This is an optimization exercise on Yosys and OpenROAD, whose aim is small area, a short achievable clock period and few clock cycles, not a production implementation.
RTL that was checked went through simulation tests only; none was proved equivalent to the original.
Not every run is shown, and edits may drop behaviour that the tests do not exercise.
The RTL of runs 8 to 10 was laid out without a check of its function.

### Cell area per tile, run 1

The die is cut into 26 by 26 equal tiles; dark blue is low, red is high, 0 to 100% covered.
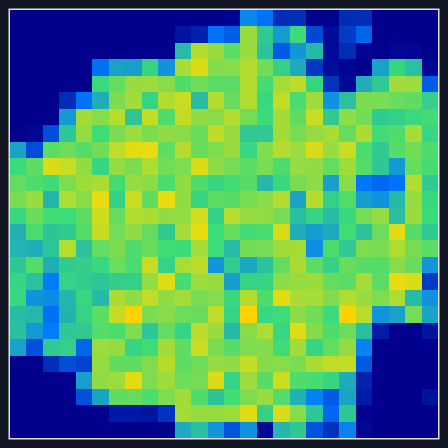
### Clock network drawn from the DEF, run 1

Drawn at 1 px/um.
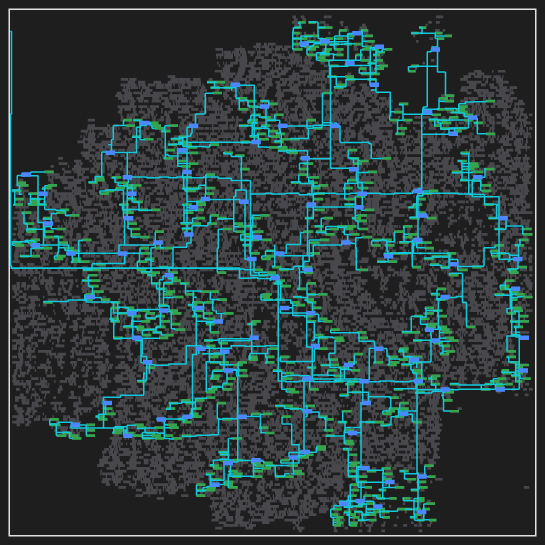
### Clock wiring as the flow saved it, run 1

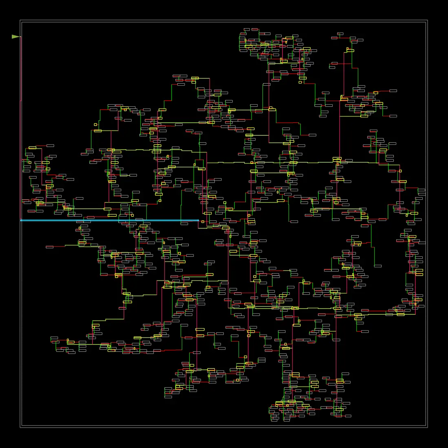
[flow/config.mk]
export PLATFORM = sky130hd
export DESIGN_NAME = sa_accel
export DESIGN_NICKNAME = sa_accel
export VERILOG_FILES = /design/flow/design.v
export SDC_FILE = /design/flow/constraint.sdc
export NUM_CORES = 4
export LEC_CHECK = 0
export CAP_MARGIN = 20
export CORE_MARGIN = 2
export CORE_UTILIZATION = 40
export SLEW_MARGIN = 20
[flow/design.v]
module quantize #(
	parameter INPUT_DW = 24,
	parameter INPUT_IT = 17,
	parameter INPUT_PC = 6,
	parameter OUTPUT_DW = 8,
	parameter OUTPUT_IT = 4,
	parameter OUTPUT_PC = 3
)
(
	input  logic signed [INPUT_DW-1:0] ori_data,
	output logic signed [OUTPUT_DW-1:0] quantized_data
);
logic signed [INPUT_IT+OUTPUT_PC:0] round; 
logic signed carry_bit;
assign carry_bit = ori_data[INPUT_DW-1] ? ( ori_data[INPUT_PC-OUTPUT_PC-1] & (|ori_data[INPUT_PC-OUTPUT_PC-2:0]) ) : ori_data[INPUT_PC-OUTPUT_PC-1] ;
assign round = {ori_data[INPUT_DW-1], ori_data[INPUT_DW-1:INPUT_PC-OUTPUT_PC]} + carry_bit;
assign quantized_data = (round[(INPUT_IT+OUTPUT_PC) -: (INPUT_IT-OUTPUT_IT+1)] == {(INPUT_IT-OUTPUT_IT+1){1'b0}} ||
		round[(INPUT_IT+OUTPUT_PC) -: (INPUT_IT-OUTPUT_IT+1)] == {(INPUT_IT-OUTPUT_IT+1){1'b1}})
		? round[OUTPUT_DW-1:0]:  
		{round[INPUT_IT+OUTPUT_PC],{(OUTPUT_DW-1){!round[INPUT_IT+OUTPUT_PC]}}} ;  
endmodule
module shift_register #(
    parameter LEN = 4
)(
    input clk,
    input rst_n,
    input [7:0] din,
    input logic ren_n,
    output logic [7:0] dout
);
    logic [7:0] shift_reg [0:LEN-1];
    always_ff @(posedge clk) begin
        for (int i=0;i<LEN;i++) begin
            if (i==0) begin
                if (!rst_n) begin
                    shift_reg[i] <= 0;
                end
                else begin
                    if (ren_n) begin
                        shift_reg[i] <= 0;
                    end
                    else begin
                        shift_reg[i] <= din;
                    end
                end
            end
            else begin
                if (!rst_n) begin
                    shift_reg[i] <= 0;
                end
                else begin
                    shift_reg[i] <= shift_reg[i-1];
                end
            end
        end
    end
    assign dout = shift_reg[LEN-1];
endmodule
module shift_array #(
    parameter N = 8
) (
    input clk,
    input rst_n,
    input logic [N-1:0] [7:0] data_in,  
    input logic ren_n,
    output logic [N-1:0] [7:0]  data_out
);
    logic ren_n_r;
    always_ff @ (posedge clk) begin
        ren_n_r <= ren_n;
    end
    assign data_out[0] = (ren_n_r) ? 0:data_in[0];
    generate
        for (genvar i=1;i<N;i++) begin
            shift_register #(.LEN(i))
            u_shift_reg (
                .clk(clk),
                .rst_n(rst_n),
                .din(data_in[i]),
                .ren_n(ren_n_r),
                .dout(data_out[i])
            );
        end
    endgenerate
endmodule
module systolic_NxN_cfg
#(
    parameter N = 8
)(
    input clk,
    input rst_n,
    input logic start,
    input logic clear,
    output logic calc_done,
    output logic dout_done,
    input logic [7:0] k_param,  
    input logic out_mode,  
    input logic signed [N-1:0] [7:0] row_in,
    input logic signed [N-1:0] [7:0] col_in,
    output logic [12:0] raddr,
    output logic [12:0] waddr,
    output logic ren_n,  
    output logic wen_n,  
    output logic signed [N-1:0] [23:0] row_out, col_out
);
logic signed [7:0]  pe_a    [0:N-1][0:N-1];
logic signed [7:0]  pe_b    [0:N-1][0:N-1];
logic signed [23:0] pe_psum [0:N-1][0:N-1];
logic [7:0] cnt, shift_cnt, clear_cnt;
logic busy, shift_busy, calc_busy, calc_busy_r, clear_r;
always_ff @(posedge clk or negedge rst_n) begin
    if (!rst_n) begin
        cnt <= 0;
    end 
    else begin
        if (start) begin
            cnt <= 0;
        end
        else if (busy) begin
            cnt <= cnt + 1;
        end
    end
end
always_ff @(posedge clk or negedge rst_n) begin
    if (!rst_n) begin
        shift_cnt <= 0;
    end
    else begin
        shift_cnt <= cnt;
    end
end
always_ff @(posedge clk or negedge rst_n) begin
    if (!rst_n) begin
        busy <= 0;
    end 
    else begin
        if (start) begin
            busy <= 1;
        end
        else if (cnt == 2*N+k_param-3) begin
            busy <= 0;
        end
    end
end
always_ff @(posedge clk or negedge rst_n) begin
    if (!rst_n) begin
        shift_busy <= 0;
        calc_busy <= 0;
        calc_busy_r <= 0;
    end
    else begin
        shift_busy <= busy;
        calc_busy <= shift_busy;
        calc_busy_r <= calc_busy;
    end
end
always_ff @(posedge clk or negedge rst_n) begin
    if (!rst_n) begin
        calc_done <= 0;
    end
    else begin
        if (calc_busy_r && !calc_busy) begin
            calc_done <= 1;
        end
        else begin
            calc_done <= 0;
        end
    end
end
always_ff @(posedge clk or negedge rst_n) begin
    if (!rst_n) begin
        clear_r <= 0;
    end
    else begin
        if (clear) begin
            clear_r <= 1;
        end
        else if (clear_cnt == N-1) begin
            clear_r <= 0;
        end
    end
end
always_ff @(posedge clk or negedge rst_n) begin
    if (!rst_n) begin
        clear_cnt <= 0;
    end
    else begin
        if (clear_cnt == N-1) begin
            clear_cnt <= 0;
        end
        else if (clear_r) begin
            clear_cnt <= clear_cnt + 1;
        end
    end
end
assign dout_done = (clear_cnt == N-1) ? 1:0;
always_ff @(posedge clk or negedge rst_n) begin: shift_reg
    if (!rst_n) begin
        for (int i=0;i<N;i++) begin
            for (int j=0;j<N;j++) begin
                pe_a[i][j] <= 0;
                pe_b[i][j] <= 0;
            end
        end
    end 
    else begin
        if (shift_busy || calc_busy) begin
            for (int i=0;i<N;i++) begin
                pe_a[i][0] <= row_in[i];
            end
            for (int j=0;j<N;j++) begin
                pe_b[0][j] <= col_in[j];
            end
            for (int i=0;i<N;i++) begin
                for (int j=1;j<N;j++) begin
                    pe_a[i][j] <= pe_a[i][j-1];
                end
            end
            for (int j=0;j<N;j++) begin
                for (int i=1;i<N;i++) begin
                    pe_b[i][j] <= pe_b[i-1][j];
                end
            end
        end
    end
end
always_ff @(posedge clk or negedge rst_n) begin: MAC_calc
    if (!rst_n) begin
        for (int i=0;i<N;i++) begin
            for (int j=0;j<N;j++) begin
                pe_psum[i][j] <= 0;
            end
        end
    end
    else begin
        if (calc_busy) begin
            for (int i=0;i<N;i++) begin
                for (int j=0;j<N;j++) begin
                    pe_psum[i][j] <= pe_a[i][j] * pe_b[i][j] + pe_psum[i][j]; 
                end
            end
        end
        else if (clear_r) begin
            if (out_mode == 0) begin
                for (int i=0;i<N;i++) begin
                    pe_psum[i][N-1] <= 0;
                    for (int j=0;j<N-1;j++) begin
                        pe_psum[i][j] <= pe_psum[i][j+1]; 
                    end
                end
            end
            else begin
                for (int j=0;j<N;j++) begin
                    pe_psum[N-1][j] <= 0;
                    for (int i=0;i<N-1;i++) begin
                        pe_psum[i][j] <= pe_psum[i+1][j]; 
                    end
                end
            end
        end
    end
end
assign raddr = (cnt<k_param) ? cnt:0;
assign ren_n = ((busy)&&(cnt<k_param)) ? 0:1;
always_comb begin: data_row_out
    for (int i=0;i<N;i++) begin
        row_out[i] = (out_mode == 0) ? pe_psum[i][0]:0;
    end
end
always_comb begin : data_col_out
    for (int j=0;j<N;j++) begin
        col_out[j] = (out_mode == 0) ? 0:pe_psum[0][j];
    end
end
assign waddr = clear_cnt;
assign wen_n = ! clear_r;
endmodule
module SA_with_shift_cfg #(
    parameter N = 8
) (
    input clk,
    input rst_n,
    input  logic start_all,
    input  logic [7:0] k_param,
    input  logic out_mode,  
    input  logic [7:0] row_shape,  
    input  logic [7:0] col_shape,  
    output logic done_all,
    output logic ren_n,
    output logic [12:0] raddr_row,
    input  logic [N-1:0] [7:0] rdata_row,
    output logic [12:0] raddr_col,
    input  logic [N-1:0] [7:0] rdata_col,
    output logic wen_n,
    output logic [12:0] waddr,
    output logic [N-1:0] [7:0] data_out
);
logic [N-1:0] [7:0] shift_row, shift_col;
logic [12:0] raddr;
logic [N-1:0] [23:0] sytsolic_out;
logic [7:0] a_shape, b_shape;
assign a_shape = out_mode ? col_shape:row_shape;
assign b_shape = out_mode ? row_shape:col_shape;
shift_array #(.N(N))
u_shift_array_row (
    .clk(clk),
    .rst_n(rst_n),
    .data_in(rdata_row),
    .ren_n(ren_n),
    .data_out(shift_row)
);
shift_array #(.N(N))
u_shift_array_col (
    .clk(clk),
    .rst_n(rst_n),
    .data_in(rdata_col),
    .ren_n(ren_n),
    .data_out(shift_col)
);
logic start, clear, calc_done, dout_done;
assign start = (start_all || (dout_done && !done_all)) ? 1:0;
assign clear = calc_done;
logic [7:0] row_cnt, col_cnt;
logic [12:0] wb_base_addr, waddr_out;
always_ff @(posedge clk or negedge rst_n) begin
    if (!rst_n) begin
        row_cnt <= 0;
        col_cnt <= 0;
        wb_base_addr <= 0;
    end
    else begin
        if (dout_done) begin
            wb_base_addr <= wb_base_addr + N;
            if (col_cnt == b_shape-1) begin
                col_cnt <= 0;
                if (row_cnt == a_shape-1) begin
                    row_cnt <= 0;
                    wb_base_addr <= 0;
                end
                else begin
                    row_cnt <= row_cnt + 1;
                end
            end
            else begin
                col_cnt <= col_cnt + 1;
            end
        end
    end
end
assign done_all = ((row_cnt == a_shape-1) && (col_cnt == b_shape-1)) ? dout_done:0;
assign raddr_row = out_mode ? col_cnt * k_param + raddr:row_cnt * k_param + raddr;
assign raddr_col = out_mode ? row_cnt * k_param + raddr:col_cnt * k_param + raddr;
logic [N-1:0] [23:0] temp_out, row_out, col_out;
systolic_NxN_cfg #(.N(N))
u_systolic (
    .clk(clk),
    .rst_n(rst_n),
    .start(start),
    .clear(clear),
    .calc_done(calc_done),
    .dout_done(dout_done),
    .k_param(k_param),
    .out_mode(out_mode),
    .row_in(shift_row),
    .col_in(shift_col),
    .raddr(raddr),
    .ren_n(ren_n),
    .waddr(waddr_out),
    .wen_n(wen_n),
    .row_out(row_out),
    .col_out(col_out)
);
assign temp_out = out_mode? col_out:row_out;
assign waddr = waddr_out + wb_base_addr;
generate
    for (genvar i=0;i<N;i++) begin
        quantize u_quant_row (
            .ori_data(temp_out[i]),
            .quantized_data(data_out[i])
        );
    end
endgenerate
endmodule
module sa_accel (
    input  logic        clk,
    input  logic        rst_n,
    input  logic        start_all,
    input  logic [7:0]  k_param,
    input  logic        out_mode,
    input  logic [7:0]  row_shape,
    input  logic [7:0]  col_shape,
    output logic        done_all,
    output logic        ren_n,
    output logic [12:0] raddr_row,
    input  logic [31:0] rdata_row,
    output logic [12:0] raddr_col,
    input  logic [31:0] rdata_col,
    output logic        wen_n,
    output logic [12:0] waddr,
    output logic [31:0] data_out
);
SA_with_shift_cfg #(.N(4)) u_SA (
    .clk(clk), .rst_n(rst_n),
    .start_all(start_all), .k_param(k_param), .out_mode(out_mode),
    .row_shape(row_shape), .col_shape(col_shape), .done_all(done_all),
    .ren_n(ren_n), .raddr_row(raddr_row), .rdata_row(rdata_row),
    .raddr_col(raddr_col), .rdata_col(rdata_col),
    .wen_n(wen_n), .waddr(waddr), .data_out(data_out)
);
endmodule
[flow/constraint.sdc]
create_clock -name core_clock -period 11.0 [get_ports {clk}]
set_input_delay 2.2000 -clock core_clock [delete_from_list [all_inputs] [get_ports {clk}]]
set_output_delay 2.2000 -clock core_clock [all_outputs]
set_load 0.01 [all_outputs]
[flow/run.sh]
#!/bin/bash
# synth_recipe.tcl (not shown) runs the flow's synth.tcl, then flattens the netlist and writes it again
# the make line also repeats each setting of config.mk as NAME=value (left out here)
make -C /OpenROAD-flow-scripts/flow DESIGN_CONFIG=/design/flow/config.mk WORK_HOME=/design/flow/orfs CLKGATE_MAP_FILE= SYNTH_SCRIPT=/design/flow/synth_recipe.tcl finish
==> results_dict.tcl, run 1 <==
set metrics [dict create \
    status "complete, no violations" \
    fillers 25982 \
    dr_wl_met2_um 159000 \
    layout_commonest_cell "fa_1" \
    synth_top_family_by_area "adder cells" \
    syn_area_um2 109000 \
    cpLargestDelayFamily "adder cells" \
    hold_viol 0 \
    grt-ovfl-total 0 \
    timing.fmax_ghz 0.0934 \
    dieArea_um2 276000 \
    gp_congestion 0.927 \
    r2r_end "u_SA.u_systolic.pe_psum[9][19]" \
    cts_resized 1 \
    drt-total-wl_um 322000 \
    syn_inst 11154 \
    num-nonclk-buffers 279 \
    slew_headroom_pct 24.7 \
    max_slew.worst_pin.slew_ps 1130 \
    cp.required_ps 8800 \
    nClkBuffers 142 \
    met3WireLength_um 13800 \
    rr_startpoint "u_SA.u_systolic.pe_a[9][7]" \
    period_needed_ps 10710 \
    rsz0062_at_grt "false" \
    drt_pass1_iterations 6 \
    yosys_warnings 12 \
    top_layer "met5" \
    period_share_pct 97.4 \
    grt_pass1_vias 86454 \
    setup.worst_path.start "k_param[1]" \
    path_class "in2out" \
    fin_tns_setup_ps 0 \
    ys_ff_latch 786 \
    finalNonFillerCells 14722 \
    inverters 1715 \
    timing.hold.ws_ps 432 \
    register_area_um2 19200 \
]
Testbench counts for the RTL of run 1, summed over its fixed seeds: cycles 247,968.
## Picture notes: 'Cell area per tile'
fullest tile: 76%
tiles over 75% full: 0.40%
nearly empty tiles: 19%

## Picture notes: 'Clock network drawn from the DEF'
[blue] cells driving clock nets | count: 104
[green] flip-flops | count: 786
[cyan] clock wires | length: 14700 um
flops lie: spread over the die
routed clock nets: 105

## Picture notes: 'Clock wiring as the flow saved it'
Layout Skew: 83.9 ps
clock sinks: 786
Num CTS Buffers: 104

==> run 2: a larger rewrite; changed files in full <==
==> flow/design.v <==
module quantize (
    input  logic signed [23:0] ori_data,
    output logic signed [7:0]  quantized_data
);
    logic        carry_bit;
    logic [20:0] round;
    assign carry_bit = ori_data[23] ? (ori_data[2] & (|ori_data[1:0])) : ori_data[2];
    assign round     = ori_data[23:3] + {20'd0, carry_bit};
    assign quantized_data = (round[20:7] == 14'h0000 || round[20:7] == 14'h3fff)
                          ? round[7:0]
                          : {round[20], {7{~round[20]}}};
endmodule
module shift_register #(
    parameter LEN = 1,
    parameter W   = 8
) (
    input  logic         clk,
    input  logic [W-1:0] din,
    output logic [W-1:0] dout
);
    logic [W-1:0] sr [0:LEN-1];
    always_ff @(posedge clk) begin
        sr[0] <= din;
        for (int i = 1; i < LEN; i++) sr[i] <= sr[i-1];
    end
    assign dout = sr[LEN-1];
endmodule
module shift_array (
    input  logic             clk,
    input  logic [3:0][7:0]  a_in,       
    input  logic [3:0][7:0]  b_in,       
    output logic [3:0][31:0] a_col,      
    output logic [3:0][7:0]  b_col       
);
    assign a_col[0] = a_in;
    assign b_col[0] = b_in[0];
    generate
        for (genvar m = 1; m < 4; m++) begin : g_col
            shift_register #(.LEN(1), .W(32)) u_a (
                .clk(clk), .din(a_col[m-1]), .dout(a_col[m]));
            shift_register #(.LEN(m), .W(8)) u_b (
                .clk(clk), .din(b_in[m]), .dout(b_col[m]));
        end
    endgenerate
endmodule
module systolic_NxN_cfg (
    input  logic             clk,
    input  logic [3:0][31:0] a_col,
    input  logic [3:0][7:0]  b_col,
    input  logic [3:0]       first,     
    output logic [3:0][3:0][22:0] psum  
);
    generate
        for (genvar m = 0; m < 4; m++) begin : g_m
            for (genvar x = 0; x < 4; x++) begin : g_x
                logic signed [7:0]  a, b;
                logic signed [22:0] acc;
                assign a = a_col[m][8*x +: 8];
                assign b = b_col[m];
                always_ff @(posedge clk) begin
                    acc <= (first[m] ? 23'sd0 : acc) + a * b;
                end
                assign psum[m][x] = acc;
            end
        end
    endgenerate
endmodule
module SA_with_shift_cfg (
    input  logic        clk,
    input  logic        rst_n,
    input  logic        start_all,
    input  logic [7:0]  k_param,
    input  logic        out_mode,
    input  logic [7:0]  row_shape,
    input  logic [7:0]  col_shape,
    output logic        done_all,
    output logic        ren_n,
    output logic [12:0] raddr_row,
    input  logic [31:0] rdata_row,
    output logic [12:0] raddr_col,
    input  logic [31:0] rdata_col,
    output logic        wen_n,
    output logic [12:0] waddr,
    output logic [31:0] data_out
);
    logic        busy;
    logic [7:0]  cnt;         
    logic [7:0]  inner;       
    logic [7:0]  outer;       
    logic [12:0] base_a;      
    logic        ren_q;       
    logic        first_q;     
    logic [12:0] ra_row, ra_col;
    logic [7:0]  n_outer, n_inner, slot_m1;
    assign n_outer = out_mode ? col_shape : row_shape;
    assign n_inner = out_mode ? row_shape : col_shape;
    assign slot_m1 = (k_param < 8'd4) ? 8'd3 : k_param - 8'd1;
    logic end_blk, inner_last, last_blk, job_last;
    assign end_blk    = busy && (cnt == 8'd0);
    assign inner_last = (inner == 8'd0);
    assign job_last   = end_blk && inner_last && (outer == 8'd0);
    assign last_blk   = end_blk;
    logic [12:0] ra_a, ra_b, na_a, na_b;
    assign ra_a = out_mode ? ra_col : ra_row;
    assign ra_b = out_mode ? ra_row : ra_col;
    always_comb begin
        na_a = ra_a;
        na_b = ra_b;
        if (ren_q) begin
            na_a = ra_a + 13'd1;
            na_b = ra_b + 13'd1;
            if (end_blk) begin
                if (inner_last) na_b = 13'd0;
                else            na_a = base_a;
            end
        end
    end
    logic       busy_n;
    logic [7:0] cnt_n;
    always_comb begin
        busy_n = busy;
        cnt_n  = cnt - 8'd1;
        if (!busy) begin
            busy_n = start_all;
            cnt_n  = slot_m1;
        end else if (cnt == 8'd0) begin
            busy_n = !job_last;
            cnt_n  = slot_m1;
        end
    end
    always_ff @(posedge clk or negedge rst_n) begin
        if (!rst_n) begin
            busy    <= 1'b0;
            cnt     <= 8'd0;
            inner   <= 8'd0;
            outer   <= 8'd0;
            base_a  <= 13'd0;
            ren_q   <= 1'b0;
            first_q <= 1'b0;
            ra_row  <= 13'd0;
            ra_col  <= 13'd0;
        end else begin
            busy    <= busy_n;
            cnt     <= cnt_n;
            ren_q   <= busy_n && (cnt_n < k_param);
            first_q <= busy_n && (cnt_n == k_param - 8'd1);
            if (!busy) begin
                inner  <= n_inner - 8'd1;
                outer  <= n_outer - 8'd1;
                base_a <= 13'd0;
                ra_row <= 13'd0;
                ra_col <= 13'd0;
            end else begin
                if (end_blk) begin
                    if (inner_last) begin
                        inner  <= n_inner - 8'd1;
                        outer  <= outer - 8'd1;
                        base_a <= ra_a + 13'd1;
                    end else begin
                        inner  <= inner - 8'd1;
                    end
                end
                ra_row <= out_mode ? na_b : na_a;
                ra_col <= out_mode ? na_a : na_b;
            end
        end
    end
    assign ren_n     = !ren_q;
    assign raddr_row = ra_row;
    assign raddr_col = ra_col;
    logic [6:0] p_val, p_first, p_last, p_job;
    always_ff @(posedge clk or negedge rst_n) begin
        if (!rst_n) begin
            p_val   <= '0;
            p_first <= '0;
            p_last  <= '0;
            p_job   <= '0;
        end else begin
            p_val   <= {p_val[5:0],   ren_q};
            p_first <= {p_first[5:0], ren_q && first_q};
            p_last  <= {p_last[5:0],  last_blk};
            p_job   <= {p_job[5:0],   job_last};
        end
    end
    logic [3:0][7:0] a_reg, b_reg;
    always_ff @(posedge clk) begin
        if (p_val[0]) begin
            a_reg <= out_mode ? rdata_col : rdata_row;
            b_reg <= out_mode ? rdata_row : rdata_col;
        end else begin
            a_reg <= '0;
            b_reg <= '0;
        end
    end
    logic [3:0][31:0] a_col;
    logic [3:0][7:0]  b_col;
    shift_array u_skew (
        .clk(clk), .a_in(a_reg), .b_in(b_reg), .a_col(a_col), .b_col(b_col));
    logic [3:0][3:0][22:0] psum;
    systolic_NxN_cfg u_array (
        .clk(clk), .a_col(a_col), .b_col(b_col),
        .first(p_first[4:1]), .psum(psum));
    logic [3:0] wr;
    assign wr = p_last[5:2];
    logic [3:0][23:0] sel;
    always_comb begin
        for (int x = 0; x < 4; x++) begin
            sel[x] = '0;
            for (int m = 0; m < 4; m++)
                if (wr[m]) sel[x] = {psum[m][x][22], psum[m][x]};
        end
    end
    logic [3:0][7:0] q;
    generate
        for (genvar x = 0; x < 4; x++) begin : g_q
            quantize u_q (.ori_data(sel[x]), .quantized_data(q[x]));
        end
    endgenerate
    logic [31:0] dout_q;
    logic        wen_q, done_q;
    logic [12:0] waddr_q;
    always_ff @(posedge clk) begin
        if (|wr) dout_q <= q;
    end
    always_ff @(posedge clk or negedge rst_n) begin
        if (!rst_n) begin
            wen_q   <= 1'b0;
            done_q  <= 1'b0;
            waddr_q <= 13'h1fff;
        end else begin
            wen_q  <= |wr;
            done_q <= p_job[5];
            if (start_all && !busy) waddr_q <= 13'h1fff;
            else if (|wr)           waddr_q <= waddr_q + 13'd1;
        end
    end
    assign data_out = dout_q;
    assign wen_n    = !wen_q;
    assign waddr    = waddr_q;
    assign done_all = done_q;
endmodule
module sa_accel (
    input  logic        clk,
    input  logic        rst_n,
    input  logic        start_all,
    input  logic [7:0]  k_param,
    input  logic        out_mode,
    input  logic [7:0]  row_shape,
    input  logic [7:0]  col_shape,
    output logic        done_all,
    output logic        ren_n,
    output logic [12:0] raddr_row,
    input  logic [31:0] rdata_row,
    output logic [12:0] raddr_col,
    input  logic [31:0] rdata_col,
    output logic        wen_n,
    output logic [12:0] waddr,
    output logic [31:0] data_out
);
SA_with_shift_cfg u_SA (
    .clk(clk), .rst_n(rst_n),
    .start_all(start_all), .k_param(k_param), .out_mode(out_mode),
    .row_shape(row_shape), .col_shape(col_shape), .done_all(done_all),
    .ren_n(ren_n), .raddr_row(raddr_row), .rdata_row(rdata_row),
    .raddr_col(raddr_col), .rdata_col(rdata_col),
    .wen_n(wen_n), .waddr(waddr), .data_out(data_out)
);
endmodule
==> flow/config.mk <==
export PLATFORM = sky130hd
export DESIGN_NAME = sa_accel
export DESIGN_NICKNAME = sa_accel
export VERILOG_FILES = /design/flow/design.v
export SDC_FILE = /design/flow/constraint.sdc
export NUM_CORES = 4
export LEC_CHECK = 0
export ABC_CLOCK_PERIOD_IN_PS = 3000
export CAP_MARGIN = 20
export CORE_MARGIN = 2
export CORE_UTILIZATION = 40
export SETUP_SLACK_MARGIN = 5
export SLEW_MARGIN = 20
==> results_dict.tcl, run 2 <==
set metrics [dict create \
    drt_pass1_iterations 5 \
    status "complete, no violations" \
    rsz0062_at_grt "true" \
    cts_resized 106 \
    cts_htree_levels 3 \
    async_flop_share_pct 14.0 \
    postCtsSetupRepairBufs 24 \
    drt-total-wl_um 231000 \
    met3WireLength_um 13200 \
    inverters 1447 \
    crit_fanout 32 \
    hold_viol 0 \
    die_x_um 480 \
    gp_congestion 0.892 \
    fillers 21445 \
    setup.worst_path.start "u_SA.b_reg[0]" \
    layout_commonest_cell "fa_1" \
    largest-register "u_SA.u_array.g_m.g_x.acc" \
    cp.required_ps 11600 \
    critPathCapture "u_SA.u_array.g_m[0].g_x[2].acc[22]" \
    dieArea_um2 230000 \
    period_share_pct 52.8 \
    path_class "reg2reg" \
    post_drt_via_cell_ratio 5.10 \
    grt-ovfl-total 0 \
    grt_pass1_vias 67349 \
    cpLargestDelayFamily "adder cells" \
    dr_wl_met2_um 104000 \
    num-nonclk-buffers 295 \
    max_slew.worst_pin.slew_ps 1130 \
    yosys_warnings 10 \
    timing.hold.ws_ps 318 \
    syn2layout_area_growth_pct 10.0 \
    syn_area_um2 90600 \
    ys_ff_latch 707 \
    grt_use_met2_pct 32.4 \
    finalNonFillerCells 12313 \
    r2r_end "u_SA.u_array.g_m[0].g_x[2].acc[22]" \
    period_needed_ps 5810 \
    top_layer "met5" \
    well_tap_count 2992 \
    synth_top_family_by_area "adder cells" \
    dp_hpwl_um 186000 \
    rr_startpoint "u_SA.b_reg[0]" \
]
Testbench counts for the RTL of run 2, summed over its fixed seeds: cycles 206,458.
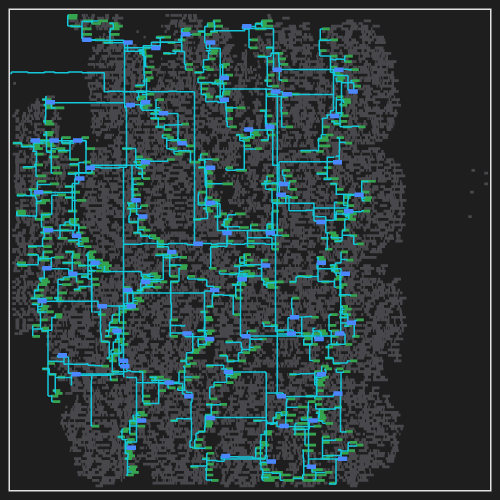
*Clock network drawn from the DEF, run 2*
Drawn at 1 px/um.
[green] flip-flops | count: 707
[blue] cells driving clock nets | count: 85
[cyan] clock wires | length: 11900 um
routed clock nets: 86
clock latency on the worst-skew pair: 710 ps
Layout Skew: 43.8 ps

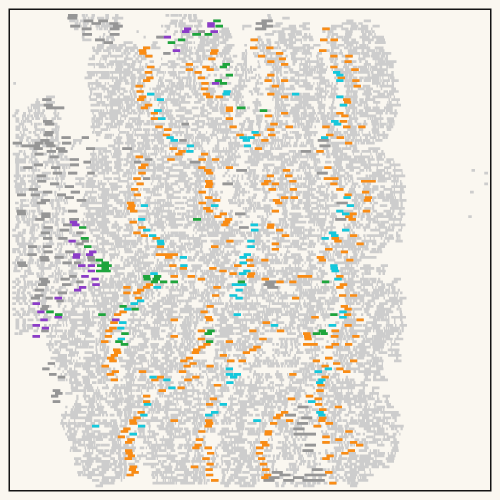
*Where the registers sit, run 2*
Drawn at 1 px/um.
[purple] u_SA.b_reg | placed flops: 32
[orange] u_SA.u_array.g_m.g_x.acc | placed flops: 368
[green] u_SA.u_skew.g_col.u_b.sr | placed flops: 48
[cyan] u_SA.u_skew.g_col.u_a.sr | placed flops: 96
not colored: 163
Seq. cell area: 15000 um^2
final core utilization: 44.3%
sequential share of cell area: 15.1%

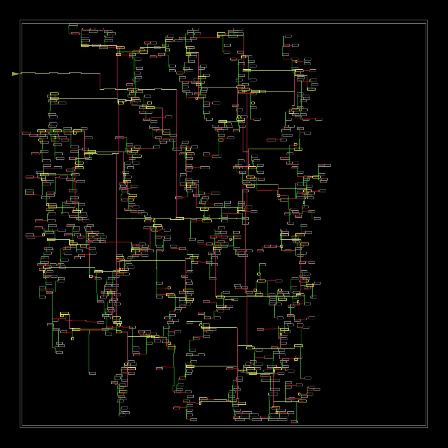
*Clock wiring as the flow saved it, run 2*
sequential cells: 707
clock buffers: 115
clock sinks: 707
Num CTS Buffers: 85

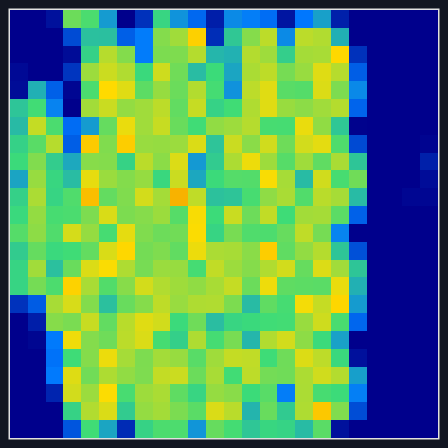
*Cell area per tile, run 2*
The die is cut into 24 by 24 equal tiles; dark blue is low, red is high, 0 to 100% covered.
nearly empty tiles: 22%
fullest tile: 80%
tiles over 75% full: 2.1%
mean over tiles: 42%
initial cell density of the core: 40.3%
core area: 225000 um^2

## Run 3: what changed since run 2
--- a/flow/config.mk
+++ b/flow/config.mk
@@ -6,8 +6,6 @@
 export NUM_CORES = 4
 export LEC_CHECK = 0
-export ABC_CLOCK_PERIOD_IN_PS = 3000
 export CAP_MARGIN = 20
 export CORE_MARGIN = 2
 export CORE_UTILIZATION = 40
-export SETUP_SLACK_MARGIN = 5
 export SLEW_MARGIN = 20
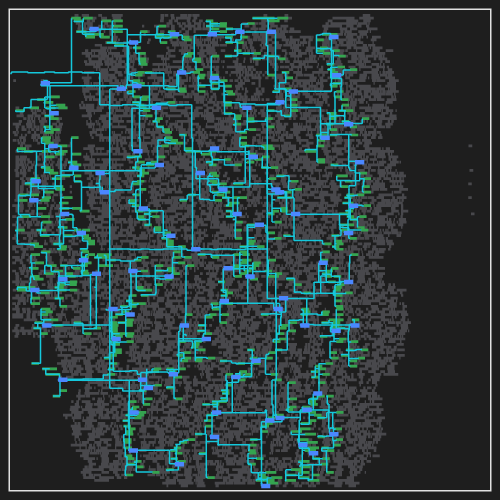
*Clock network drawn from the DEF, run 3*
Drawn at 1 px/um.
[blue] cells driving clock nets | count: 86
[cyan] clock wires | length: 12300 um
[green] flip-flops | count: 707
routed clock nets: 87
clock latency on the worst-skew pair: 720 ps
Layout Skew: 22.4 ps

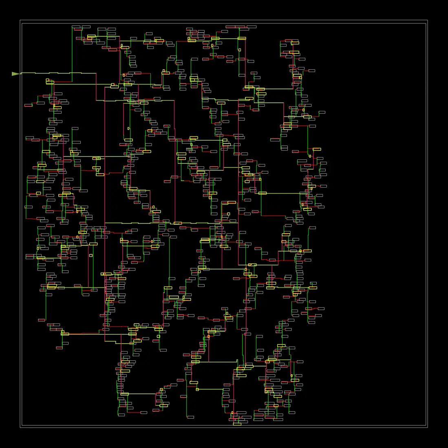
*Clock wiring as the flow saved it, run 3*
Num CTS Buffers: 86
clock buffers: 117

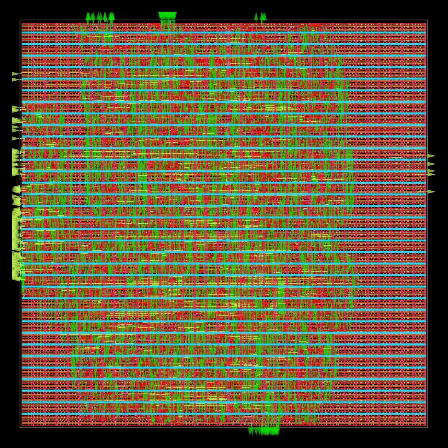
*Full-chip view from the flow's report step, run 3*
Finished Cell Area: 98500 um^2
Die Wd: 480 um
final core utilization: 43.8%

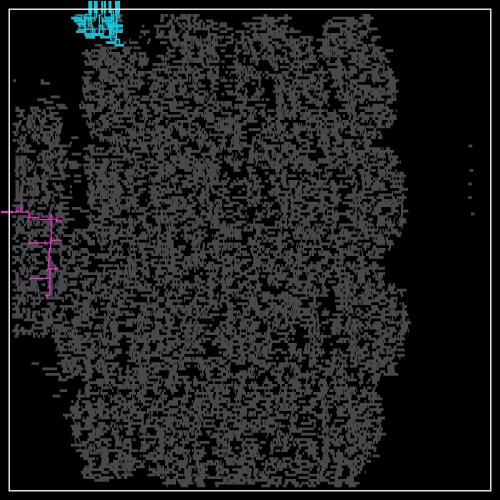
*Nets reached from selected ports, run 3*
Drawn at 1 px/um.
[magenta] ren_n | direction: output | edge: left | end cells: 1 | buffers: 2 | wire: 243 um
[cyan] waddr | direction: output | edge: top | end cells: 13 | buffers: 13 | wire: 520 um
# port buffers: 165
Top Ports: 166

==> results_dict.tcl, run 3 <==
set metrics [dict create \
    status "complete, no violations" \
    timing.fmax_ghz 0.135 \
    seq-cell-share_pct 15.2 \
    fin_tns_setup_ps 0 \
    inverters 1447 \
    num-nonclk-buffers 230 \
    setup.worst_path.start "u_SA.u_skew.g_col[1].u_b.sr[0][0]" \
    async_flop_share_pct 14.0 \
    critPathCapture "u_SA.u_array.g_m[1].g_x[1].acc[21]" \
    gp_congestion 0.900 \
    cts_num_sinks 707 \
    period_needed_ps 7390 \
    max_slew.worst_pin.slew_ps 1170 \
    cpLargestDelayFamily "adder cells" \
    core_um2 225000 \
    dr_wl_met2_um 103000 \
    rr_startpoint "u_SA.u_skew.g_col[1].u_b.sr[0][0]" \
    top_layer "met4" \
    dieArea_um2 230000 \
    cts_resized 0 \
    well_tap_count 2992 \
    syn_inst 9131 \
    r2r_end "u_SA.u_array.g_m[1].g_x[1].acc[21]" \
    finalNonFillerCells 12255 \
    crit_fanout 19 \
    yosys_warnings 10 \
    fillers 21499 \
    postCtsSetupRepairBufs 0 \
    ys_ff_latch 707 \
    syn2layout_area_growth_pct 8.69 \
    path_class "reg2reg" \
    cp.required_ps 11590 \
    dp_hpwl_um 185000 \
    rsz0062_at_grt "false" \
    floorplan.initialDensity_pct 40.3 \
]
### Where the registers sit, run 3

Drawn at 1 px/um.
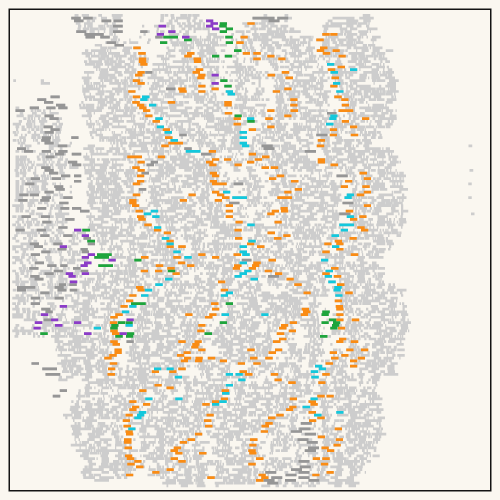

--- run 4 (changed files replaced; the others as in run 3) ---
removed: flow/run.sh
==> flow/design.v <==
module quantize (
    input  logic [22:0] acc,
    input  logic        cp,
    output logic [7:0]  quantized_data
);
    logic [10:0] hi;
    logic        allz, allo, s, uni, c;
    logic [6:0]  w;
    assign hi   = acc[22:12];
    assign allz = cp ? (&hi) : ~(|hi);
    assign allo = cp ? (hi == 11'h7fe) : (&hi);
    assign s    = hi[10] ^ (cp & (&hi[9:0]));
    assign uni  = (allz & ~acc[11] & ~acc[10]) | (allo & acc[11] & acc[10]);
    assign w    = acc[9:3];
    assign c    = s ? (acc[2] & (acc[1] | acc[0])) : acc[2];
    always_comb begin
        if (!uni)         quantized_data = s ? 8'h80 : 8'h7f;
        else if (s)       quantized_data = {1'b1, w} + {7'd0, c};
        else if (&w && c) quantized_data = 8'h7f;
        else              quantized_data = {1'b0, w} + {7'd0, c};
    end
endmodule
module shift_register #(
    parameter LEN = 1,
    parameter W   = 8
) (
    input  logic         clk,
    input  logic [W-1:0] din,
    output logic [W-1:0] dout
);
    logic [W-1:0] sr [0:LEN-1];
    always_ff @(posedge clk) begin
        sr[0] <= din;
        for (int i = 1; i < LEN; i++) sr[i] <= sr[i-1];
    end
    assign dout = sr[LEN-1];
endmodule
module shift_array (
    input  logic             clk,
    input  logic [31:0]      a_in,       
    input  logic [7:0]       b0_in,      
    input  logic [3:1][7:0]  b_in,       
    output logic [3:0][31:0] a_col,      
    output logic [3:0][11:0] bd_col      
);
    function automatic logic [11:0] booth_enc(input logic [7:0] b);
        logic [3:0] one, two, neg;
        logic bm1, b0, b1;
        for (int k = 0; k < 4; k++) begin
            bm1 = (k == 0) ? 1'b0 : b[2*k-1];
            b0  = b[2*k];
            b1  = b[2*k+1];
            one[k] = b0 ^ bm1;
            two[k] = (b1 & ~b0 & ~bm1) | (~b1 & b0 & bm1);
            neg[k] = b1;
        end
        booth_enc = {neg, two, one};
    endfunction
    assign a_col[0] = a_in;
    always_ff @(posedge clk) begin
        bd_col[0] <= booth_enc(b0_in);
    end
    generate
        for (genvar m = 1; m < 4; m++) begin : g_col
            shift_register #(.LEN(1), .W(32)) u_a (
                .clk(clk), .din(a_col[m-1]), .dout(a_col[m]));
            logic [7:0] b_pre;
            if (m == 1) begin : g_direct
                assign b_pre = b_in[m];
            end else begin : g_delay
                shift_register #(.LEN(m-1), .W(8)) u_b (
                    .clk(clk), .din(b_in[m]), .dout(b_pre));
            end
            always_ff @(posedge clk) begin
                bd_col[m] <= booth_enc(b_pre);
            end
        end
    endgenerate
endmodule
module mac_pe (
    input  logic        clk,
    input  logic        first,
    input  logic [7:0]  a,
    input  logic [3:0]  one, two, neg,   
    output logic [22:0] acc,
    output logic        cpend    
);
    logic pp1;
    logic pp2;
    logic pp3;
    logic pp4;
    logic pp5;
    logic pp6;
    logic pp7;
    logic pp8;
    logic pp9;
    logic ns10;
    logic pp11;
    logic pp12;
    logic pp13;
    logic pp14;
    logic pp15;
    logic pp16;
    logic pp17;
    logic pp18;
    logic pp19;
    logic ns20;
    logic pp21;
    logic pp22;
    logic pp23;
    logic pp24;
    logic pp25;
    logic pp26;
    logic pp27;
    logic pp28;
    logic pp29;
    logic ns30;
    logic pp31;
    logic pp32;
    logic pp33;
    logic pp34;
    logic pp35;
    logic pp36;
    logic pp37;
    logic pp38;
    logic pp39;
    logic ns40;
    logic g41;
    logic g42;
    logic g43;
    logic g44;
    logic g45;
    logic g46;
    logic g47;
    logic g48;
    logic g49;
    logic g50;
    logic g51;
    logic g52;
    logic g53;
    logic g54;
    logic g55;
    logic g56;
    logic g57;
    logic g58;
    logic g59;
    logic g60;
    logic g61;
    logic g62;
    logic g63;
    logic g64;
    logic s65;
    logic c66;
    logic s67;
    logic c68;
    logic s69;
    logic c70;
    logic s71;
    logic c72;
    logic s73;
    logic c74;
    logic s75;
    logic c76;
    logic s77;
    logic c78;
    logic s79;
    logic c80;
    logic s81;
    logic c82;
    logic s83;
    logic c84;
    logic s85;
    logic c86;
    logic s87;
    logic s88;
    logic c89;
    logic s90;
    logic c91;
    logic s92;
    logic c93;
    logic s94;
    logic c95;
    logic s96;
    logic c97;
    logic s98;
    logic c99;
    logic s100;
    logic c101;
    logic s102;
    logic c103;
    logic s104;
    logic c105;
    logic s106;
    logic c107;
    logic s108;
    logic c109;
    logic s110;
    logic c111;
    logic s112;
    logic c113;
    logic s114;
    logic c115;
    logic s116;
    logic c117;
    logic s118;
    logic c119;
    logic s120;
    logic c121;
    logic s122;
    logic c123;
    logic s124;
    logic c125;
    logic s126;
    logic c127;
    logic s128;
    logic c129;
    logic s130;
    logic c131;
    logic s132;
    logic c133;
    logic s134;
    logic c135;
    logic s136;
    logic c137;
    logic s138;
    logic c139;
    logic s140;
    logic c141;
    logic s142;
    logic c143;
    logic s144;
    logic s145;
    logic s146;
    logic s147;
    logic s148;
    logic s149;
    logic s150;
    logic s151;
    assign pp1 = ((one[0] & a[0])) ^ neg[0];
    assign pp2 = ((one[0] & a[1]) | (two[0] & a[0])) ^ neg[0];
    assign pp3 = ((one[0] & a[2]) | (two[0] & a[1])) ^ neg[0];
    assign pp4 = ((one[0] & a[3]) | (two[0] & a[2])) ^ neg[0];
    assign pp5 = ((one[0] & a[4]) | (two[0] & a[3])) ^ neg[0];
    assign pp6 = ((one[0] & a[5]) | (two[0] & a[4])) ^ neg[0];
    assign pp7 = ((one[0] & a[6]) | (two[0] & a[5])) ^ neg[0];
    assign pp8 = ((one[0] & a[7]) | (two[0] & a[6])) ^ neg[0];
    assign pp9 = ((one[0] & a[7]) | (two[0] & a[7])) ^ neg[0];
    assign ns10 = ~pp9;
    assign pp11 = ((one[1] & a[0])) ^ neg[1];
    assign pp12 = ((one[1] & a[1]) | (two[1] & a[0])) ^ neg[1];
    assign pp13 = ((one[1] & a[2]) | (two[1] & a[1])) ^ neg[1];
    assign pp14 = ((one[1] & a[3]) | (two[1] & a[2])) ^ neg[1];
    assign pp15 = ((one[1] & a[4]) | (two[1] & a[3])) ^ neg[1];
    assign pp16 = ((one[1] & a[5]) | (two[1] & a[4])) ^ neg[1];
    assign pp17 = ((one[1] & a[6]) | (two[1] & a[5])) ^ neg[1];
    assign pp18 = ((one[1] & a[7]) | (two[1] & a[6])) ^ neg[1];
    assign pp19 = ((one[1] & a[7]) | (two[1] & a[7])) ^ neg[1];
    assign ns20 = ~pp19;
    assign pp21 = ((one[2] & a[0])) ^ neg[2];
    assign pp22 = ((one[2] & a[1]) | (two[2] & a[0])) ^ neg[2];
    assign pp23 = ((one[2] & a[2]) | (two[2] & a[1])) ^ neg[2];
    assign pp24 = ((one[2] & a[3]) | (two[2] & a[2])) ^ neg[2];
    assign pp25 = ((one[2] & a[4]) | (two[2] & a[3])) ^ neg[2];
    assign pp26 = ((one[2] & a[5]) | (two[2] & a[4])) ^ neg[2];
    assign pp27 = ((one[2] & a[6]) | (two[2] & a[5])) ^ neg[2];
    assign pp28 = ((one[2] & a[7]) | (two[2] & a[6])) ^ neg[2];
    assign pp29 = ((one[2] & a[7]) | (two[2] & a[7])) ^ neg[2];
    assign ns30 = ~pp29;
    assign pp31 = ((one[3] & a[0])) ^ neg[3];
    assign pp32 = ((one[3] & a[1]) | (two[3] & a[0])) ^ neg[3];
    assign pp33 = ((one[3] & a[2]) | (two[3] & a[1])) ^ neg[3];
    assign pp34 = ((one[3] & a[3]) | (two[3] & a[2])) ^ neg[3];
    assign pp35 = ((one[3] & a[4]) | (two[3] & a[3])) ^ neg[3];
    assign pp36 = ((one[3] & a[5]) | (two[3] & a[4])) ^ neg[3];
    assign pp37 = ((one[3] & a[6]) | (two[3] & a[5])) ^ neg[3];
    assign pp38 = ((one[3] & a[7]) | (two[3] & a[6])) ^ neg[3];
    assign pp39 = ((one[3] & a[7]) | (two[3] & a[7])) ^ neg[3];
    assign ns40 = ~pp39;
    assign g41 = acc[0] & ~first;
    assign g42 = acc[1] & ~first;
    assign g43 = acc[2] & ~first;
    assign g44 = acc[3] & ~first;
    assign g45 = acc[4] & ~first;
    assign g46 = acc[5] & ~first;
    assign g47 = acc[6] & ~first;
    assign g48 = acc[7] & ~first;
    assign g49 = acc[8] & ~first;
    assign g50 = acc[9] & ~first;
    assign g51 = acc[10] & ~first;
    assign g52 = acc[11] & ~first;
    assign g53 = acc[12] & ~first;
    assign g54 = acc[13] & ~first;
    assign g55 = acc[14] & ~first;
    assign g56 = acc[15] & ~first;
    assign g57 = acc[16] & ~first;
    assign g58 = acc[17] & ~first;
    assign g59 = acc[18] & ~first;
    assign g60 = acc[19] & ~first;
    assign g61 = acc[20] & ~first;
    assign g62 = acc[21] & ~first;
    assign g63 = acc[22] & ~first;
    assign g64 = cpend & ~first;
    assign s65 = neg[2] ^ g45;
    assign c66 = neg[2] & g45;
    assign s67 = g46 ^ pp6;
    assign c68 = g46 & pp6;
    assign s69 = neg[3] ^ g47 ^ pp7;
    assign c70 = (neg[3] & g47) | (neg[3] & pp7) | (g47 & pp7);
    assign s71 = pp15 ^ pp23;
    assign c72 = pp15 & pp23;
    assign s73 = g48 ^ pp8 ^ pp16;
    assign c74 = (g48 & pp8) | (g48 & pp16) | (pp8 & pp16);
    assign s75 = pp24 ^ pp32;
    assign c76 = pp24 & pp32;
    assign s77 = ~(g49 ^ pp17);
    assign c78 = g49 | pp17;
    assign s79 = pp25 ^ pp33 ^ ns10;
    assign c80 = (pp25 & pp33) | (pp25 & ns10) | (pp33 & ns10);
    assign s81 = ~(g50 ^ pp18);
    assign c82 = g50 | pp18;
    assign s83 = pp26 ^ pp34;
    assign c84 = pp26 & pp34;
    assign s85 = g51 ^ pp27 ^ pp35;
    assign c86 = (g51 & pp27) | (g51 & pp35) | (pp27 & pp35);
    assign s87 = ~g52;
    assign s88 = g53 ^ g64;
    assign c89 = g53 & g64;
    assign s90 = neg[1] ^ g43;
    assign c91 = neg[1] & g43;
    assign s92 = g44 ^ pp4;
    assign c93 = g44 & pp4;
    assign s94 = s65 ^ pp5 ^ pp13;
    assign c95 = (s65 & pp5) | (s65 & pp13) | (pp5 & pp13);
    assign s96 = c66 ^ pp14 ^ pp22;
    assign c97 = (c66 & pp14) | (c66 & pp22) | (pp14 & pp22);
    assign s98 = pp31 ^ c68 ^ s71;
    assign c99 = (pp31 & c68) | (pp31 & s71) | (c68 & s71);
    assign s100 = c72 ^ s75 ^ c70;
    assign c101 = (c72 & s75) | (c72 & c70) | (s75 & c70);
    assign s102 = c76 ^ c74 ^ s77;
    assign c103 = (c76 & c74) | (c76 & s77) | (c74 & s77);
    assign s104 = s83 ^ c78 ^ s81;
    assign c105 = (s83 & c78) | (s83 & s81) | (c78 & s81);
    assign s106 = c84 ^ ns20 ^ c82;
    assign c107 = (c84 & ns20) | (c84 & c82) | (ns20 & c82);
    assign s108 = s87 ^ pp28 ^ pp36;
    assign c109 = (s87 & pp28) | (s87 & pp36) | (pp28 & pp36);
    assign s110 = g52 ^ s88 ^ pp37;
    assign c111 = (g52 & s88) | (g52 & pp37) | (s88 & pp37);
    assign s112 = ~(g54 ^ c89);
    assign c113 = g54 | c89;
    assign s114 = neg[0] ^ g41;
    assign c115 = neg[0] & g41;
    assign s116 = g42 ^ pp2;
    assign c117 = g42 & pp2;
    assign s118 = s90 ^ pp3 ^ pp11;
    assign c119 = (s90 & pp3) | (s90 & pp11) | (pp3 & pp11);
    assign s120 = c91 ^ pp12 ^ s92;
    assign c121 = (c91 & pp12) | (c91 & s92) | (pp12 & s92);
    assign s122 = pp21 ^ c93 ^ s94;
    assign c123 = (pp21 & c93) | (pp21 & s94) | (c93 & s94);
    assign s124 = s67 ^ c95 ^ s96;
    assign c125 = (s67 & c95) | (s67 & s96) | (c95 & s96);
    assign s126 = c97 ^ s69 ^ s98;
    assign c127 = (c97 & s69) | (c97 & s98) | (s69 & s98);
    assign s128 = s73 ^ c99 ^ s100;
    assign c129 = (s73 & c99) | (s73 & s100) | (c99 & s100);
    assign s130 = s79 ^ c101 ^ s102;
    assign c131 = (s79 & c101) | (s79 & s102) | (c101 & s102);
    assign s132 = c80 ^ c103 ^ s104;
    assign c133 = (c80 & c103) | (c80 & s104) | (c103 & s104);
    assign s134 = s85 ^ c105 ^ s106;
    assign c135 = (s85 & c105) | (s85 & s106) | (c105 & s106);
    assign s136 = s108 ^ c86 ^ c107;
    assign c137 = (s108 & c86) | (s108 & c107) | (c86 & c107);
    assign s138 = ns30 ^ c109 ^ s110;
    assign c139 = (ns30 & c109) | (ns30 & s110) | (c109 & s110);
    assign s140 = pp38 ^ c111 ^ s112;
    assign c141 = (pp38 & c111) | (pp38 & s112) | (c111 & s112);
    assign s142 = g55 ^ ns40 ^ c113;
    assign c143 = (g55 & ns40) | (g55 & c113) | (ns40 & c113);
    assign s144 = ~g56;
    assign s145 = ~g57;
    assign s146 = ~g58;
    assign s147 = ~g59;
    assign s148 = ~g60;
    assign s149 = ~g61;
    assign s150 = ~g62;
    assign s151 = ~g63;
    logic [22:0] r0, r1;
    assign r0 = {g62, g61, g60, g59, g58, g57, g56, c143, c141, c139, c137, c135, c133, c131, c129, c127, c125, c123, c121, c119, c117, c115, s114};
    assign r1 = {s151, s150, s149, s148, s147, s146, s145, s144, s142, s140, s138, s136, s134, s132, s130, s128, s126, s124, s122, s120, s118, s116, pp1};
    logic [12:0] lo;
    assign lo = {1'b0, r0[11:0]} + {1'b0, r1[11:0]};
    always_ff @(posedge clk) begin
        acc[11:0] <= lo[11:0];
        cpend <= lo[12];
        acc[22:12] <= r0[22:12] + r1[22:12];
    end
endmodule
module systolic_NxN_cfg (
    input  logic             clk,
    input  logic [3:0][31:0] a_col,
    input  logic [3:0][11:0] bd_col,    
    input  logic [3:0]       first,     
    output logic [3:0][3:0][22:0] psum,  
    output logic [3:0][3:0]       cpend  
);
    generate
        for (genvar m = 0; m < 4; m++) begin : g_m
            for (genvar x = 0; x < 4; x++) begin : g_x
                mac_pe u_pe (
                    .clk(clk), .first(first[m]), .a(a_col[m][8*x +: 8]),
                    .one(bd_col[m][3:0]), .two(bd_col[m][7:4]), .neg(bd_col[m][11:8]),
                    .acc(psum[m][x]), .cpend(cpend[m][x]));
            end
        end
    endgenerate
endmodule
module SA_with_shift_cfg (
    input  logic        clk,
    input  logic        rst_n,
    input  logic        start_all,
    input  logic [7:0]  k_param,
    input  logic        out_mode,
    input  logic [7:0]  row_shape,
    input  logic [7:0]  col_shape,
    output logic        done_all,
    output logic        ren_n,
    output logic [12:0] raddr_row,
    input  logic [31:0] rdata_row,
    output logic [12:0] raddr_col,
    input  logic [31:0] rdata_col,
    output logic        wen_n,
    output logic [12:0] waddr,
    output logic [31:0] data_out
);
    logic        busy;
    logic [7:0]  cnt;         
    logic [7:0]  inner;       
    logic [7:0]  outer;       
    logic [12:0] base_a;      
    logic        ren_q;       
    logic        first_q;     
    logic [12:0] ra_row, ra_col;
    logic        mode;
    logic [7:0]  kq, n_outer, n_inner, slot_m1;
    logic go;    
    always_ff @(posedge clk or negedge rst_n) begin
        if (!rst_n) go <= 1'b0;
        else        go <= start_all && !busy && !go;
    end
    always_ff @(posedge clk) begin
        if (!busy && !go) begin
            mode    <= out_mode;
            kq      <= k_param;
            n_outer <= out_mode ? col_shape : row_shape;
            n_inner <= out_mode ? row_shape : col_shape;
            slot_m1 <= (k_param < 8'd4) ? 8'd3 : k_param - 8'd1;
        end
    end
    logic end_blk, inner_last, last_blk, job_last;
    assign end_blk    = busy && (cnt == 8'd0);
    assign inner_last = (inner == 8'd0);
    assign job_last   = end_blk && inner_last && (outer == 8'd0);
    assign last_blk   = end_blk;
    logic [12:0] ra_a, ra_b, na_a, na_b;
    assign ra_a = mode ? ra_col : ra_row;
    assign ra_b = mode ? ra_row : ra_col;
    always_comb begin
        na_a = ra_a;
        na_b = ra_b;
        if (ren_q) begin
            na_a = ra_a + 13'd1;
            na_b = ra_b + 13'd1;
            if (end_blk) begin
                if (inner_last) na_b = 13'd0;
                else            na_a = base_a;
            end
        end
    end
    logic       busy_n;
    logic [7:0] cnt_n;
    always_comb begin
        busy_n = busy;
        cnt_n  = cnt - 8'd1;
        if (!busy) begin
            busy_n = go;
            cnt_n  = slot_m1;
        end else if (cnt == 8'd0) begin
            busy_n = !job_last;
            cnt_n  = slot_m1;
        end
    end
    always_ff @(posedge clk or negedge rst_n) begin
        if (!rst_n) begin
            busy    <= 1'b0;
            cnt     <= 8'd0;
            inner   <= 8'd0;
            outer   <= 8'd0;
            base_a  <= 13'd0;
            ren_q   <= 1'b0;
            first_q <= 1'b0;
            ra_row  <= 13'd0;
            ra_col  <= 13'd0;
        end else begin
            busy    <= busy_n;
            cnt     <= cnt_n;
            ren_q   <= busy_n && (cnt_n < kq);
            first_q <= busy_n && (cnt_n == kq - 8'd1);
            if (!busy) begin
                inner  <= n_inner - 8'd1;
                outer  <= n_outer - 8'd1;
                base_a <= 13'd0;
                ra_row <= 13'd0;
                ra_col <= 13'd0;
            end else begin
                if (end_blk) begin
                    if (inner_last) begin
                        inner  <= n_inner - 8'd1;
                        outer  <= outer - 8'd1;
                        base_a <= ra_a + 13'd1;
                    end else begin
                        inner  <= inner - 8'd1;
                    end
                end
                ra_row <= mode ? na_b : na_a;
                ra_col <= mode ? na_a : na_b;
            end
        end
    end
    assign ren_n     = !ren_q;
    assign raddr_row = ra_row;
    assign raddr_col = ra_col;
    logic [6:0] p_val, p_first, p_last, p_job;
    always_ff @(posedge clk or negedge rst_n) begin
        if (!rst_n) begin
            p_val   <= '0;
            p_first <= '0;
            p_last  <= '0;
            p_job   <= '0;
        end else begin
            p_val   <= {p_val[5:0],   ren_q};
            p_first <= {p_first[5:0], ren_q && first_q};
            p_last  <= {p_last[5:0],  last_blk};
            p_job   <= {p_job[5:0],   job_last};
        end
    end
    logic [31:0]     a_word, b_word;
    logic [31:0]     a_reg;
    logic [3:1][7:0] b_reg;
    assign a_word = mode ? rdata_col : rdata_row;
    assign b_word = mode ? rdata_row : rdata_col;
    always_ff @(posedge clk) begin
        a_reg <= p_val[0] ? a_word : 32'd0;
        b_reg <= b_word[31:8];
    end
    logic [3:0][31:0] a_col;
    logic [3:0][11:0] bd_col;
    shift_array u_skew (
        .clk(clk), .a_in(a_reg), .b0_in(b_word[7:0]), .b_in(b_reg),
        .a_col(a_col), .bd_col(bd_col));
    logic [3:0][3:0][22:0] psum;
    logic [3:0][3:0]       cpend;
    systolic_NxN_cfg u_array (
        .clk(clk), .a_col(a_col), .bd_col(bd_col),
        .first(p_first[4:1]), .psum(psum), .cpend(cpend));
    logic [3:0] wr;
    assign wr = p_last[5:2];
    logic [3:0][22:0] sel_acc;
    logic [3:0]       sel_cp;
    always_comb begin
        for (int x = 0; x < 4; x++) begin
            sel_acc[x] = '0;
            sel_cp[x]  = 1'b0;
            for (int m = 0; m < 4; m++)
                if (wr[m]) begin
                    sel_acc[x] = psum[m][x];
                    sel_cp[x]  = cpend[m][x];
                end
        end
    end
    logic [3:0][7:0] q;
    generate
        for (genvar x = 0; x < 4; x++) begin : g_q
            quantize u_q (.acc(sel_acc[x]), .cp(sel_cp[x]), .quantized_data(q[x]));
        end
    endgenerate
    logic [31:0] dout_q;
    logic        wen_q, done_q;
    logic [12:0] waddr_q;
    always_ff @(posedge clk) begin
        if (|wr) dout_q <= q;
    end
    always_ff @(posedge clk or negedge rst_n) begin
        if (!rst_n) begin
            wen_q   <= 1'b0;
            done_q  <= 1'b0;
            waddr_q <= 13'h1fff;
        end else begin
            wen_q  <= |wr;
            done_q <= p_job[5];
            if (go)                 waddr_q <= 13'h1fff;
            else if (|wr)           waddr_q <= waddr_q + 13'd1;
        end
    end
    assign data_out = dout_q;
    assign wen_n    = !wen_q;
    assign waddr    = waddr_q;
    assign done_all = done_q;
endmodule
module sa_accel (
    input  logic        clk,
    input  logic        rst_n,
    input  logic        start_all,
    input  logic [7:0]  k_param,
    input  logic        out_mode,
    input  logic [7:0]  row_shape,
    input  logic [7:0]  col_shape,
    output logic        done_all,
    output logic        ren_n,
    output logic [12:0] raddr_row,
    input  logic [31:0] rdata_row,
    output logic [12:0] raddr_col,
    input  logic [31:0] rdata_col,
    output logic        wen_n,
    output logic [12:0] waddr,
    output logic [31:0] data_out
);
SA_with_shift_cfg u_SA (
    .clk(clk), .rst_n(rst_n),
    .start_all(start_all), .k_param(k_param), .out_mode(out_mode),
    .row_shape(row_shape), .col_shape(col_shape), .done_all(done_all),
    .ren_n(ren_n), .raddr_row(raddr_row), .rdata_row(rdata_row),
    .raddr_col(raddr_col), .rdata_col(rdata_col),
    .wen_n(wen_n), .waddr(waddr), .data_out(data_out)
);
endmodule
==> flow/flow/run.sh <==
#!/bin/bash
set -e
export SETUP_SLACK_MARGIN=${FLOW_SETUP_MARGIN:-7}
bash standard.sh > standard.log 2>&1
==> flow/standard.sh <==
#!/bin/bash
# synth_recipe.tcl (not shown) runs the flow's synth.tcl, then flattens the netlist and writes it again
# the make line also repeats each setting of config.mk as NAME=value (left out here)
make -C /OpenROAD-flow-scripts/flow DESIGN_CONFIG=/design/flow/config.mk WORK_HOME=/design/flow/orfs CLKGATE_MAP_FILE= SYNTH_SCRIPT=/design/flow/synth_recipe.tcl "${@:-finish}"
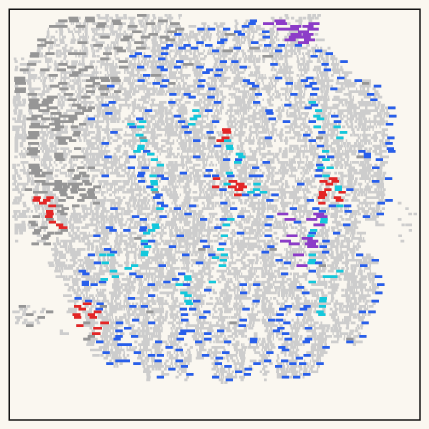
*Where the registers sit, run 4*
Drawn at 1 px/um.
[purple] u_SA.dout_q | placed flops: 32
[red] u_SA.u_skew.bd_col | placed flops: 48
[cyan] u_SA.u_skew.g_col.u_a.sr | placed flops: 96
[blue] u_SA.u_array.g_m.g_x.u_pe.acc | placed flops: 368
not colored: 229
sequential share of cell area: 21.9%
final core utilization: 46.8%

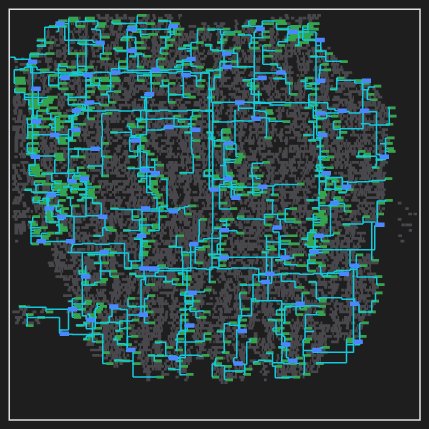
*Clock network drawn from the DEF, run 4*
Drawn at 1 px/um.
[cyan] clock wires | length: 12300 um
[blue] cells driving clock nets | count: 94
[green] flip-flops | count: 773
routed clock nets: 95
flops lie: spread over the die

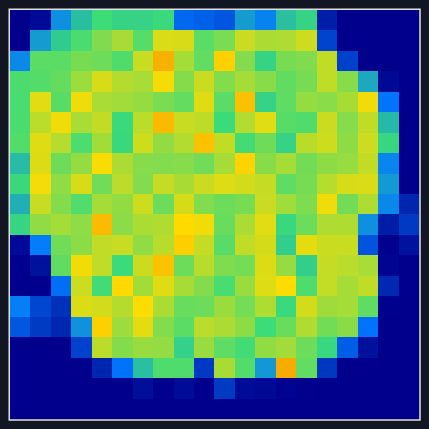
*Cell area per tile, run 4*
Drawn at 1 px/um. The die is cut into 20 by 20 equal tiles; dark blue is low, red is high, 0 to 100% covered.
fullest tile: 80%
densest ninth of the die: middle
nearly empty tiles: 20%
mean over tiles: 44%
tiles over 75% full: 3.3%

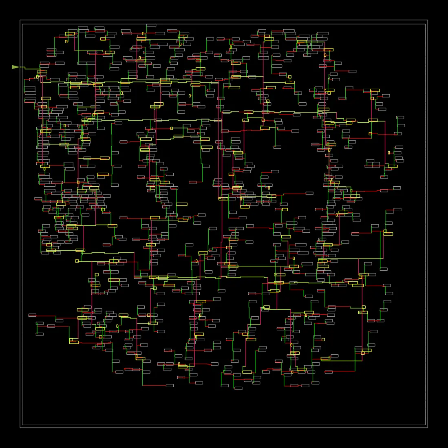
*Clock wiring as the flow saved it, run 4*
Layout Skew: 19.2 ps
Num CTS Buffers: 94

==> results_dict.tcl, run 4 <==
set metrics [dict create \
    grt_use_met2_pct 36.1 \
    drt-total-wl_um 201000 \
    cts_resized 250 \
    num-nonclk-buffers 416 \
    dr_wl_met2_um 89100 \
    status "complete, no violations" \
    rsz0062_at_grt "true" \
    fin_tns_setup_ps 0 \
    cts_htree_levels 3 \
    rr_startpoint "u_SA.p_first[4]" \
    async_flop_share_pct 12.9 \
    syn2layout_area_growth_pct 16.1 \
    gp_congestion 0.900 \
    inverters 771 \
    layout_commonest_cell "inv_1" \
    register_area_um2 16800 \
    hold_viol 0 \
    cts_num_sinks 773 \
    floorplan.initialDensity_pct 40.3 \
    nFlopsAndLatches 773 \
    top_layer "met5" \
    final_area_um2 76300 \
    dieArea_um2 168000 \
    grt_pass1_vias 51140 \
    postCtsSetupRepairBufs 88 \
    clk_latency_ps 720 \
    yosys_warnings 10 \
    syn_area_um2 65700 \
    finalNonFillerCells 9465 \
    r2r_end "u_SA.u_array.g_m[3].g_x[1].u_pe.acc[22]" \
    synth_top_family_by_area "adder cells" \
    ys_ff_latch 773 \
    dp_hpwl_um 140000 \
    setup.worst_path.start "u_SA.p_first[4]" \
    path_class "reg2reg" \
    drt_pass1_iterations 6 \
    met3WireLength_um 15900 \
    slew_headroom_pct 29.0 \
    timing.fmax_ghz 0.241 \
    fillers 15457 \
    post_drt_via_cell_ratio 5.49 \
    pin_count 166 \
    critPathCapture "u_SA.u_array.g_m[3].g_x[1].u_pe.acc[22]" \
    cpLargestDelayFamily "adder cells" \
    nClkBuffers 129 \
    max_slew.worst_pin.slew_ps 1050 \
    largest-register "u_SA.u_array.g_m.g_x.u_pe.acc" \
    syn_inst 7134 \
    cp-end-kind "flip-flop" \
    well_tap_count 2175 \
    grt-ovfl-total 0 \
]
Testbench counts for the RTL of run 4, summed over its fixed seeds: cycles 206,490.
## Run 5: what changed since run 4
==> flow/run.sh (new file) <==
#!/bin/bash
# synth_recipe.tcl (not shown) runs the flow's synth.tcl, then flattens the netlist and writes it again
# the make line also repeats each setting of config.mk as NAME=value (left out here)
make -C /OpenROAD-flow-scripts/flow DESIGN_CONFIG=/design/flow/config.mk WORK_HOME=/design/flow/orfs CLKGATE_MAP_FILE= SYNTH_SCRIPT=/design/flow/synth_recipe.tcl finish
removed: flow/flow/run.sh
removed: flow/standard.sh
==> results_dict.tcl, run 5 <==
set metrics [dict create \
    num-nonclk-buffers 234 \
    path_class "reg2reg" \
    timing.fmax_ghz 0.188 \
    post-route-util_pct 44.3 \
    r2r_end "u_SA.u_array.g_m[2].g_x[2].u_pe.acc[22]" \
    floorplan.initialDensity_pct 40.3 \
    dp_hpwl_um 141000 \
    grt_use_met2_pct 34.2 \
    max_slew.worst_pin.slew_ps 1100 \
    postCtsSetupRepairBufs 0 \
    die_x_um 409 \
    dr_wl_met2_um 81800 \
    cts_htree_levels 3 \
    post_drt_via_cell_ratio 5.43 \
    rr_startpoint "u_SA.p_first[3]" \
    period_share_pct 48.3 \
    grt_pass1_vias 50883 \
    met3WireLength_um 14100 \
    cpLargestDelayFamily "adder cells" \
    well_tap_count 2175 \
    ys_ff_latch 773 \
    fin_tns_setup_ps 0 \
    hold_viol 0 \
    grt-ovfl-total 0 \
    yosys_warnings 10 \
    syn_area_um2 65700 \
    clockBufferDepth 3 \
    top_layer "met5" \
    period_needed_ps 5310 \
    syn_inst 7134 \
    status "complete, no violations" \
    syn2layout_area_growth_pct 9.83 \
    port_buffers 165 \
    fillers 15761 \
    register_area_um2 16700 \
    seq-cell-share_pct 23.1 \
    synth_top_family_by_area "adder cells" \
    pin_count 166 \
    dieArea_um2 168000 \
    cp-end-kind "flip-flop" \
    timing.hold.ws_ps 324 \
    layout_commonest_cell "inv_1" \
    drt_pass1_iterations 6 \
    critPathCapture "u_SA.u_array.g_m[2].g_x[2].u_pe.acc[22]" \
]
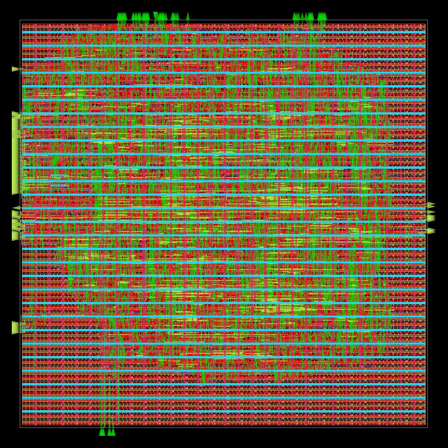
*Full-chip view from the flow's report step, run 5*
die height: 409 um
final cell count without fillers: 9286
Finished Cell Area: 72200 um^2
row count: 148
Post-Route WL: 189000 um

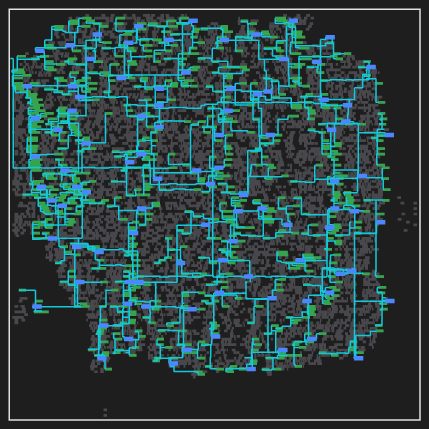
*Clock network drawn from the DEF, run 5*
Drawn at 1 px/um.
[cyan] clock wires | length: 12600 um
[blue] cells driving clock nets | count: 97
[green] flip-flops | count: 773
routed clock nets: 98
flops lie: spread over the die
clock latency on the worst-skew pair: 750 ps
Layout Skew: 34.4 ps

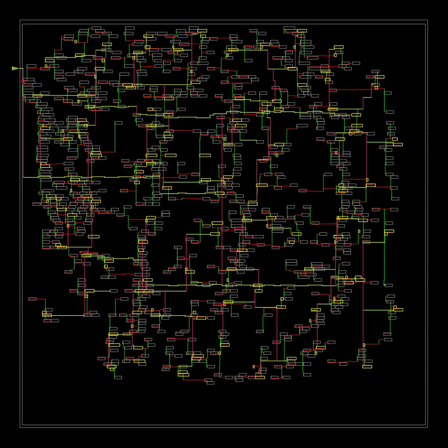
*Clock wiring as the flow saved it, run 5*
clock sinks: 773
Num CTS Buffers: 97

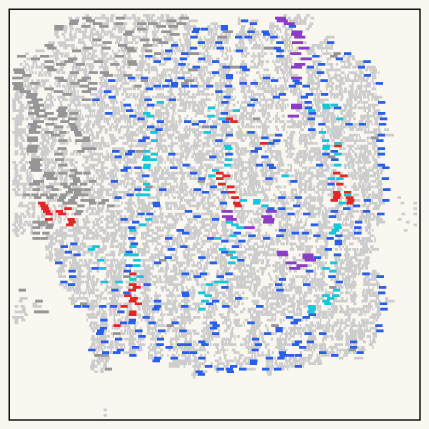
*Where the registers sit, run 5*
Drawn at 1 px/um.
[cyan] u_SA.u_skew.g_col.u_a.sr | placed flops: 96
[purple] u_SA.dout_q | placed flops: 32
[red] u_SA.u_skew.bd_col | placed flops: 48
[blue] u_SA.u_array.g_m.g_x.u_pe.acc | placed flops: 368
not colored: 229

==> run 6: a larger rewrite; changed files in full <==
removed: flow/run.sh
==> flow/design.v <==
module quantize (
    input  logic        clk,
    input  logic [22:0] acc,
    input  logic [2:0]  cp,
    output logic [7:0]  quantized_data
);
    logic [22:0] v;
    logic        s, uni, c;
    logic [6:0]  w;
    assign v[6:0]  = acc[6:0];
    assign v[22:7] = acc[22:7] + {5'd0, cp[2], 4'd0, cp[1], 4'd0, cp[0]};
    assign s    = v[22];
    assign uni  = (v[22:10] == 13'h0000) || (v[22:10] == 13'h1fff);
    assign w    = v[9:3];
    assign c    = s ? (v[2] & (v[1] | v[0])) : v[2];
    logic       s_q, uni_q, c_q;
    logic [6:0] w_q;
    always_ff @(posedge clk) begin
        s_q   <= s;
        uni_q <= uni;
        c_q   <= c;
        w_q   <= w;
    end
    always_comb begin
        if (!uni_q)           quantized_data = s_q ? 8'h80 : 8'h7f;
        else if (s_q)         quantized_data = {1'b1, w_q} + {7'd0, c_q};
        else if (&w_q && c_q) quantized_data = 8'h7f;
        else                  quantized_data = {1'b0, w_q} + {7'd0, c_q};
    end
endmodule
module shift_register #(
    parameter LEN = 1,
    parameter W   = 8
) (
    input  logic         clk,
    input  logic [W-1:0] din,
    output logic [W-1:0] dout
);
    logic [W-1:0] sr [0:LEN-1];
    always_ff @(posedge clk) begin
        sr[0] <= din;
        for (int i = 1; i < LEN; i++) sr[i] <= sr[i-1];
    end
    assign dout = sr[LEN-1];
endmodule
module shift_array (
    input  logic             clk,
    input  logic [31:0]      a_in,       
    input  logic [7:0]       b0_in,      
    input  logic [3:1][7:0]  b_in,       
    output logic [3:0][31:0] a_col,      
    output logic [3:0][11:0] bd_col      
);
    function automatic logic [11:0] booth_enc(input logic [7:0] b);
        logic [3:0] one, two, neg;
        logic bm1, b0, b1;
        for (int k = 0; k < 4; k++) begin
            bm1 = (k == 0) ? 1'b0 : b[2*k-1];
            b0  = b[2*k];
            b1  = b[2*k+1];
            one[k] = b0 ^ bm1;
            two[k] = (b1 & ~b0 & ~bm1) | (~b1 & b0 & bm1);
            neg[k] = b1;
        end
        booth_enc = {neg, two, one};
    endfunction
    assign a_col[0] = a_in;
    always_ff @(posedge clk) begin
        bd_col[0] <= booth_enc(b0_in);
    end
    generate
        for (genvar m = 1; m < 4; m++) begin : g_col
            shift_register #(.LEN(1), .W(32)) u_a (
                .clk(clk), .din(a_col[m-1]), .dout(a_col[m]));
            logic [7:0] b_pre;
            if (m == 1) begin : g_direct
                assign b_pre = b_in[m];
            end else begin : g_delay
                shift_register #(.LEN(m-1), .W(8)) u_b (
                    .clk(clk), .din(b_in[m]), .dout(b_pre));
            end
            always_ff @(posedge clk) begin
                bd_col[m] <= booth_enc(b_pre);
            end
        end
    endgenerate
endmodule
module mac_pe (
    input  logic        clk,
    input  logic        first,
    input  logic [7:0]  a,
    input  logic [3:0]  one, two, neg,   
    output logic [22:0] acc,
    output logic [2:0]  cpend    
);
    logic pp1;
    logic pp2;
    logic pp3;
    logic pp4;
    logic pp5;
    logic pp6;
    logic pp7;
    logic pp8;
    logic pp9;
    logic ns10;
    logic pp11;
    logic pp12;
    logic pp13;
    logic pp14;
    logic pp15;
    logic pp16;
    logic pp17;
    logic pp18;
    logic pp19;
    logic ns20;
    logic pp21;
    logic pp22;
    logic pp23;
    logic pp24;
    logic pp25;
    logic pp26;
    logic pp27;
    logic pp28;
    logic pp29;
    logic ns30;
    logic pp31;
    logic pp32;
    logic pp33;
    logic pp34;
    logic pp35;
    logic pp36;
    logic pp37;
    logic pp38;
    logic pp39;
    logic ns40;
    logic g41;
    logic g42;
    logic g43;
    logic g44;
    logic g45;
    logic g46;
    logic g47;
    logic g48;
    logic g49;
    logic g50;
    logic g51;
    logic g52;
    logic g53;
    logic g54;
    logic g55;
    logic g56;
    logic g57;
    logic g58;
    logic g59;
    logic g60;
    logic g61;
    logic g62;
    logic g63;
    logic g64;
    logic g65;
    logic g66;
    logic s67;
    logic c68;
    logic s69;
    logic c70;
    logic s71;
    logic c72;
    logic s73;
    logic c74;
    logic s75;
    logic c76;
    logic s77;
    logic c78;
    logic s79;
    logic c80;
    logic s81;
    logic c82;
    logic s83;
    logic c84;
    logic s85;
    logic c86;
    logic s87;
    logic c88;
    logic s89;
    logic s90;
    logic c91;
    logic s92;
    logic c93;
    logic s94;
    logic c95;
    logic s96;
    logic c97;
    logic s98;
    logic c99;
    logic s100;
    logic c101;
    logic s102;
    logic c103;
    logic s104;
    logic c105;
    logic s106;
    logic c107;
    logic s108;
    logic c109;
    logic s110;
    logic c111;
    logic s112;
    logic c113;
    logic s114;
    logic c115;
    logic s116;
    logic c117;
    logic s118;
    logic c119;
    logic s120;
    logic c121;
    logic s122;
    logic c123;
    logic s124;
    logic c125;
    logic s126;
    logic c127;
    logic s128;
    logic c129;
    logic s130;
    logic c131;
    logic s132;
    logic c133;
    logic s134;
    logic c135;
    logic s136;
    logic c137;
    logic s138;
    logic c139;
    logic s140;
    logic c141;
    logic s142;
    logic c143;
    logic s144;
    logic c145;
    logic s146;
    logic s147;
    logic s148;
    logic c149;
    logic s150;
    logic s151;
    logic s152;
    logic s153;
    logic s154;
    assign pp1 = ((one[0] & a[0])) ^ neg[0];
    assign pp2 = ((one[0] & a[1]) | (two[0] & a[0])) ^ neg[0];
    assign pp3 = ((one[0] & a[2]) | (two[0] & a[1])) ^ neg[0];
    assign pp4 = ((one[0] & a[3]) | (two[0] & a[2])) ^ neg[0];
    assign pp5 = ((one[0] & a[4]) | (two[0] & a[3])) ^ neg[0];
    assign pp6 = ((one[0] & a[5]) | (two[0] & a[4])) ^ neg[0];
    assign pp7 = ((one[0] & a[6]) | (two[0] & a[5])) ^ neg[0];
    assign pp8 = ((one[0] & a[7]) | (two[0] & a[6])) ^ neg[0];
    assign pp9 = ((one[0] & a[7]) | (two[0] & a[7])) ^ neg[0];
    assign ns10 = ~pp9;
    assign pp11 = ((one[1] & a[0])) ^ neg[1];
    assign pp12 = ((one[1] & a[1]) | (two[1] & a[0])) ^ neg[1];
    assign pp13 = ((one[1] & a[2]) | (two[1] & a[1])) ^ neg[1];
    assign pp14 = ((one[1] & a[3]) | (two[1] & a[2])) ^ neg[1];
    assign pp15 = ((one[1] & a[4]) | (two[1] & a[3])) ^ neg[1];
    assign pp16 = ((one[1] & a[5]) | (two[1] & a[4])) ^ neg[1];
    assign pp17 = ((one[1] & a[6]) | (two[1] & a[5])) ^ neg[1];
    assign pp18 = ((one[1] & a[7]) | (two[1] & a[6])) ^ neg[1];
    assign pp19 = ((one[1] & a[7]) | (two[1] & a[7])) ^ neg[1];
    assign ns20 = ~pp19;
    assign pp21 = ((one[2] & a[0])) ^ neg[2];
    assign pp22 = ((one[2] & a[1]) | (two[2] & a[0])) ^ neg[2];
    assign pp23 = ((one[2] & a[2]) | (two[2] & a[1])) ^ neg[2];
    assign pp24 = ((one[2] & a[3]) | (two[2] & a[2])) ^ neg[2];
    assign pp25 = ((one[2] & a[4]) | (two[2] & a[3])) ^ neg[2];
    assign pp26 = ((one[2] & a[5]) | (two[2] & a[4])) ^ neg[2];
    assign pp27 = ((one[2] & a[6]) | (two[2] & a[5])) ^ neg[2];
    assign pp28 = ((one[2] & a[7]) | (two[2] & a[6])) ^ neg[2];
    assign pp29 = ((one[2] & a[7]) | (two[2] & a[7])) ^ neg[2];
    assign ns30 = ~pp29;
    assign pp31 = ((one[3] & a[0])) ^ neg[3];
    assign pp32 = ((one[3] & a[1]) | (two[3] & a[0])) ^ neg[3];
    assign pp33 = ((one[3] & a[2]) | (two[3] & a[1])) ^ neg[3];
    assign pp34 = ((one[3] & a[3]) | (two[3] & a[2])) ^ neg[3];
    assign pp35 = ((one[3] & a[4]) | (two[3] & a[3])) ^ neg[3];
    assign pp36 = ((one[3] & a[5]) | (two[3] & a[4])) ^ neg[3];
    assign pp37 = ((one[3] & a[6]) | (two[3] & a[5])) ^ neg[3];
    assign pp38 = ((one[3] & a[7]) | (two[3] & a[6])) ^ neg[3];
    assign pp39 = ((one[3] & a[7]) | (two[3] & a[7])) ^ neg[3];
    assign ns40 = ~pp39;
    assign g41 = acc[0] & ~first;
    assign g42 = acc[1] & ~first;
    assign g43 = acc[2] & ~first;
    assign g44 = acc[3] & ~first;
    assign g45 = acc[4] & ~first;
    assign g46 = acc[5] & ~first;
    assign g47 = acc[6] & ~first;
    assign g48 = acc[7] & ~first;
    assign g49 = acc[8] & ~first;
    assign g50 = acc[9] & ~first;
    assign g51 = acc[10] & ~first;
    assign g52 = acc[11] & ~first;
    assign g53 = acc[12] & ~first;
    assign g54 = acc[13] & ~first;
    assign g55 = acc[14] & ~first;
    assign g56 = acc[15] & ~first;
    assign g57 = acc[16] & ~first;
    assign g58 = acc[17] & ~first;
    assign g59 = acc[18] & ~first;
    assign g60 = acc[19] & ~first;
    assign g61 = acc[20] & ~first;
    assign g62 = acc[21] & ~first;
    assign g63 = acc[22] & ~first;
    assign g64 = cpend[0] & ~first;
    assign g65 = cpend[1] & ~first;
    assign g66 = cpend[2] & ~first;
    assign s67 = neg[2] ^ pp5;
    assign c68 = neg[2] & pp5;
    assign s69 = pp6 ^ pp14;
    assign c70 = pp6 & pp14;
    assign s71 = neg[3] ^ pp7 ^ pp15;
    assign c72 = (neg[3] & pp7) | (neg[3] & pp15) | (pp7 & pp15);
    assign s73 = pp23 ^ pp31;
    assign c74 = pp23 & pp31;
    assign s75 = pp8 ^ pp16 ^ pp24;
    assign c76 = (pp8 & pp16) | (pp8 & pp24) | (pp16 & pp24);
    assign s77 = pp32 ^ g48 ^ g64;
    assign c78 = (pp32 & g48) | (pp32 & g64) | (g48 & g64);
    assign s79 = ~(pp17 ^ pp25);
    assign c80 = pp17 | pp25;
    assign s81 = pp33 ^ ns10 ^ g49;
    assign c82 = (pp33 & ns10) | (pp33 & g49) | (ns10 & g49);
    assign s83 = ~(pp18 ^ pp26);
    assign c84 = pp18 | pp26;
    assign s85 = pp34 ^ g50;
    assign c86 = pp34 & g50;
    assign s87 = pp27 ^ pp35 ^ ns20;
    assign c88 = (pp27 & pp35) | (pp27 & ns20) | (pp35 & ns20);
    assign s89 = ~pp28;
    assign s90 = pp37 ^ ns30;
    assign c91 = pp37 & ns30;
    assign s92 = neg[1] ^ pp3;
    assign c93 = neg[1] & pp3;
    assign s94 = pp4 ^ pp12;
    assign c95 = pp4 & pp12;
    assign s96 = pp13 ^ pp21 ^ s67;
    assign c97 = (pp13 & pp21) | (pp13 & s67) | (pp21 & s67);
    assign s98 = pp22 ^ c68 ^ s69;
    assign c99 = (pp22 & c68) | (pp22 & s69) | (c68 & s69);
    assign s100 = c70 ^ s73 ^ s71;
    assign c101 = (c70 & s73) | (c70 & s71) | (s73 & s71);
    assign s102 = c74 ^ c72 ^ s75;
    assign c103 = (c74 & c72) | (c74 & s75) | (c72 & s75);
    assign s104 = c76 ^ s79 ^ c78;
    assign c105 = (c76 & s79) | (c76 & c78) | (s79 & c78);
    assign s106 = c80 ^ s83 ^ s85;
    assign c107 = (c80 & s83) | (c80 & s85) | (s83 & s85);
    assign s108 = c84 ^ g51 ^ c86;
    assign c109 = (c84 & g51) | (c84 & c86) | (g51 & c86);
    assign s110 = pp36 ^ s89 ^ g52;
    assign c111 = (pp36 & s89) | (pp36 & g52) | (s89 & g52);
    assign s112 = pp28 ^ s90 ^ g53;
    assign c113 = (pp28 & s90) | (pp28 & g53) | (s90 & g53);
    assign s114 = ~(pp38 ^ c91);
    assign c115 = pp38 | c91;
    assign s116 = neg[0] ^ pp1;
    assign c117 = neg[0] & pp1;
    assign s118 = pp2 ^ g42;
    assign c119 = pp2 & g42;
    assign s120 = pp11 ^ s92 ^ g43;
    assign c121 = (pp11 & s92) | (pp11 & g43) | (s92 & g43);
    assign s122 = c93 ^ s94 ^ g44;
    assign c123 = (c93 & s94) | (c93 & g44) | (s94 & g44);
    assign s124 = c95 ^ g45 ^ s96;
    assign c125 = (c95 & g45) | (c95 & s96) | (g45 & s96);
    assign s126 = g46 ^ c97 ^ s98;
    assign c127 = (g46 & c97) | (g46 & s98) | (c97 & s98);
    assign s128 = g47 ^ c99 ^ s100;
    assign c129 = (g47 & c99) | (g47 & s100) | (c99 & s100);
    assign s130 = c101 ^ s102 ^ s77;
    assign c131 = (c101 & s102) | (c101 & s77) | (s102 & s77);
    assign s132 = c103 ^ s81 ^ s104;
    assign c133 = (c103 & s81) | (c103 & s104) | (s81 & s104);
    assign s134 = c82 ^ s106 ^ c105;
    assign c135 = (c82 & s106) | (c82 & c105) | (s106 & c105);
    assign s136 = s87 ^ c107 ^ s108;
    assign c137 = (s87 & c107) | (s87 & s108) | (c107 & s108);
    assign s138 = c88 ^ s110 ^ c109;
    assign c139 = (c88 & s110) | (c88 & c109) | (s110 & c109);
    assign s140 = g65 ^ c111 ^ s112;
    assign c141 = (g65 & c111) | (g65 & s112) | (c111 & s112);
    assign s142 = g54 ^ c113 ^ s114;
    assign c143 = (g54 & c113) | (g54 & s114) | (c113 & s114);
    assign s144 = ns40 ^ g55 ^ c115;
    assign c145 = (ns40 & g55) | (ns40 & c115) | (g55 & c115);
    assign s146 = ~g56;
    assign s147 = ~g57;
    assign s148 = ~(g58 ^ g66);
    assign c149 = g58 | g66;
    assign s150 = ~g59;
    assign s151 = ~g60;
    assign s152 = ~g61;
    assign s153 = ~g62;
    assign s154 = ~g63;
    logic [22:0] r0, r1;
    assign r0 = {g62, g61, g60, g59, c149, g57, g56, c145, c143, c141, c139, c137, c135, c133, c131, c129, c127, c125, c123, c121, c119, c117, s116};
    assign r1 = {s154, s153, s152, s151, s150, s148, s147, s146, s144, s142, s140, s138, s136, s134, s132, s130, s128, s126, s124, s122, s120, s118, g41};
    always_ff @(posedge clk) begin
        {cpend[0], acc[6:0]} <= {1'b0, r0[6:0]} + {1'b0, r1[6:0]};
        {cpend[1], acc[11:7]} <= {1'b0, r0[11:7]} + {1'b0, r1[11:7]};
        {cpend[2], acc[16:12]} <= {1'b0, r0[16:12]} + {1'b0, r1[16:12]};
        acc[22:17] <= r0[22:17] + r1[22:17];
    end
endmodule
module systolic_NxN_cfg (
    input  logic             clk,
    input  logic [3:0][31:0] a_col,
    input  logic [3:0][11:0] bd_col,    
    input  logic [3:0]       first,     
    output logic [3:0][3:0][22:0] psum,  
    output logic [3:0][3:0][2:0]  cpend  
);
    generate
        for (genvar m = 0; m < 4; m++) begin : g_m
            for (genvar x = 0; x < 4; x++) begin : g_x
                mac_pe u_pe (
                    .clk(clk), .first(first[m]), .a(a_col[m][8*x +: 8]),
                    .one(bd_col[m][3:0]), .two(bd_col[m][7:4]), .neg(bd_col[m][11:8]),
                    .acc(psum[m][x]), .cpend(cpend[m][x]));
            end
        end
    endgenerate
endmodule
module SA_with_shift_cfg (
    input  logic        clk,
    input  logic        rst_n,
    input  logic        start_all,
    input  logic [7:0]  k_param,
    input  logic        out_mode,
    input  logic [7:0]  row_shape,
    input  logic [7:0]  col_shape,
    output logic        done_all,
    output logic        ren_n,
    output logic [12:0] raddr_row,
    input  logic [31:0] rdata_row,
    output logic [12:0] raddr_col,
    input  logic [31:0] rdata_col,
    output logic        wen_n,
    output logic [12:0] waddr,
    output logic [31:0] data_out
);
    logic        busy;
    logic [7:0]  cnt;         
    logic [7:0]  inner;       
    logic [7:0]  outer;       
    logic [12:0] base_a;      
    logic        ren_q;       
    logic        first_q;     
    logic [12:0] ra_row, ra_col;
    logic        mode;
    logic [7:0]  kq, n_outer, n_inner, slot_m1;
    logic go;    
    always_ff @(posedge clk or negedge rst_n) begin
        if (!rst_n) go <= 1'b0;
        else        go <= start_all && !busy && !go;
    end
    always_ff @(posedge clk) begin
        if (!busy && !go) begin
            mode    <= out_mode;
            kq      <= k_param;
            n_outer <= out_mode ? col_shape : row_shape;
            n_inner <= out_mode ? row_shape : col_shape;
            slot_m1 <= (k_param < 8'd4) ? 8'd3 : k_param - 8'd1;
        end
    end
    logic end_blk, inner_last, last_blk, job_last;
    assign end_blk    = busy && (cnt == 8'd0);
    assign inner_last = (inner == 8'd0);
    assign job_last   = end_blk && inner_last && (outer == 8'd0);
    assign last_blk   = end_blk;
    logic [12:0] ra_a, ra_b, na_a, na_b;
    assign ra_a = mode ? ra_col : ra_row;
    assign ra_b = mode ? ra_row : ra_col;
    always_comb begin
        na_a = ra_a;
        na_b = ra_b;
        if (ren_q) begin
            na_a = ra_a + 13'd1;
            na_b = ra_b + 13'd1;
            if (end_blk) begin
                if (inner_last) na_b = 13'd0;
                else            na_a = base_a;
            end
        end
    end
    logic       busy_n;
    logic [7:0] cnt_n;
    always_comb begin
        busy_n = busy;
        cnt_n  = cnt - 8'd1;
        if (!busy) begin
            busy_n = go;
            cnt_n  = slot_m1;
        end else if (cnt == 8'd0) begin
            busy_n = !job_last;
            cnt_n  = slot_m1;
        end
    end
    always_ff @(posedge clk or negedge rst_n) begin
        if (!rst_n) begin
            busy    <= 1'b0;
            cnt     <= 8'd0;
            inner   <= 8'd0;
            outer   <= 8'd0;
            base_a  <= 13'd0;
            ren_q   <= 1'b0;
            first_q <= 1'b0;
            ra_row  <= 13'd0;
            ra_col  <= 13'd0;
        end else begin
            busy    <= busy_n;
            cnt     <= cnt_n;
            ren_q   <= busy_n && (cnt_n < kq);
            first_q <= busy_n && (cnt_n == kq - 8'd1);
            if (!busy) begin
                inner  <= n_inner - 8'd1;
                outer  <= n_outer - 8'd1;
                base_a <= 13'd0;
                ra_row <= 13'd0;
                ra_col <= 13'd0;
            end else begin
                if (end_blk) begin
                    if (inner_last) begin
                        inner  <= n_inner - 8'd1;
                        outer  <= outer - 8'd1;
                        base_a <= ra_a + 13'd1;
                    end else begin
                        inner  <= inner - 8'd1;
                    end
                end
                ra_row <= mode ? na_b : na_a;
                ra_col <= mode ? na_a : na_b;
            end
        end
    end
    assign ren_n     = !ren_q;
    assign raddr_row = ra_row;
    assign raddr_col = ra_col;
    logic [7:0] p_val, p_first, p_last, p_job;
    always_ff @(posedge clk or negedge rst_n) begin
        if (!rst_n) begin
            p_val   <= '0;
            p_first <= '0;
            p_last  <= '0;
            p_job   <= '0;
        end else begin
            p_val   <= {p_val[6:0],   ren_q};
            p_first <= {p_first[6:0], ren_q && first_q};
            p_last  <= {p_last[6:0],  last_blk};
            p_job   <= {p_job[6:0],   job_last};
        end
    end
    logic [31:0]     a_word, b_word;
    logic [31:0]     a_reg;
    logic [3:1][7:0] b_reg;
    assign a_word = mode ? rdata_col : rdata_row;
    assign b_word = mode ? rdata_row : rdata_col;
    always_ff @(posedge clk) begin
        a_reg <= p_val[0] ? a_word : 32'd0;
        b_reg <= b_word[31:8];
    end
    logic [3:0][31:0] a_col;
    logic [3:0][11:0] bd_col;
    shift_array u_skew (
        .clk(clk), .a_in(a_reg), .b0_in(b_word[7:0]), .b_in(b_reg),
        .a_col(a_col), .bd_col(bd_col));
    logic [3:0][3:0][22:0] psum;
    logic [3:0][3:0][2:0]  cpend;
    systolic_NxN_cfg u_array (
        .clk(clk), .a_col(a_col), .bd_col(bd_col),
        .first(p_first[4:1]), .psum(psum), .cpend(cpend));
    logic [3:0] wr;
    assign wr = p_last[5:2];
    logic [3:0][22:0] sel_acc;
    logic [3:0][2:0]  sel_cp;
    always_comb begin
        for (int x = 0; x < 4; x++) begin
            sel_acc[x] = '0;
            sel_cp[x]  = 3'd0;
            for (int m = 0; m < 4; m++)
                if (wr[m]) begin
                    sel_acc[x] = psum[m][x];
                    sel_cp[x]  = cpend[m][x];
                end
        end
    end
    logic [3:0][7:0] q;
    generate
        for (genvar x = 0; x < 4; x++) begin : g_q
            quantize u_q (.clk(clk), .acc(sel_acc[x]), .cp(sel_cp[x]), .quantized_data(q[x]));
        end
    endgenerate
    logic        wr_d;
    logic [31:0] dout_q;
    logic        wen_q, done_q;
    logic [12:0] waddr_q;
    always_ff @(posedge clk) begin
        dout_q <= q;
    end
    always_ff @(posedge clk or negedge rst_n) begin
        if (!rst_n) begin
            wr_d    <= 1'b0;
            wen_q   <= 1'b0;
            done_q  <= 1'b0;
            waddr_q <= 13'h1fff;
        end else begin
            wr_d   <= |wr;
            wen_q  <= wr_d;
            done_q <= p_job[6];
            if (go)        waddr_q <= 13'h1fff;
            else if (wr_d) waddr_q <= waddr_q + 13'd1;
        end
    end
    assign data_out = dout_q;
    assign wen_n    = !wen_q;
    assign waddr    = waddr_q;
    assign done_all = done_q;
endmodule
module sa_accel (
    input  logic        clk,
    input  logic        rst_n,
    input  logic        start_all,
    input  logic [7:0]  k_param,
    input  logic        out_mode,
    input  logic [7:0]  row_shape,
    input  logic [7:0]  col_shape,
    output logic        done_all,
    output logic        ren_n,
    output logic [12:0] raddr_row,
    input  logic [31:0] rdata_row,
    output logic [12:0] raddr_col,
    input  logic [31:0] rdata_col,
    output logic        wen_n,
    output logic [12:0] waddr,
    output logic [31:0] data_out
);
SA_with_shift_cfg u_SA (
    .clk(clk), .rst_n(rst_n),
    .start_all(start_all), .k_param(k_param), .out_mode(out_mode),
    .row_shape(row_shape), .col_shape(col_shape), .done_all(done_all),
    .ren_n(ren_n), .raddr_row(raddr_row), .rdata_row(rdata_row),
    .raddr_col(raddr_col), .rdata_col(rdata_col),
    .wen_n(wen_n), .waddr(waddr), .data_out(data_out)
);
endmodule
==> flow/flow/run.sh <==
#!/bin/bash
set -euo pipefail
bash standard.sh SETUP_SLACK_MARGIN=7.5 "BUFFER_PORTS_ARGS=-buffer_cell sky130_fd_sc_hd__buf_4" finish > standard.log 2>&1
==> flow/standard.sh <==
#!/bin/bash
# synth_recipe.tcl (not shown) runs the flow's synth.tcl, then flattens the netlist and writes it again
# the make line also repeats each setting of config.mk as NAME=value (left out here)
make -C /OpenROAD-flow-scripts/flow DESIGN_CONFIG=/design/flow/config.mk WORK_HOME=/design/flow/orfs CLKGATE_MAP_FILE= SYNTH_SCRIPT=/design/flow/synth_recipe.tcl "${@:-finish}"
==> results_dict.tcl, run 6 <==
set metrics [dict create \
    crit_fanout 20 \
    timing.hold.ws_ps 326 \
    finalNonFillerCells 9837 \
    period_needed_ps 3670 \
    timing.fmax_ghz 0.273 \
    rows 150 \
    floorplan.initialDensity_pct 40.3 \
    syn_area_um2 67500 \
    met3WireLength_um 21300 \
    cts_htree_levels 3 \
    fin_tns_setup_ps 0 \
    num-nonclk-buffers 646 \
    well_tap_count 2204 \
    syn2layout_area_growth_pct 22.4 \
    status "complete, no violations" \
    inverters 1036 \
    cp-end-kind "flip-flop" \
    syn_inst 7221 \
    critPathCapture "u_SA.u_array.g_m[0].g_x[3].u_pe.acc[11]" \
    grt_use_met2_pct 41.4 \
    dieArea_um2 172000 \
    r2r_end "u_SA.u_array.g_m[0].g_x[3].u_pe.acc[11]" \
    gp_congestion 0.900 \
    core_um2 167000 \
    ys_ff_latch 847 \
    dr_wl_met2_um 106000 \
    grt-ovfl-total 0 \
    clockBufferDepth 3 \
    cts_num_sinks 847 \
    cpLargestDelayFamily "adder cells" \
    top_layer "met5" \
    die_x_um 415 \
    pin_count 166 \
    grt_pass1_vias 54883 \
    postCtsSetupRepairBufs 215 \
    nFlopsAndLatches 847 \
]
Testbench counts for the RTL of run 6, summed over its fixed seeds: cycles 206,522.
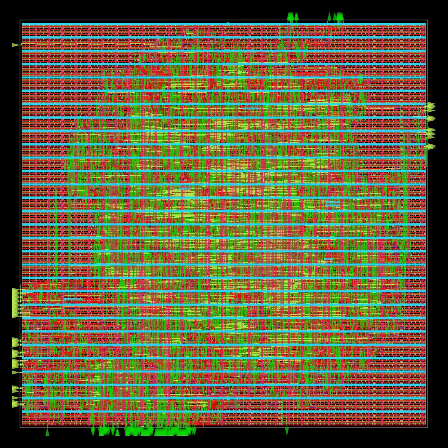
*Full-chip view from the flow's report step, run 6*
Finished Cell Area: 82600 um^2
Post-Route WL: 235000 um
die height: 415 um

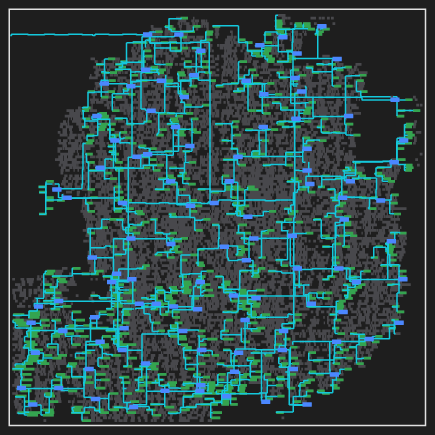
*Clock network drawn from the DEF, run 6*
Drawn at 1 px/um.
[blue] cells driving clock nets | count: 106
[cyan] clock wires | length: 13500 um
[green] flip-flops | count: 847
routed clock nets: 107
flops lie: spread over the die
clock latency on the worst-skew pair: 790 ps

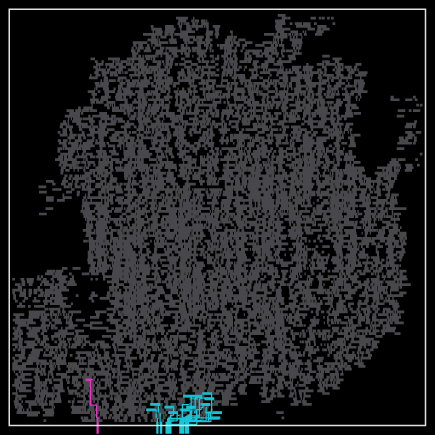
*Nets reached from selected ports, run 6*
Drawn at 1 px/um.
[magenta] ren_n | direction: output | edge: bottom | end cells: 1 | buffers: 1 | wire: 54.5 um
[cyan] waddr | direction: output | edge: bottom | end cells: 13 | buffers: 13 | wire: 572 um

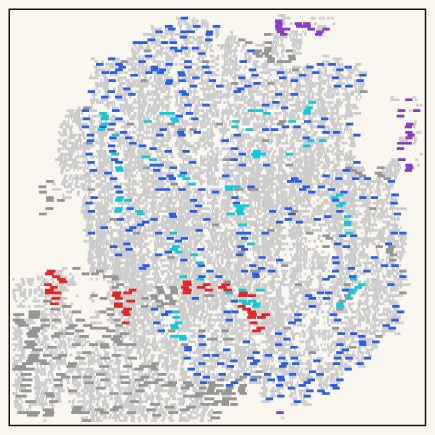
*Where the registers sit, run 6*
Drawn at 1 px/um.
[purple] u_SA.dout_q | placed flops: 32 | where: top right
[cyan] u_SA.u_skew.g_col.u_a.sr | placed flops: 96
[blue] u_SA.u_array.g_m.g_x.u_pe.acc | placed flops: 368
[red] u_SA.u_skew.bd_col | placed flops: 48
Seq. cell area: 18100 um^2
final core utilization: 49.3%
sequential share of cell area: 22.0%

## Run 7: what changed since run 6
==> flow/flow/run.sh (replaced) <==
#!/bin/bash
set -euo pipefail
bash standard.sh SETUP_SLACK_MARGIN=7 "BUFFER_PORTS_ARGS=-buffer_cell sky130_fd_sc_hd__buf_4" finish > standard.log 2>&1
==> results_dict.tcl, run 7 <==
set metrics [dict create \
    status "complete, no violations" \
    hold_viol 0 \
    grt-ovfl-total 0 \
    max_slew.worst_pin.slew_ps 1110 \
    die-height_um 415 \
    post_drt_via_cell_ratio 5.31 \
    cts_resized 49 \
    synth_top_family_by_area "adder cells" \
    clockBufferDepth 3 \
    syn2layout_area_growth_pct 10.9 \
    final_area_um2 74900 \
    crit_fanout 45 \
    pin_count 166 \
    period_share_pct 35.0 \
    inverters 1036 \
    num-nonclk-buffers 268 \
    gp_congestion 0.872 \
    grt_pass1_vias 51404 \
    critPathCapture "u_SA.g_q[3].u_q.uni_q" \
    syn_inst 7221 \
    met3WireLength_um 11900 \
    dieArea_um2 172000 \
    nClkBuffers 140 \
    rsz0062_at_grt "true" \
    path_class "reg2reg" \
    timing.fmax_ghz 0.260 \
    cpLargestDelayFamily "simple AND/OR/NAND/NOR gates" \
    yosys_warnings 10 \
    timing.hold.ws_ps 326 \
    largest-register "u_SA.u_array.g_m.g_x.u_pe.acc" \
    slew_headroom_pct 25.8 \
    period_needed_ps 3850 \
    cp.required_ps 11650 \
    postCtsSetupRepairBufs 6 \
    rows 150 \
    layout_commonest_cell "inv_1" \
    cts_buffers 105 \
    fillers 15991 \
    async_flop_share_pct 12.0 \
    setup.worst_path.start "u_SA.p_last[5]" \
]
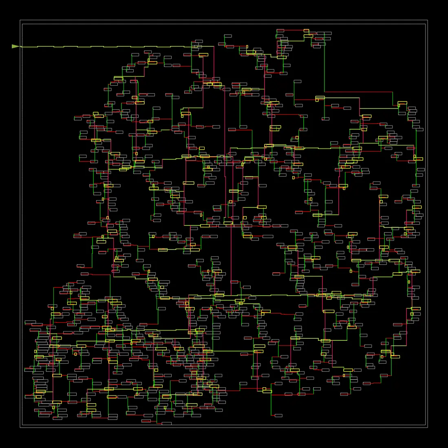
*Clock wiring as the flow saved it, run 7*
Layout Skew: 78.6 ps
sequential cells: 847
clock sinks: 847
clock latency on the worst-skew pair: 780 ps

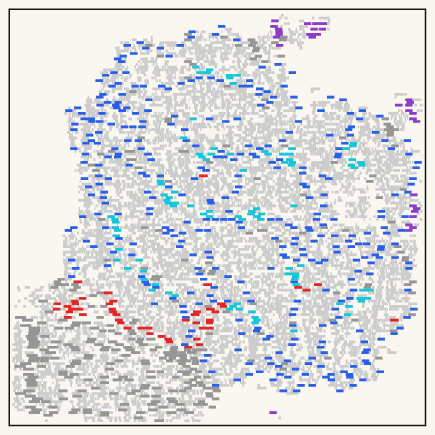
*Where the registers sit, run 7*
Drawn at 1 px/um.
[red] u_SA.u_skew.bd_col | placed flops: 48
[cyan] u_SA.u_skew.g_col.u_a.sr | placed flops: 96
[purple] u_SA.dout_q | placed flops: 32
[blue] u_SA.u_array.g_m.g_x.u_pe.acc | placed flops: 368 | where: spread over the die
not colored: 303

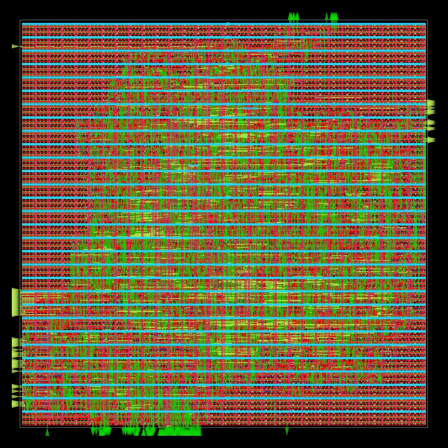
*Full-chip view from the flow's report step, run 7*
final cell count without fillers: 9447
Post-Route WL: 194000 um

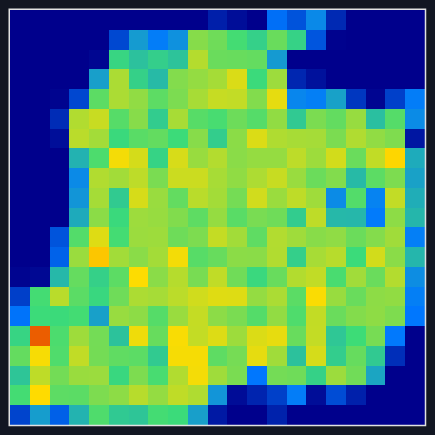
*Cell area per tile, run 7*
Drawn at 1 px/um. The die is cut into 21 by 21 equal tiles; dark blue is low, red is high, 0 to 100% covered.
tiles over 75% full: 0.90%
mean over tiles: 42%
nearly empty tiles: 20%
fullest tile: 89%
densest ninth of the die: middle
final core utilization: 44.7%
core area: 167000 um^2
initial cell density of the core: 40.3%

## Run 8: large edit since run 7, in outline
flow/design.v: 654 -> 654 lines; modules unchanged: 3
  quantize: edited, 30 -> 28 lines
  mac_pe: edited, 326 -> 325 lines
  systolic_NxN_cfg: edited, 19 -> 19 lines
  SA_with_shift_cfg: edited, 195 -> 198 lines
==> module systolic_NxN_cfg as of run 8 <==
module systolic_NxN_cfg (
    input  logic             clk,
    input  logic [3:0][31:0] a_col,
    input  logic [3:0][11:0] bd_col,    
    input  logic [3:0]       first,     
    output logic [3:0][3:0][22:0] psum,  
    output logic [3:0][3:0][3:0]  cpend  
);
    generate
        for (genvar m = 0; m < 4; m++) begin : g_m
            for (genvar x = 0; x < 4; x++) begin : g_x
                mac_pe u_pe (
                    .clk(clk), .first(first[m]), .a(a_col[m][8*x +: 8]),
                    .one(bd_col[m][3:0]), .two(bd_col[m][7:4]), .neg(bd_col[m][11:8]),
                    .acc(psum[m][x]), .cpend(cpend[m][x]));
            end
        end
    endgenerate
endmodule
==> module quantize as of run 8 <==
module quantize (
    input  logic        clk,
    input  logic [22:0] acc,
    input  logic [3:0]  cp,
    output logic [7:0]  quantized_data
);
    logic [22:0] acc_q;
    logic [3:0]  cp_q;
    always_ff @(posedge clk) begin
        acc_q <= acc;
        cp_q  <= cp;
    end
    logic [22:0] v;
    logic        s, uni, c;
    logic [6:0]  w;
    assign v[4:0]  = acc_q[4:0];
    assign v[22:5] = acc_q[22:5] + {5'd0, cp_q[3], 3'd0, cp_q[2], 3'd0, cp_q[1], 3'd0, cp_q[0]};
    assign s    = v[22];
    assign uni  = (v[22:10] == 13'h0000) || (v[22:10] == 13'h1fff);
    assign w    = v[9:3];
    assign c    = s ? (v[2] & (v[1] | v[0])) : v[2];
    always_comb begin
        if (!uni)         quantized_data = s ? 8'h80 : 8'h7f;
        else if (s)       quantized_data = {1'b1, w} + {7'd0, c};
        else if (&w && c) quantized_data = 8'h7f;
        else              quantized_data = {1'b0, w} + {7'd0, c};
    end
endmodule
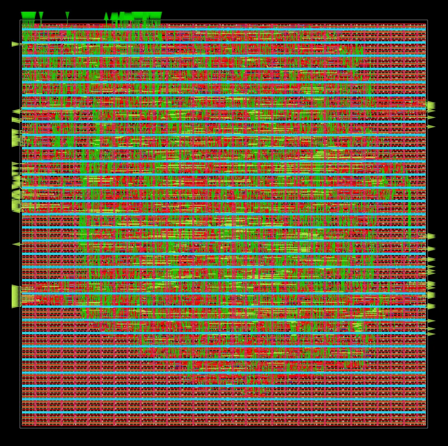
*Full-chip view from the flow's report step, run 8*
final core utilization: 44.2%
Die Wd: 420 um
Finished Cell Area: 76100 um^2
row count: 152

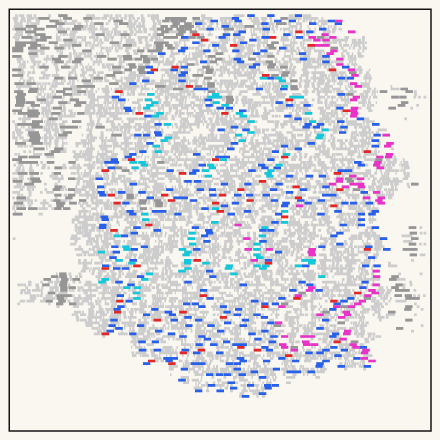
*Where the registers sit, run 8*
Drawn at 1 px/um.
[magenta] u_SA.g_q.u_q.acc_q | placed flops: 92 | where: a vertical strip on the right
[cyan] u_SA.u_skew.g_col.u_a.sr | placed flops: 96
[blue] u_SA.u_array.g_m.g_x.u_pe.acc | placed flops: 368
[red] u_SA.u_array.g_m.g_x.u_pe.cpend | placed flops: 64
not colored: 312

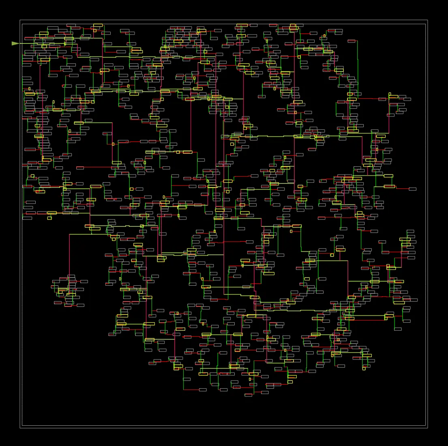
*Clock wiring as the flow saved it, run 8*
clock buffers: 148

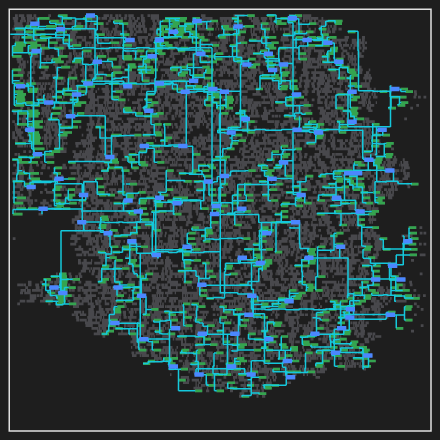
*Clock network drawn from the DEF, run 8*
Drawn at 1 px/um.
[cyan] clock wires | length: 13900 um
[blue] cells driving clock nets | count: 110
[green] flip-flops | count: 932
flops lie: spread over the die

==> results_dict.tcl, run 8 <==
set metrics [dict create \
    register_area_um2 19600 \
    pin_count 166 \
    critPathCapture "u_SA.u_array.g_m[0].g_x[3].u_pe.acc[8]" \
    rsz0062_at_grt "false" \
    period_share_pct 34.5 \
    port_buffers 165 \
    path_class "reg2reg" \
    finalNonFillerCells 9775 \
    syn_area_um2 69300 \
    setup.worst_path.start "u_SA.u_skew.bd_col[11]" \
    postCtsSetupRepairBufs 0 \
    cts_num_sinks 932 \
    grt_pass1_vias 50433 \
    cts_htree_levels 3 \
    period_needed_ps 3800 \
    inverters 913 \
    syn_inst 7498 \
    layout_commonest_cell "inv_1" \
    crit_fanout 21 \
    max_slew.worst_pin.slew_ps 1120 \
    nFlopsAndLatches 932 \
    status "complete, no violations" \
    largest-register "u_SA.u_array.g_m.g_x.u_pe.acc" \
    clockBufferDepth 3 \
    num-nonclk-buffers 233 \
    yosys_warnings 10 \
    r2r_end "u_SA.u_array.g_m[0].g_x[3].u_pe.acc[8]" \
    slew_headroom_pct 25.2 \
    drt_pass1_iterations 6 \
    fin_skew_ps 69.7 \
    fin_tns_setup_ps 0 \
    cp.required_ps 11710 \
    grt_use_met2_pct 30.2 \
    gp_congestion 0.853 \
    dp_hpwl_um 131000 \
    core_um2 172000 \
    clk_latency_ps 780 \
    well_tap_count 2310 \
    drt-total-wl_um 177000 \
    top_layer "met4" \
    syn2layout_area_growth_pct 9.69 \
    cts_resized 2 \
    fillers 16573 \
    cp-end-kind "flip-flop" \
    timing.fmax_ghz 0.263 \
    synth_top_family_by_area "adder cells" \
    async_flop_share_pct 11.1 \
    floorplan.initialDensity_pct 40.3 \
    timing.hold.ws_ps 325 \
    dr_wl_met2_um 76000 \
    met3WireLength_um 11200 \
    cts_buffers 110 \
]
### Nets reached from selected ports, run 8

Drawn at 1 px/um.
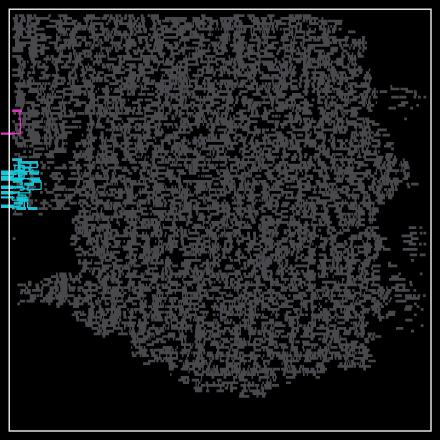

## Run 9: what changed since run 8
--- a/flow/config.mk
+++ b/flow/config.mk
@@ -9,3 +9,5 @@
 export CORE_MARGIN = 2
 export CORE_UTILIZATION = 40
+export CTS_CLUSTER_DIAMETER = 100
+export CTS_CLUSTER_SIZE = 24
 export SLEW_MARGIN = 20
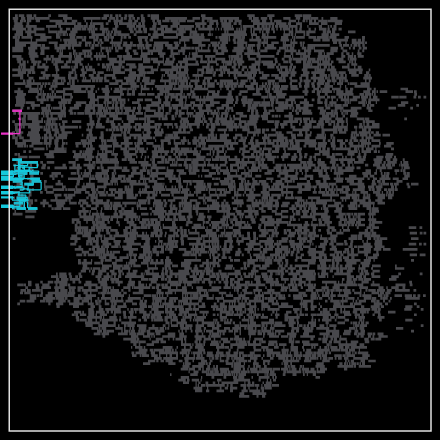
*Nets reached from selected ports, run 9*
Drawn at 1 px/um.
[cyan] waddr | direction: output | edge: left | end cells: 13 | buffers: 13 | wire: 465 um
[magenta] ren_n | direction: output | edge: left | end cells: 1 | buffers: 1 | wire: 35.0 um

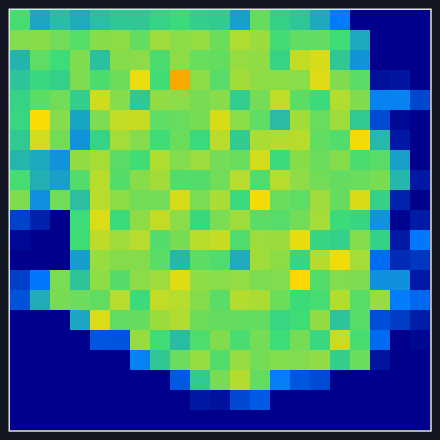
*Cell area per tile, run 9*
Drawn at 1 px/um. The die is cut into 21 by 21 equal tiles; dark blue is low, red is high, 0 to 100% covered.
nearly empty tiles: 21%
emptiest ninth of the die: bottom left
fullest tile: 81%
tiles over 75% full: 0.50%

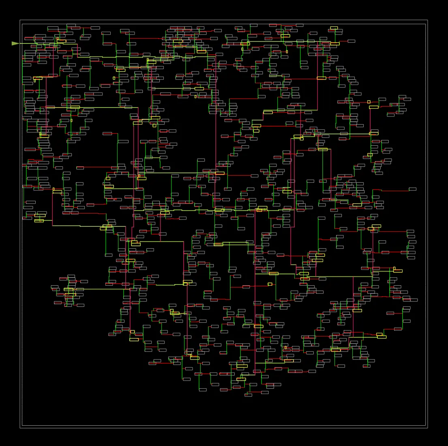
*Clock wiring as the flow saved it, run 9*
clock buffers: 66
Num CTS Buffers: 51
Layout Skew: 45.5 ps

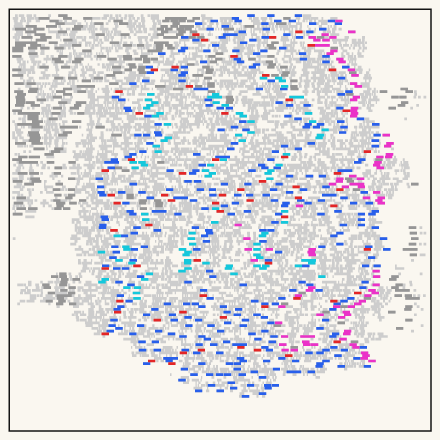
*Where the registers sit, run 9*
Drawn at 1 px/um.
[cyan] u_SA.u_skew.g_col.u_a.sr | placed flops: 96
[magenta] u_SA.g_q.u_q.acc_q | placed flops: 92 | where: a vertical strip on the right
[blue] u_SA.u_array.g_m.g_x.u_pe.acc | placed flops: 368
[red] u_SA.u_array.g_m.g_x.u_pe.cpend | placed flops: 64
sequential share of cell area: 26.5%
final core utilization: 43.0%

==> results_dict.tcl, run 9 <==
set metrics [dict create \
    syn2layout_area_growth_pct 6.52 \
    post_drt_via_cell_ratio 5.18 \
    clockBufferDepth 3 \
    period_needed_ps 3820 \
    well_tap_count 2310 \
    grt_use_met2_pct 30.0 \
    rsz0062_at_grt "false" \
    timing.fmax_ghz 0.262 \
    async_flop_share_pct 11.1 \
    critPathCapture "u_SA.u_array.g_m[0].g_x[3].u_pe.acc[8]" \
    dieArea_um2 177000 \
    met3WireLength_um 10100 \
    fin_tns_setup_ps 0 \
    syn_area_um2 69300 \
    layout_commonest_cell "inv_1" \
    die_x_um 420 \
    nFlopsAndLatches 932 \
    rr_startpoint "u_SA.u_skew.bd_col[11]" \
    cts_num_sinks 932 \
    synthDistinctLibCells 89 \
    max_slew.worst_pin.slew_ps 1110 \
    floorplan.initialDensity_pct 40.3 \
    wl_met1_um 86700 \
    cts_resized 2 \
    timing.hold.ws_ps 320 \
    largest-register "u_SA.u_array.g_m.g_x.u_pe.acc" \
    crit_fanout 21 \
    cp.required_ps 11640 \
    pin_count 166 \
    port_buffers 165 \
    postCtsSetupRepairBufs 0 \
    setup.worst_path.start "u_SA.u_skew.bd_col[11]" \
    synth_top_family_by_area "adder cells" \
    slew_headroom_pct 26.2 \
    dp_hpwl_um 131000 \
    cts_htree_levels 2 \
    gp_congestion 0.853 \
    dr_wl_met2_um 75300 \
    cpLargestDelayFamily "adder cells" \
    clk_latency_ps 700 \
    grt_pass1_vias 49743 \
    syn_inst 7498 \
    finalNonFillerCells 9652 \
    register_area_um2 19600 \
    num-nonclk-buffers 233 \
    status "complete, no violations" \
    yosys_warnings 10 \
    r2r_end "u_SA.u_array.g_m[0].g_x[3].u_pe.acc[8]" \
    fillers 16755 \
    grt-ovfl-total 0 \
    path_class "reg2reg" \
    core_um2 172000 \
]
## Run 10: what changed since run 9
==> flow/flow/run.sh (replaced) <==
#!/bin/bash
set -euo pipefail
bash standard.sh SETUP_SLACK_MARGIN=7.5 "BUFFER_PORTS_ARGS=-buffer_cell sky130_fd_sc_hd__buf_4" finish > standard.log 2>&1
--- a/flow/config.mk
+++ b/flow/config.mk
@@ -9,5 +9,3 @@
 export CORE_MARGIN = 2
 export CORE_UTILIZATION = 40
-export CTS_CLUSTER_DIAMETER = 100
-export CTS_CLUSTER_SIZE = 24
 export SLEW_MARGIN = 20
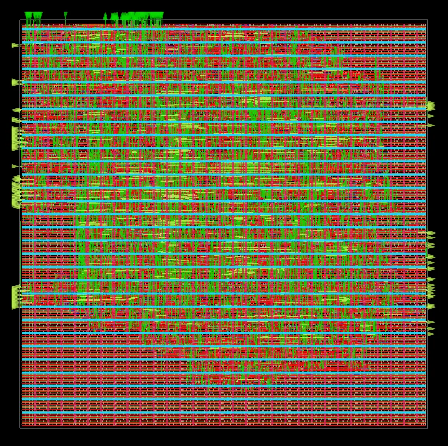
*Full-chip view from the flow's report step, run 10*
final cell count without fillers: 9903
Post-Route WL: 191000 um
die height: 420 um

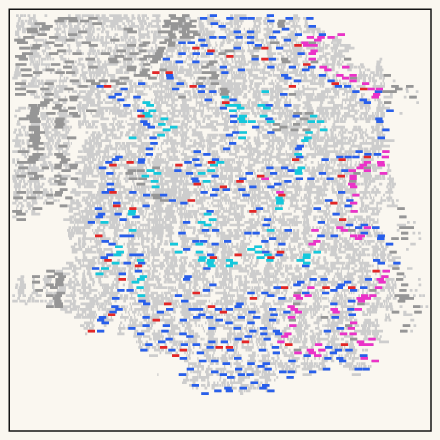
*Where the registers sit, run 10*
Drawn at 1 px/um.
[magenta] u_SA.g_q.u_q.acc_q | placed flops: 92 | where: a vertical strip on the right
[red] u_SA.u_array.g_m.g_x.u_pe.cpend | placed flops: 64
[blue] u_SA.u_array.g_m.g_x.u_pe.acc | placed flops: 368
[cyan] u_SA.u_skew.g_col.u_a.sr | placed flops: 96
not colored: 312

==> results_dict.tcl, run 10 <==
set metrics [dict create \
    ys_ff_latch 932 \
    cts_num_sinks 932 \
    gp_congestion 0.858 \
    fin_tns_setup_ps 0 \
    layout_commonest_cell "inv_1" \
    synth_top_family_by_area "adder cells" \
    cp.required_ps 8800 \
    rr_startpoint "u_SA.u_skew.bd_col[18]" \
    yosys_warnings 10 \
    fillers 16198 \
    timing.fmax_ghz 0.276 \
    rsz0062_at_grt "true" \
    nClkBuffers 147 \
    port_buffers 165 \
    dr_wl_met2_um 86300 \
    status "complete, no violations" \
    synthDistinctLibCells 89 \
    register_area_um2 19800 \
    postCtsSetupRepairBufs 39 \
    die_x_um 420 \
    seq-cell-share_pct 24.9 \
    path_class "reg2out" \
    met3WireLength_um 12000 \
    post_drt_via_cell_ratio 5.21 \
    grt_use_met2_pct 30.7 \
    rows 152 \
]
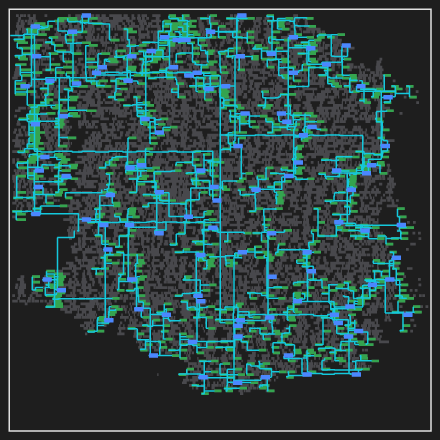
*Clock network drawn from the DEF, run 10*
Drawn at 1 px/um.
[blue] cells driving clock nets | count: 107
[green] flip-flops | count: 932
[cyan] clock wires | length: 13400 um
routed clock nets: 108
flops lie: spread over the die
clock latency on the worst-skew pair: 770 ps
Layout Skew: 52.6 ps

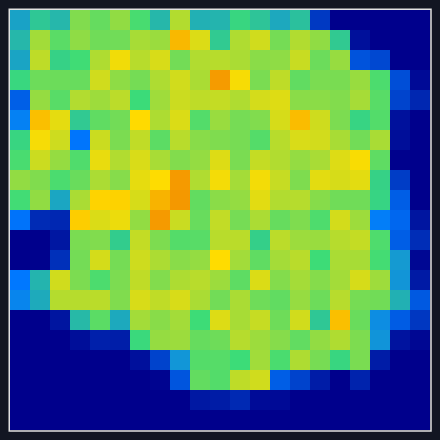
*Cell area per tile, run 10*
Drawn at 1 px/um. The die is cut into 21 by 21 equal tiles; dark blue is low, red is high, 0 to 100% covered.
tiles over 75% full: 2.9%
fullest tile: 83%
nearly empty tiles: 19%
emptiest ninth of the die: bottom left
final core utilization: 46.3%
initial cell density of the core: 40.3%
core area: 172000 um^2


==> gallery <==
Cell area per tile.
picture 1
Drawn at 1 px/um. The die is cut into 20 by 20 equal tiles; dark blue is low, red is high, 0 to 100% covered.
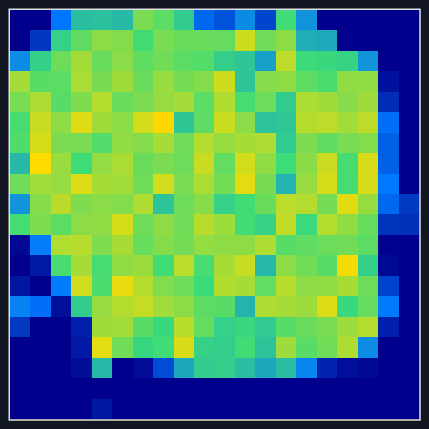
picture 2
Drawn at 1 px/um. The die is cut into 21 by 21 equal tiles; dark blue is low, red is high, 0 to 100% covered.
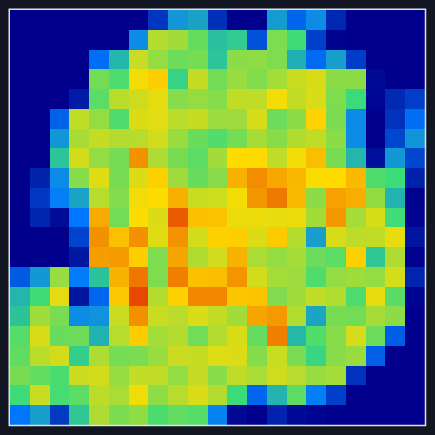
picture 3
The die is cut into 24 by 24 equal tiles; dark blue is low, red is high, 0 to 100% covered.
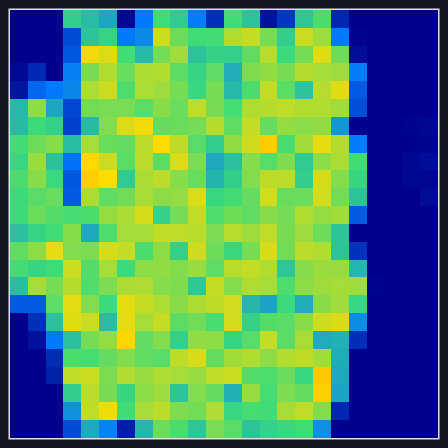
- largest die: picture 3
For run 3, see picture 3.
For run 5, see picture 1.
For run 6, see picture 2.


## Gallery

Full-chip view from the flow's report step.
image #1
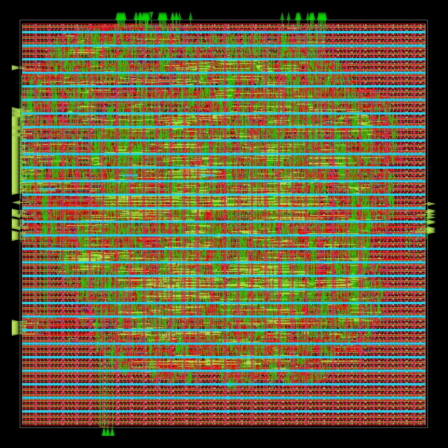
image #2
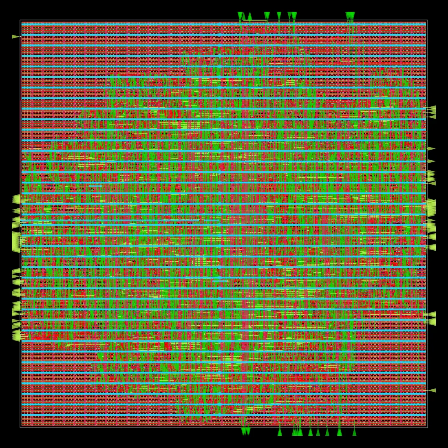
image #3
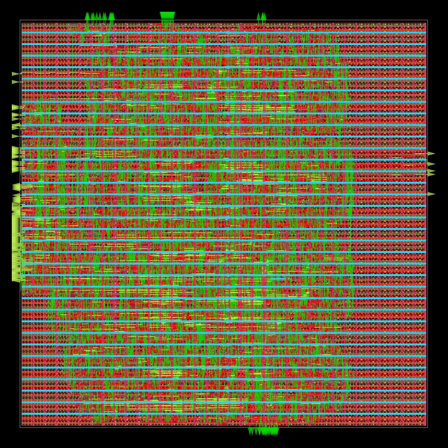
run 2: image #3
run 4: image #1
run 1: image #2
Of these, fewest cells: image #1
Of these, least wire: image #1

-- separate check: timing with driven ports --
The flow's constraints put no driver on any port. The routed layouts listed below were extracted and timed again, unchanged, in two steps.
Step 1 sets driving cells, clkbuf_16 on the clock port and buf_2 on the other inputs (assumed; they add their load-dependent delay and slew).
Step 2 adds t to the input delays and takes it off the output delays; t is the mean of the earliest and latest rising clock arrival at the registers after step 1. Input paths then give back, and output paths get back, about the clock's delay inside the block.
Slacks: no drivers / after step 1 / after step 2; pairs: no drivers / after step 1.
run	t, ns	setup WS [ns]	hold slack, ns	worst data-port slew with drivers (ns)
run 1	0.850	0.291 / 0.265 / 0.265	0.432 / 0.432 / 0.432	0.05
run 2	0.772	5.189 / 5.189 / 4.958	0.318 / 0.318 / 0.318	0.07
run 3	0.787	3.610 / 3.610 / 3.610	0.320 / 0.320 / 0.320	0.06
run 4	0.789	6.848 / 6.848 / 6.835	0.325 / 0.325 / 0.325	0.11
run 5	0.807	5.686 / 5.686 / 5.686	0.324 / 0.324 / 0.324	0.07
run 6	0.822	7.333 / 7.258 / 7.244	0.326 / 0.326 / 0.326	0.12
run 7	0.825	7.151 / 7.095 / 7.151	0.326 / 0.326 / 0.326	0.08
run 8	0.828	7.202 / 7.202 / 7.202	0.325 / 0.325 / 0.325	0.06
run 9	0.768	7.184 / 7.184 / 7.184	0.320 / 0.320 / 0.320	0.07
run 10	0.822	7.378 / 7.297 / 7.241	0.328 / 0.328 / 0.328	0.08
After both steps setup and hold are still met in every run listed. For run 2, which loses most, drivers alone change the setup slack by 0.000 ns; drivers and shift together by -0.231 ns. The worst setup slack also covers recovery checks on asynchronous resets.
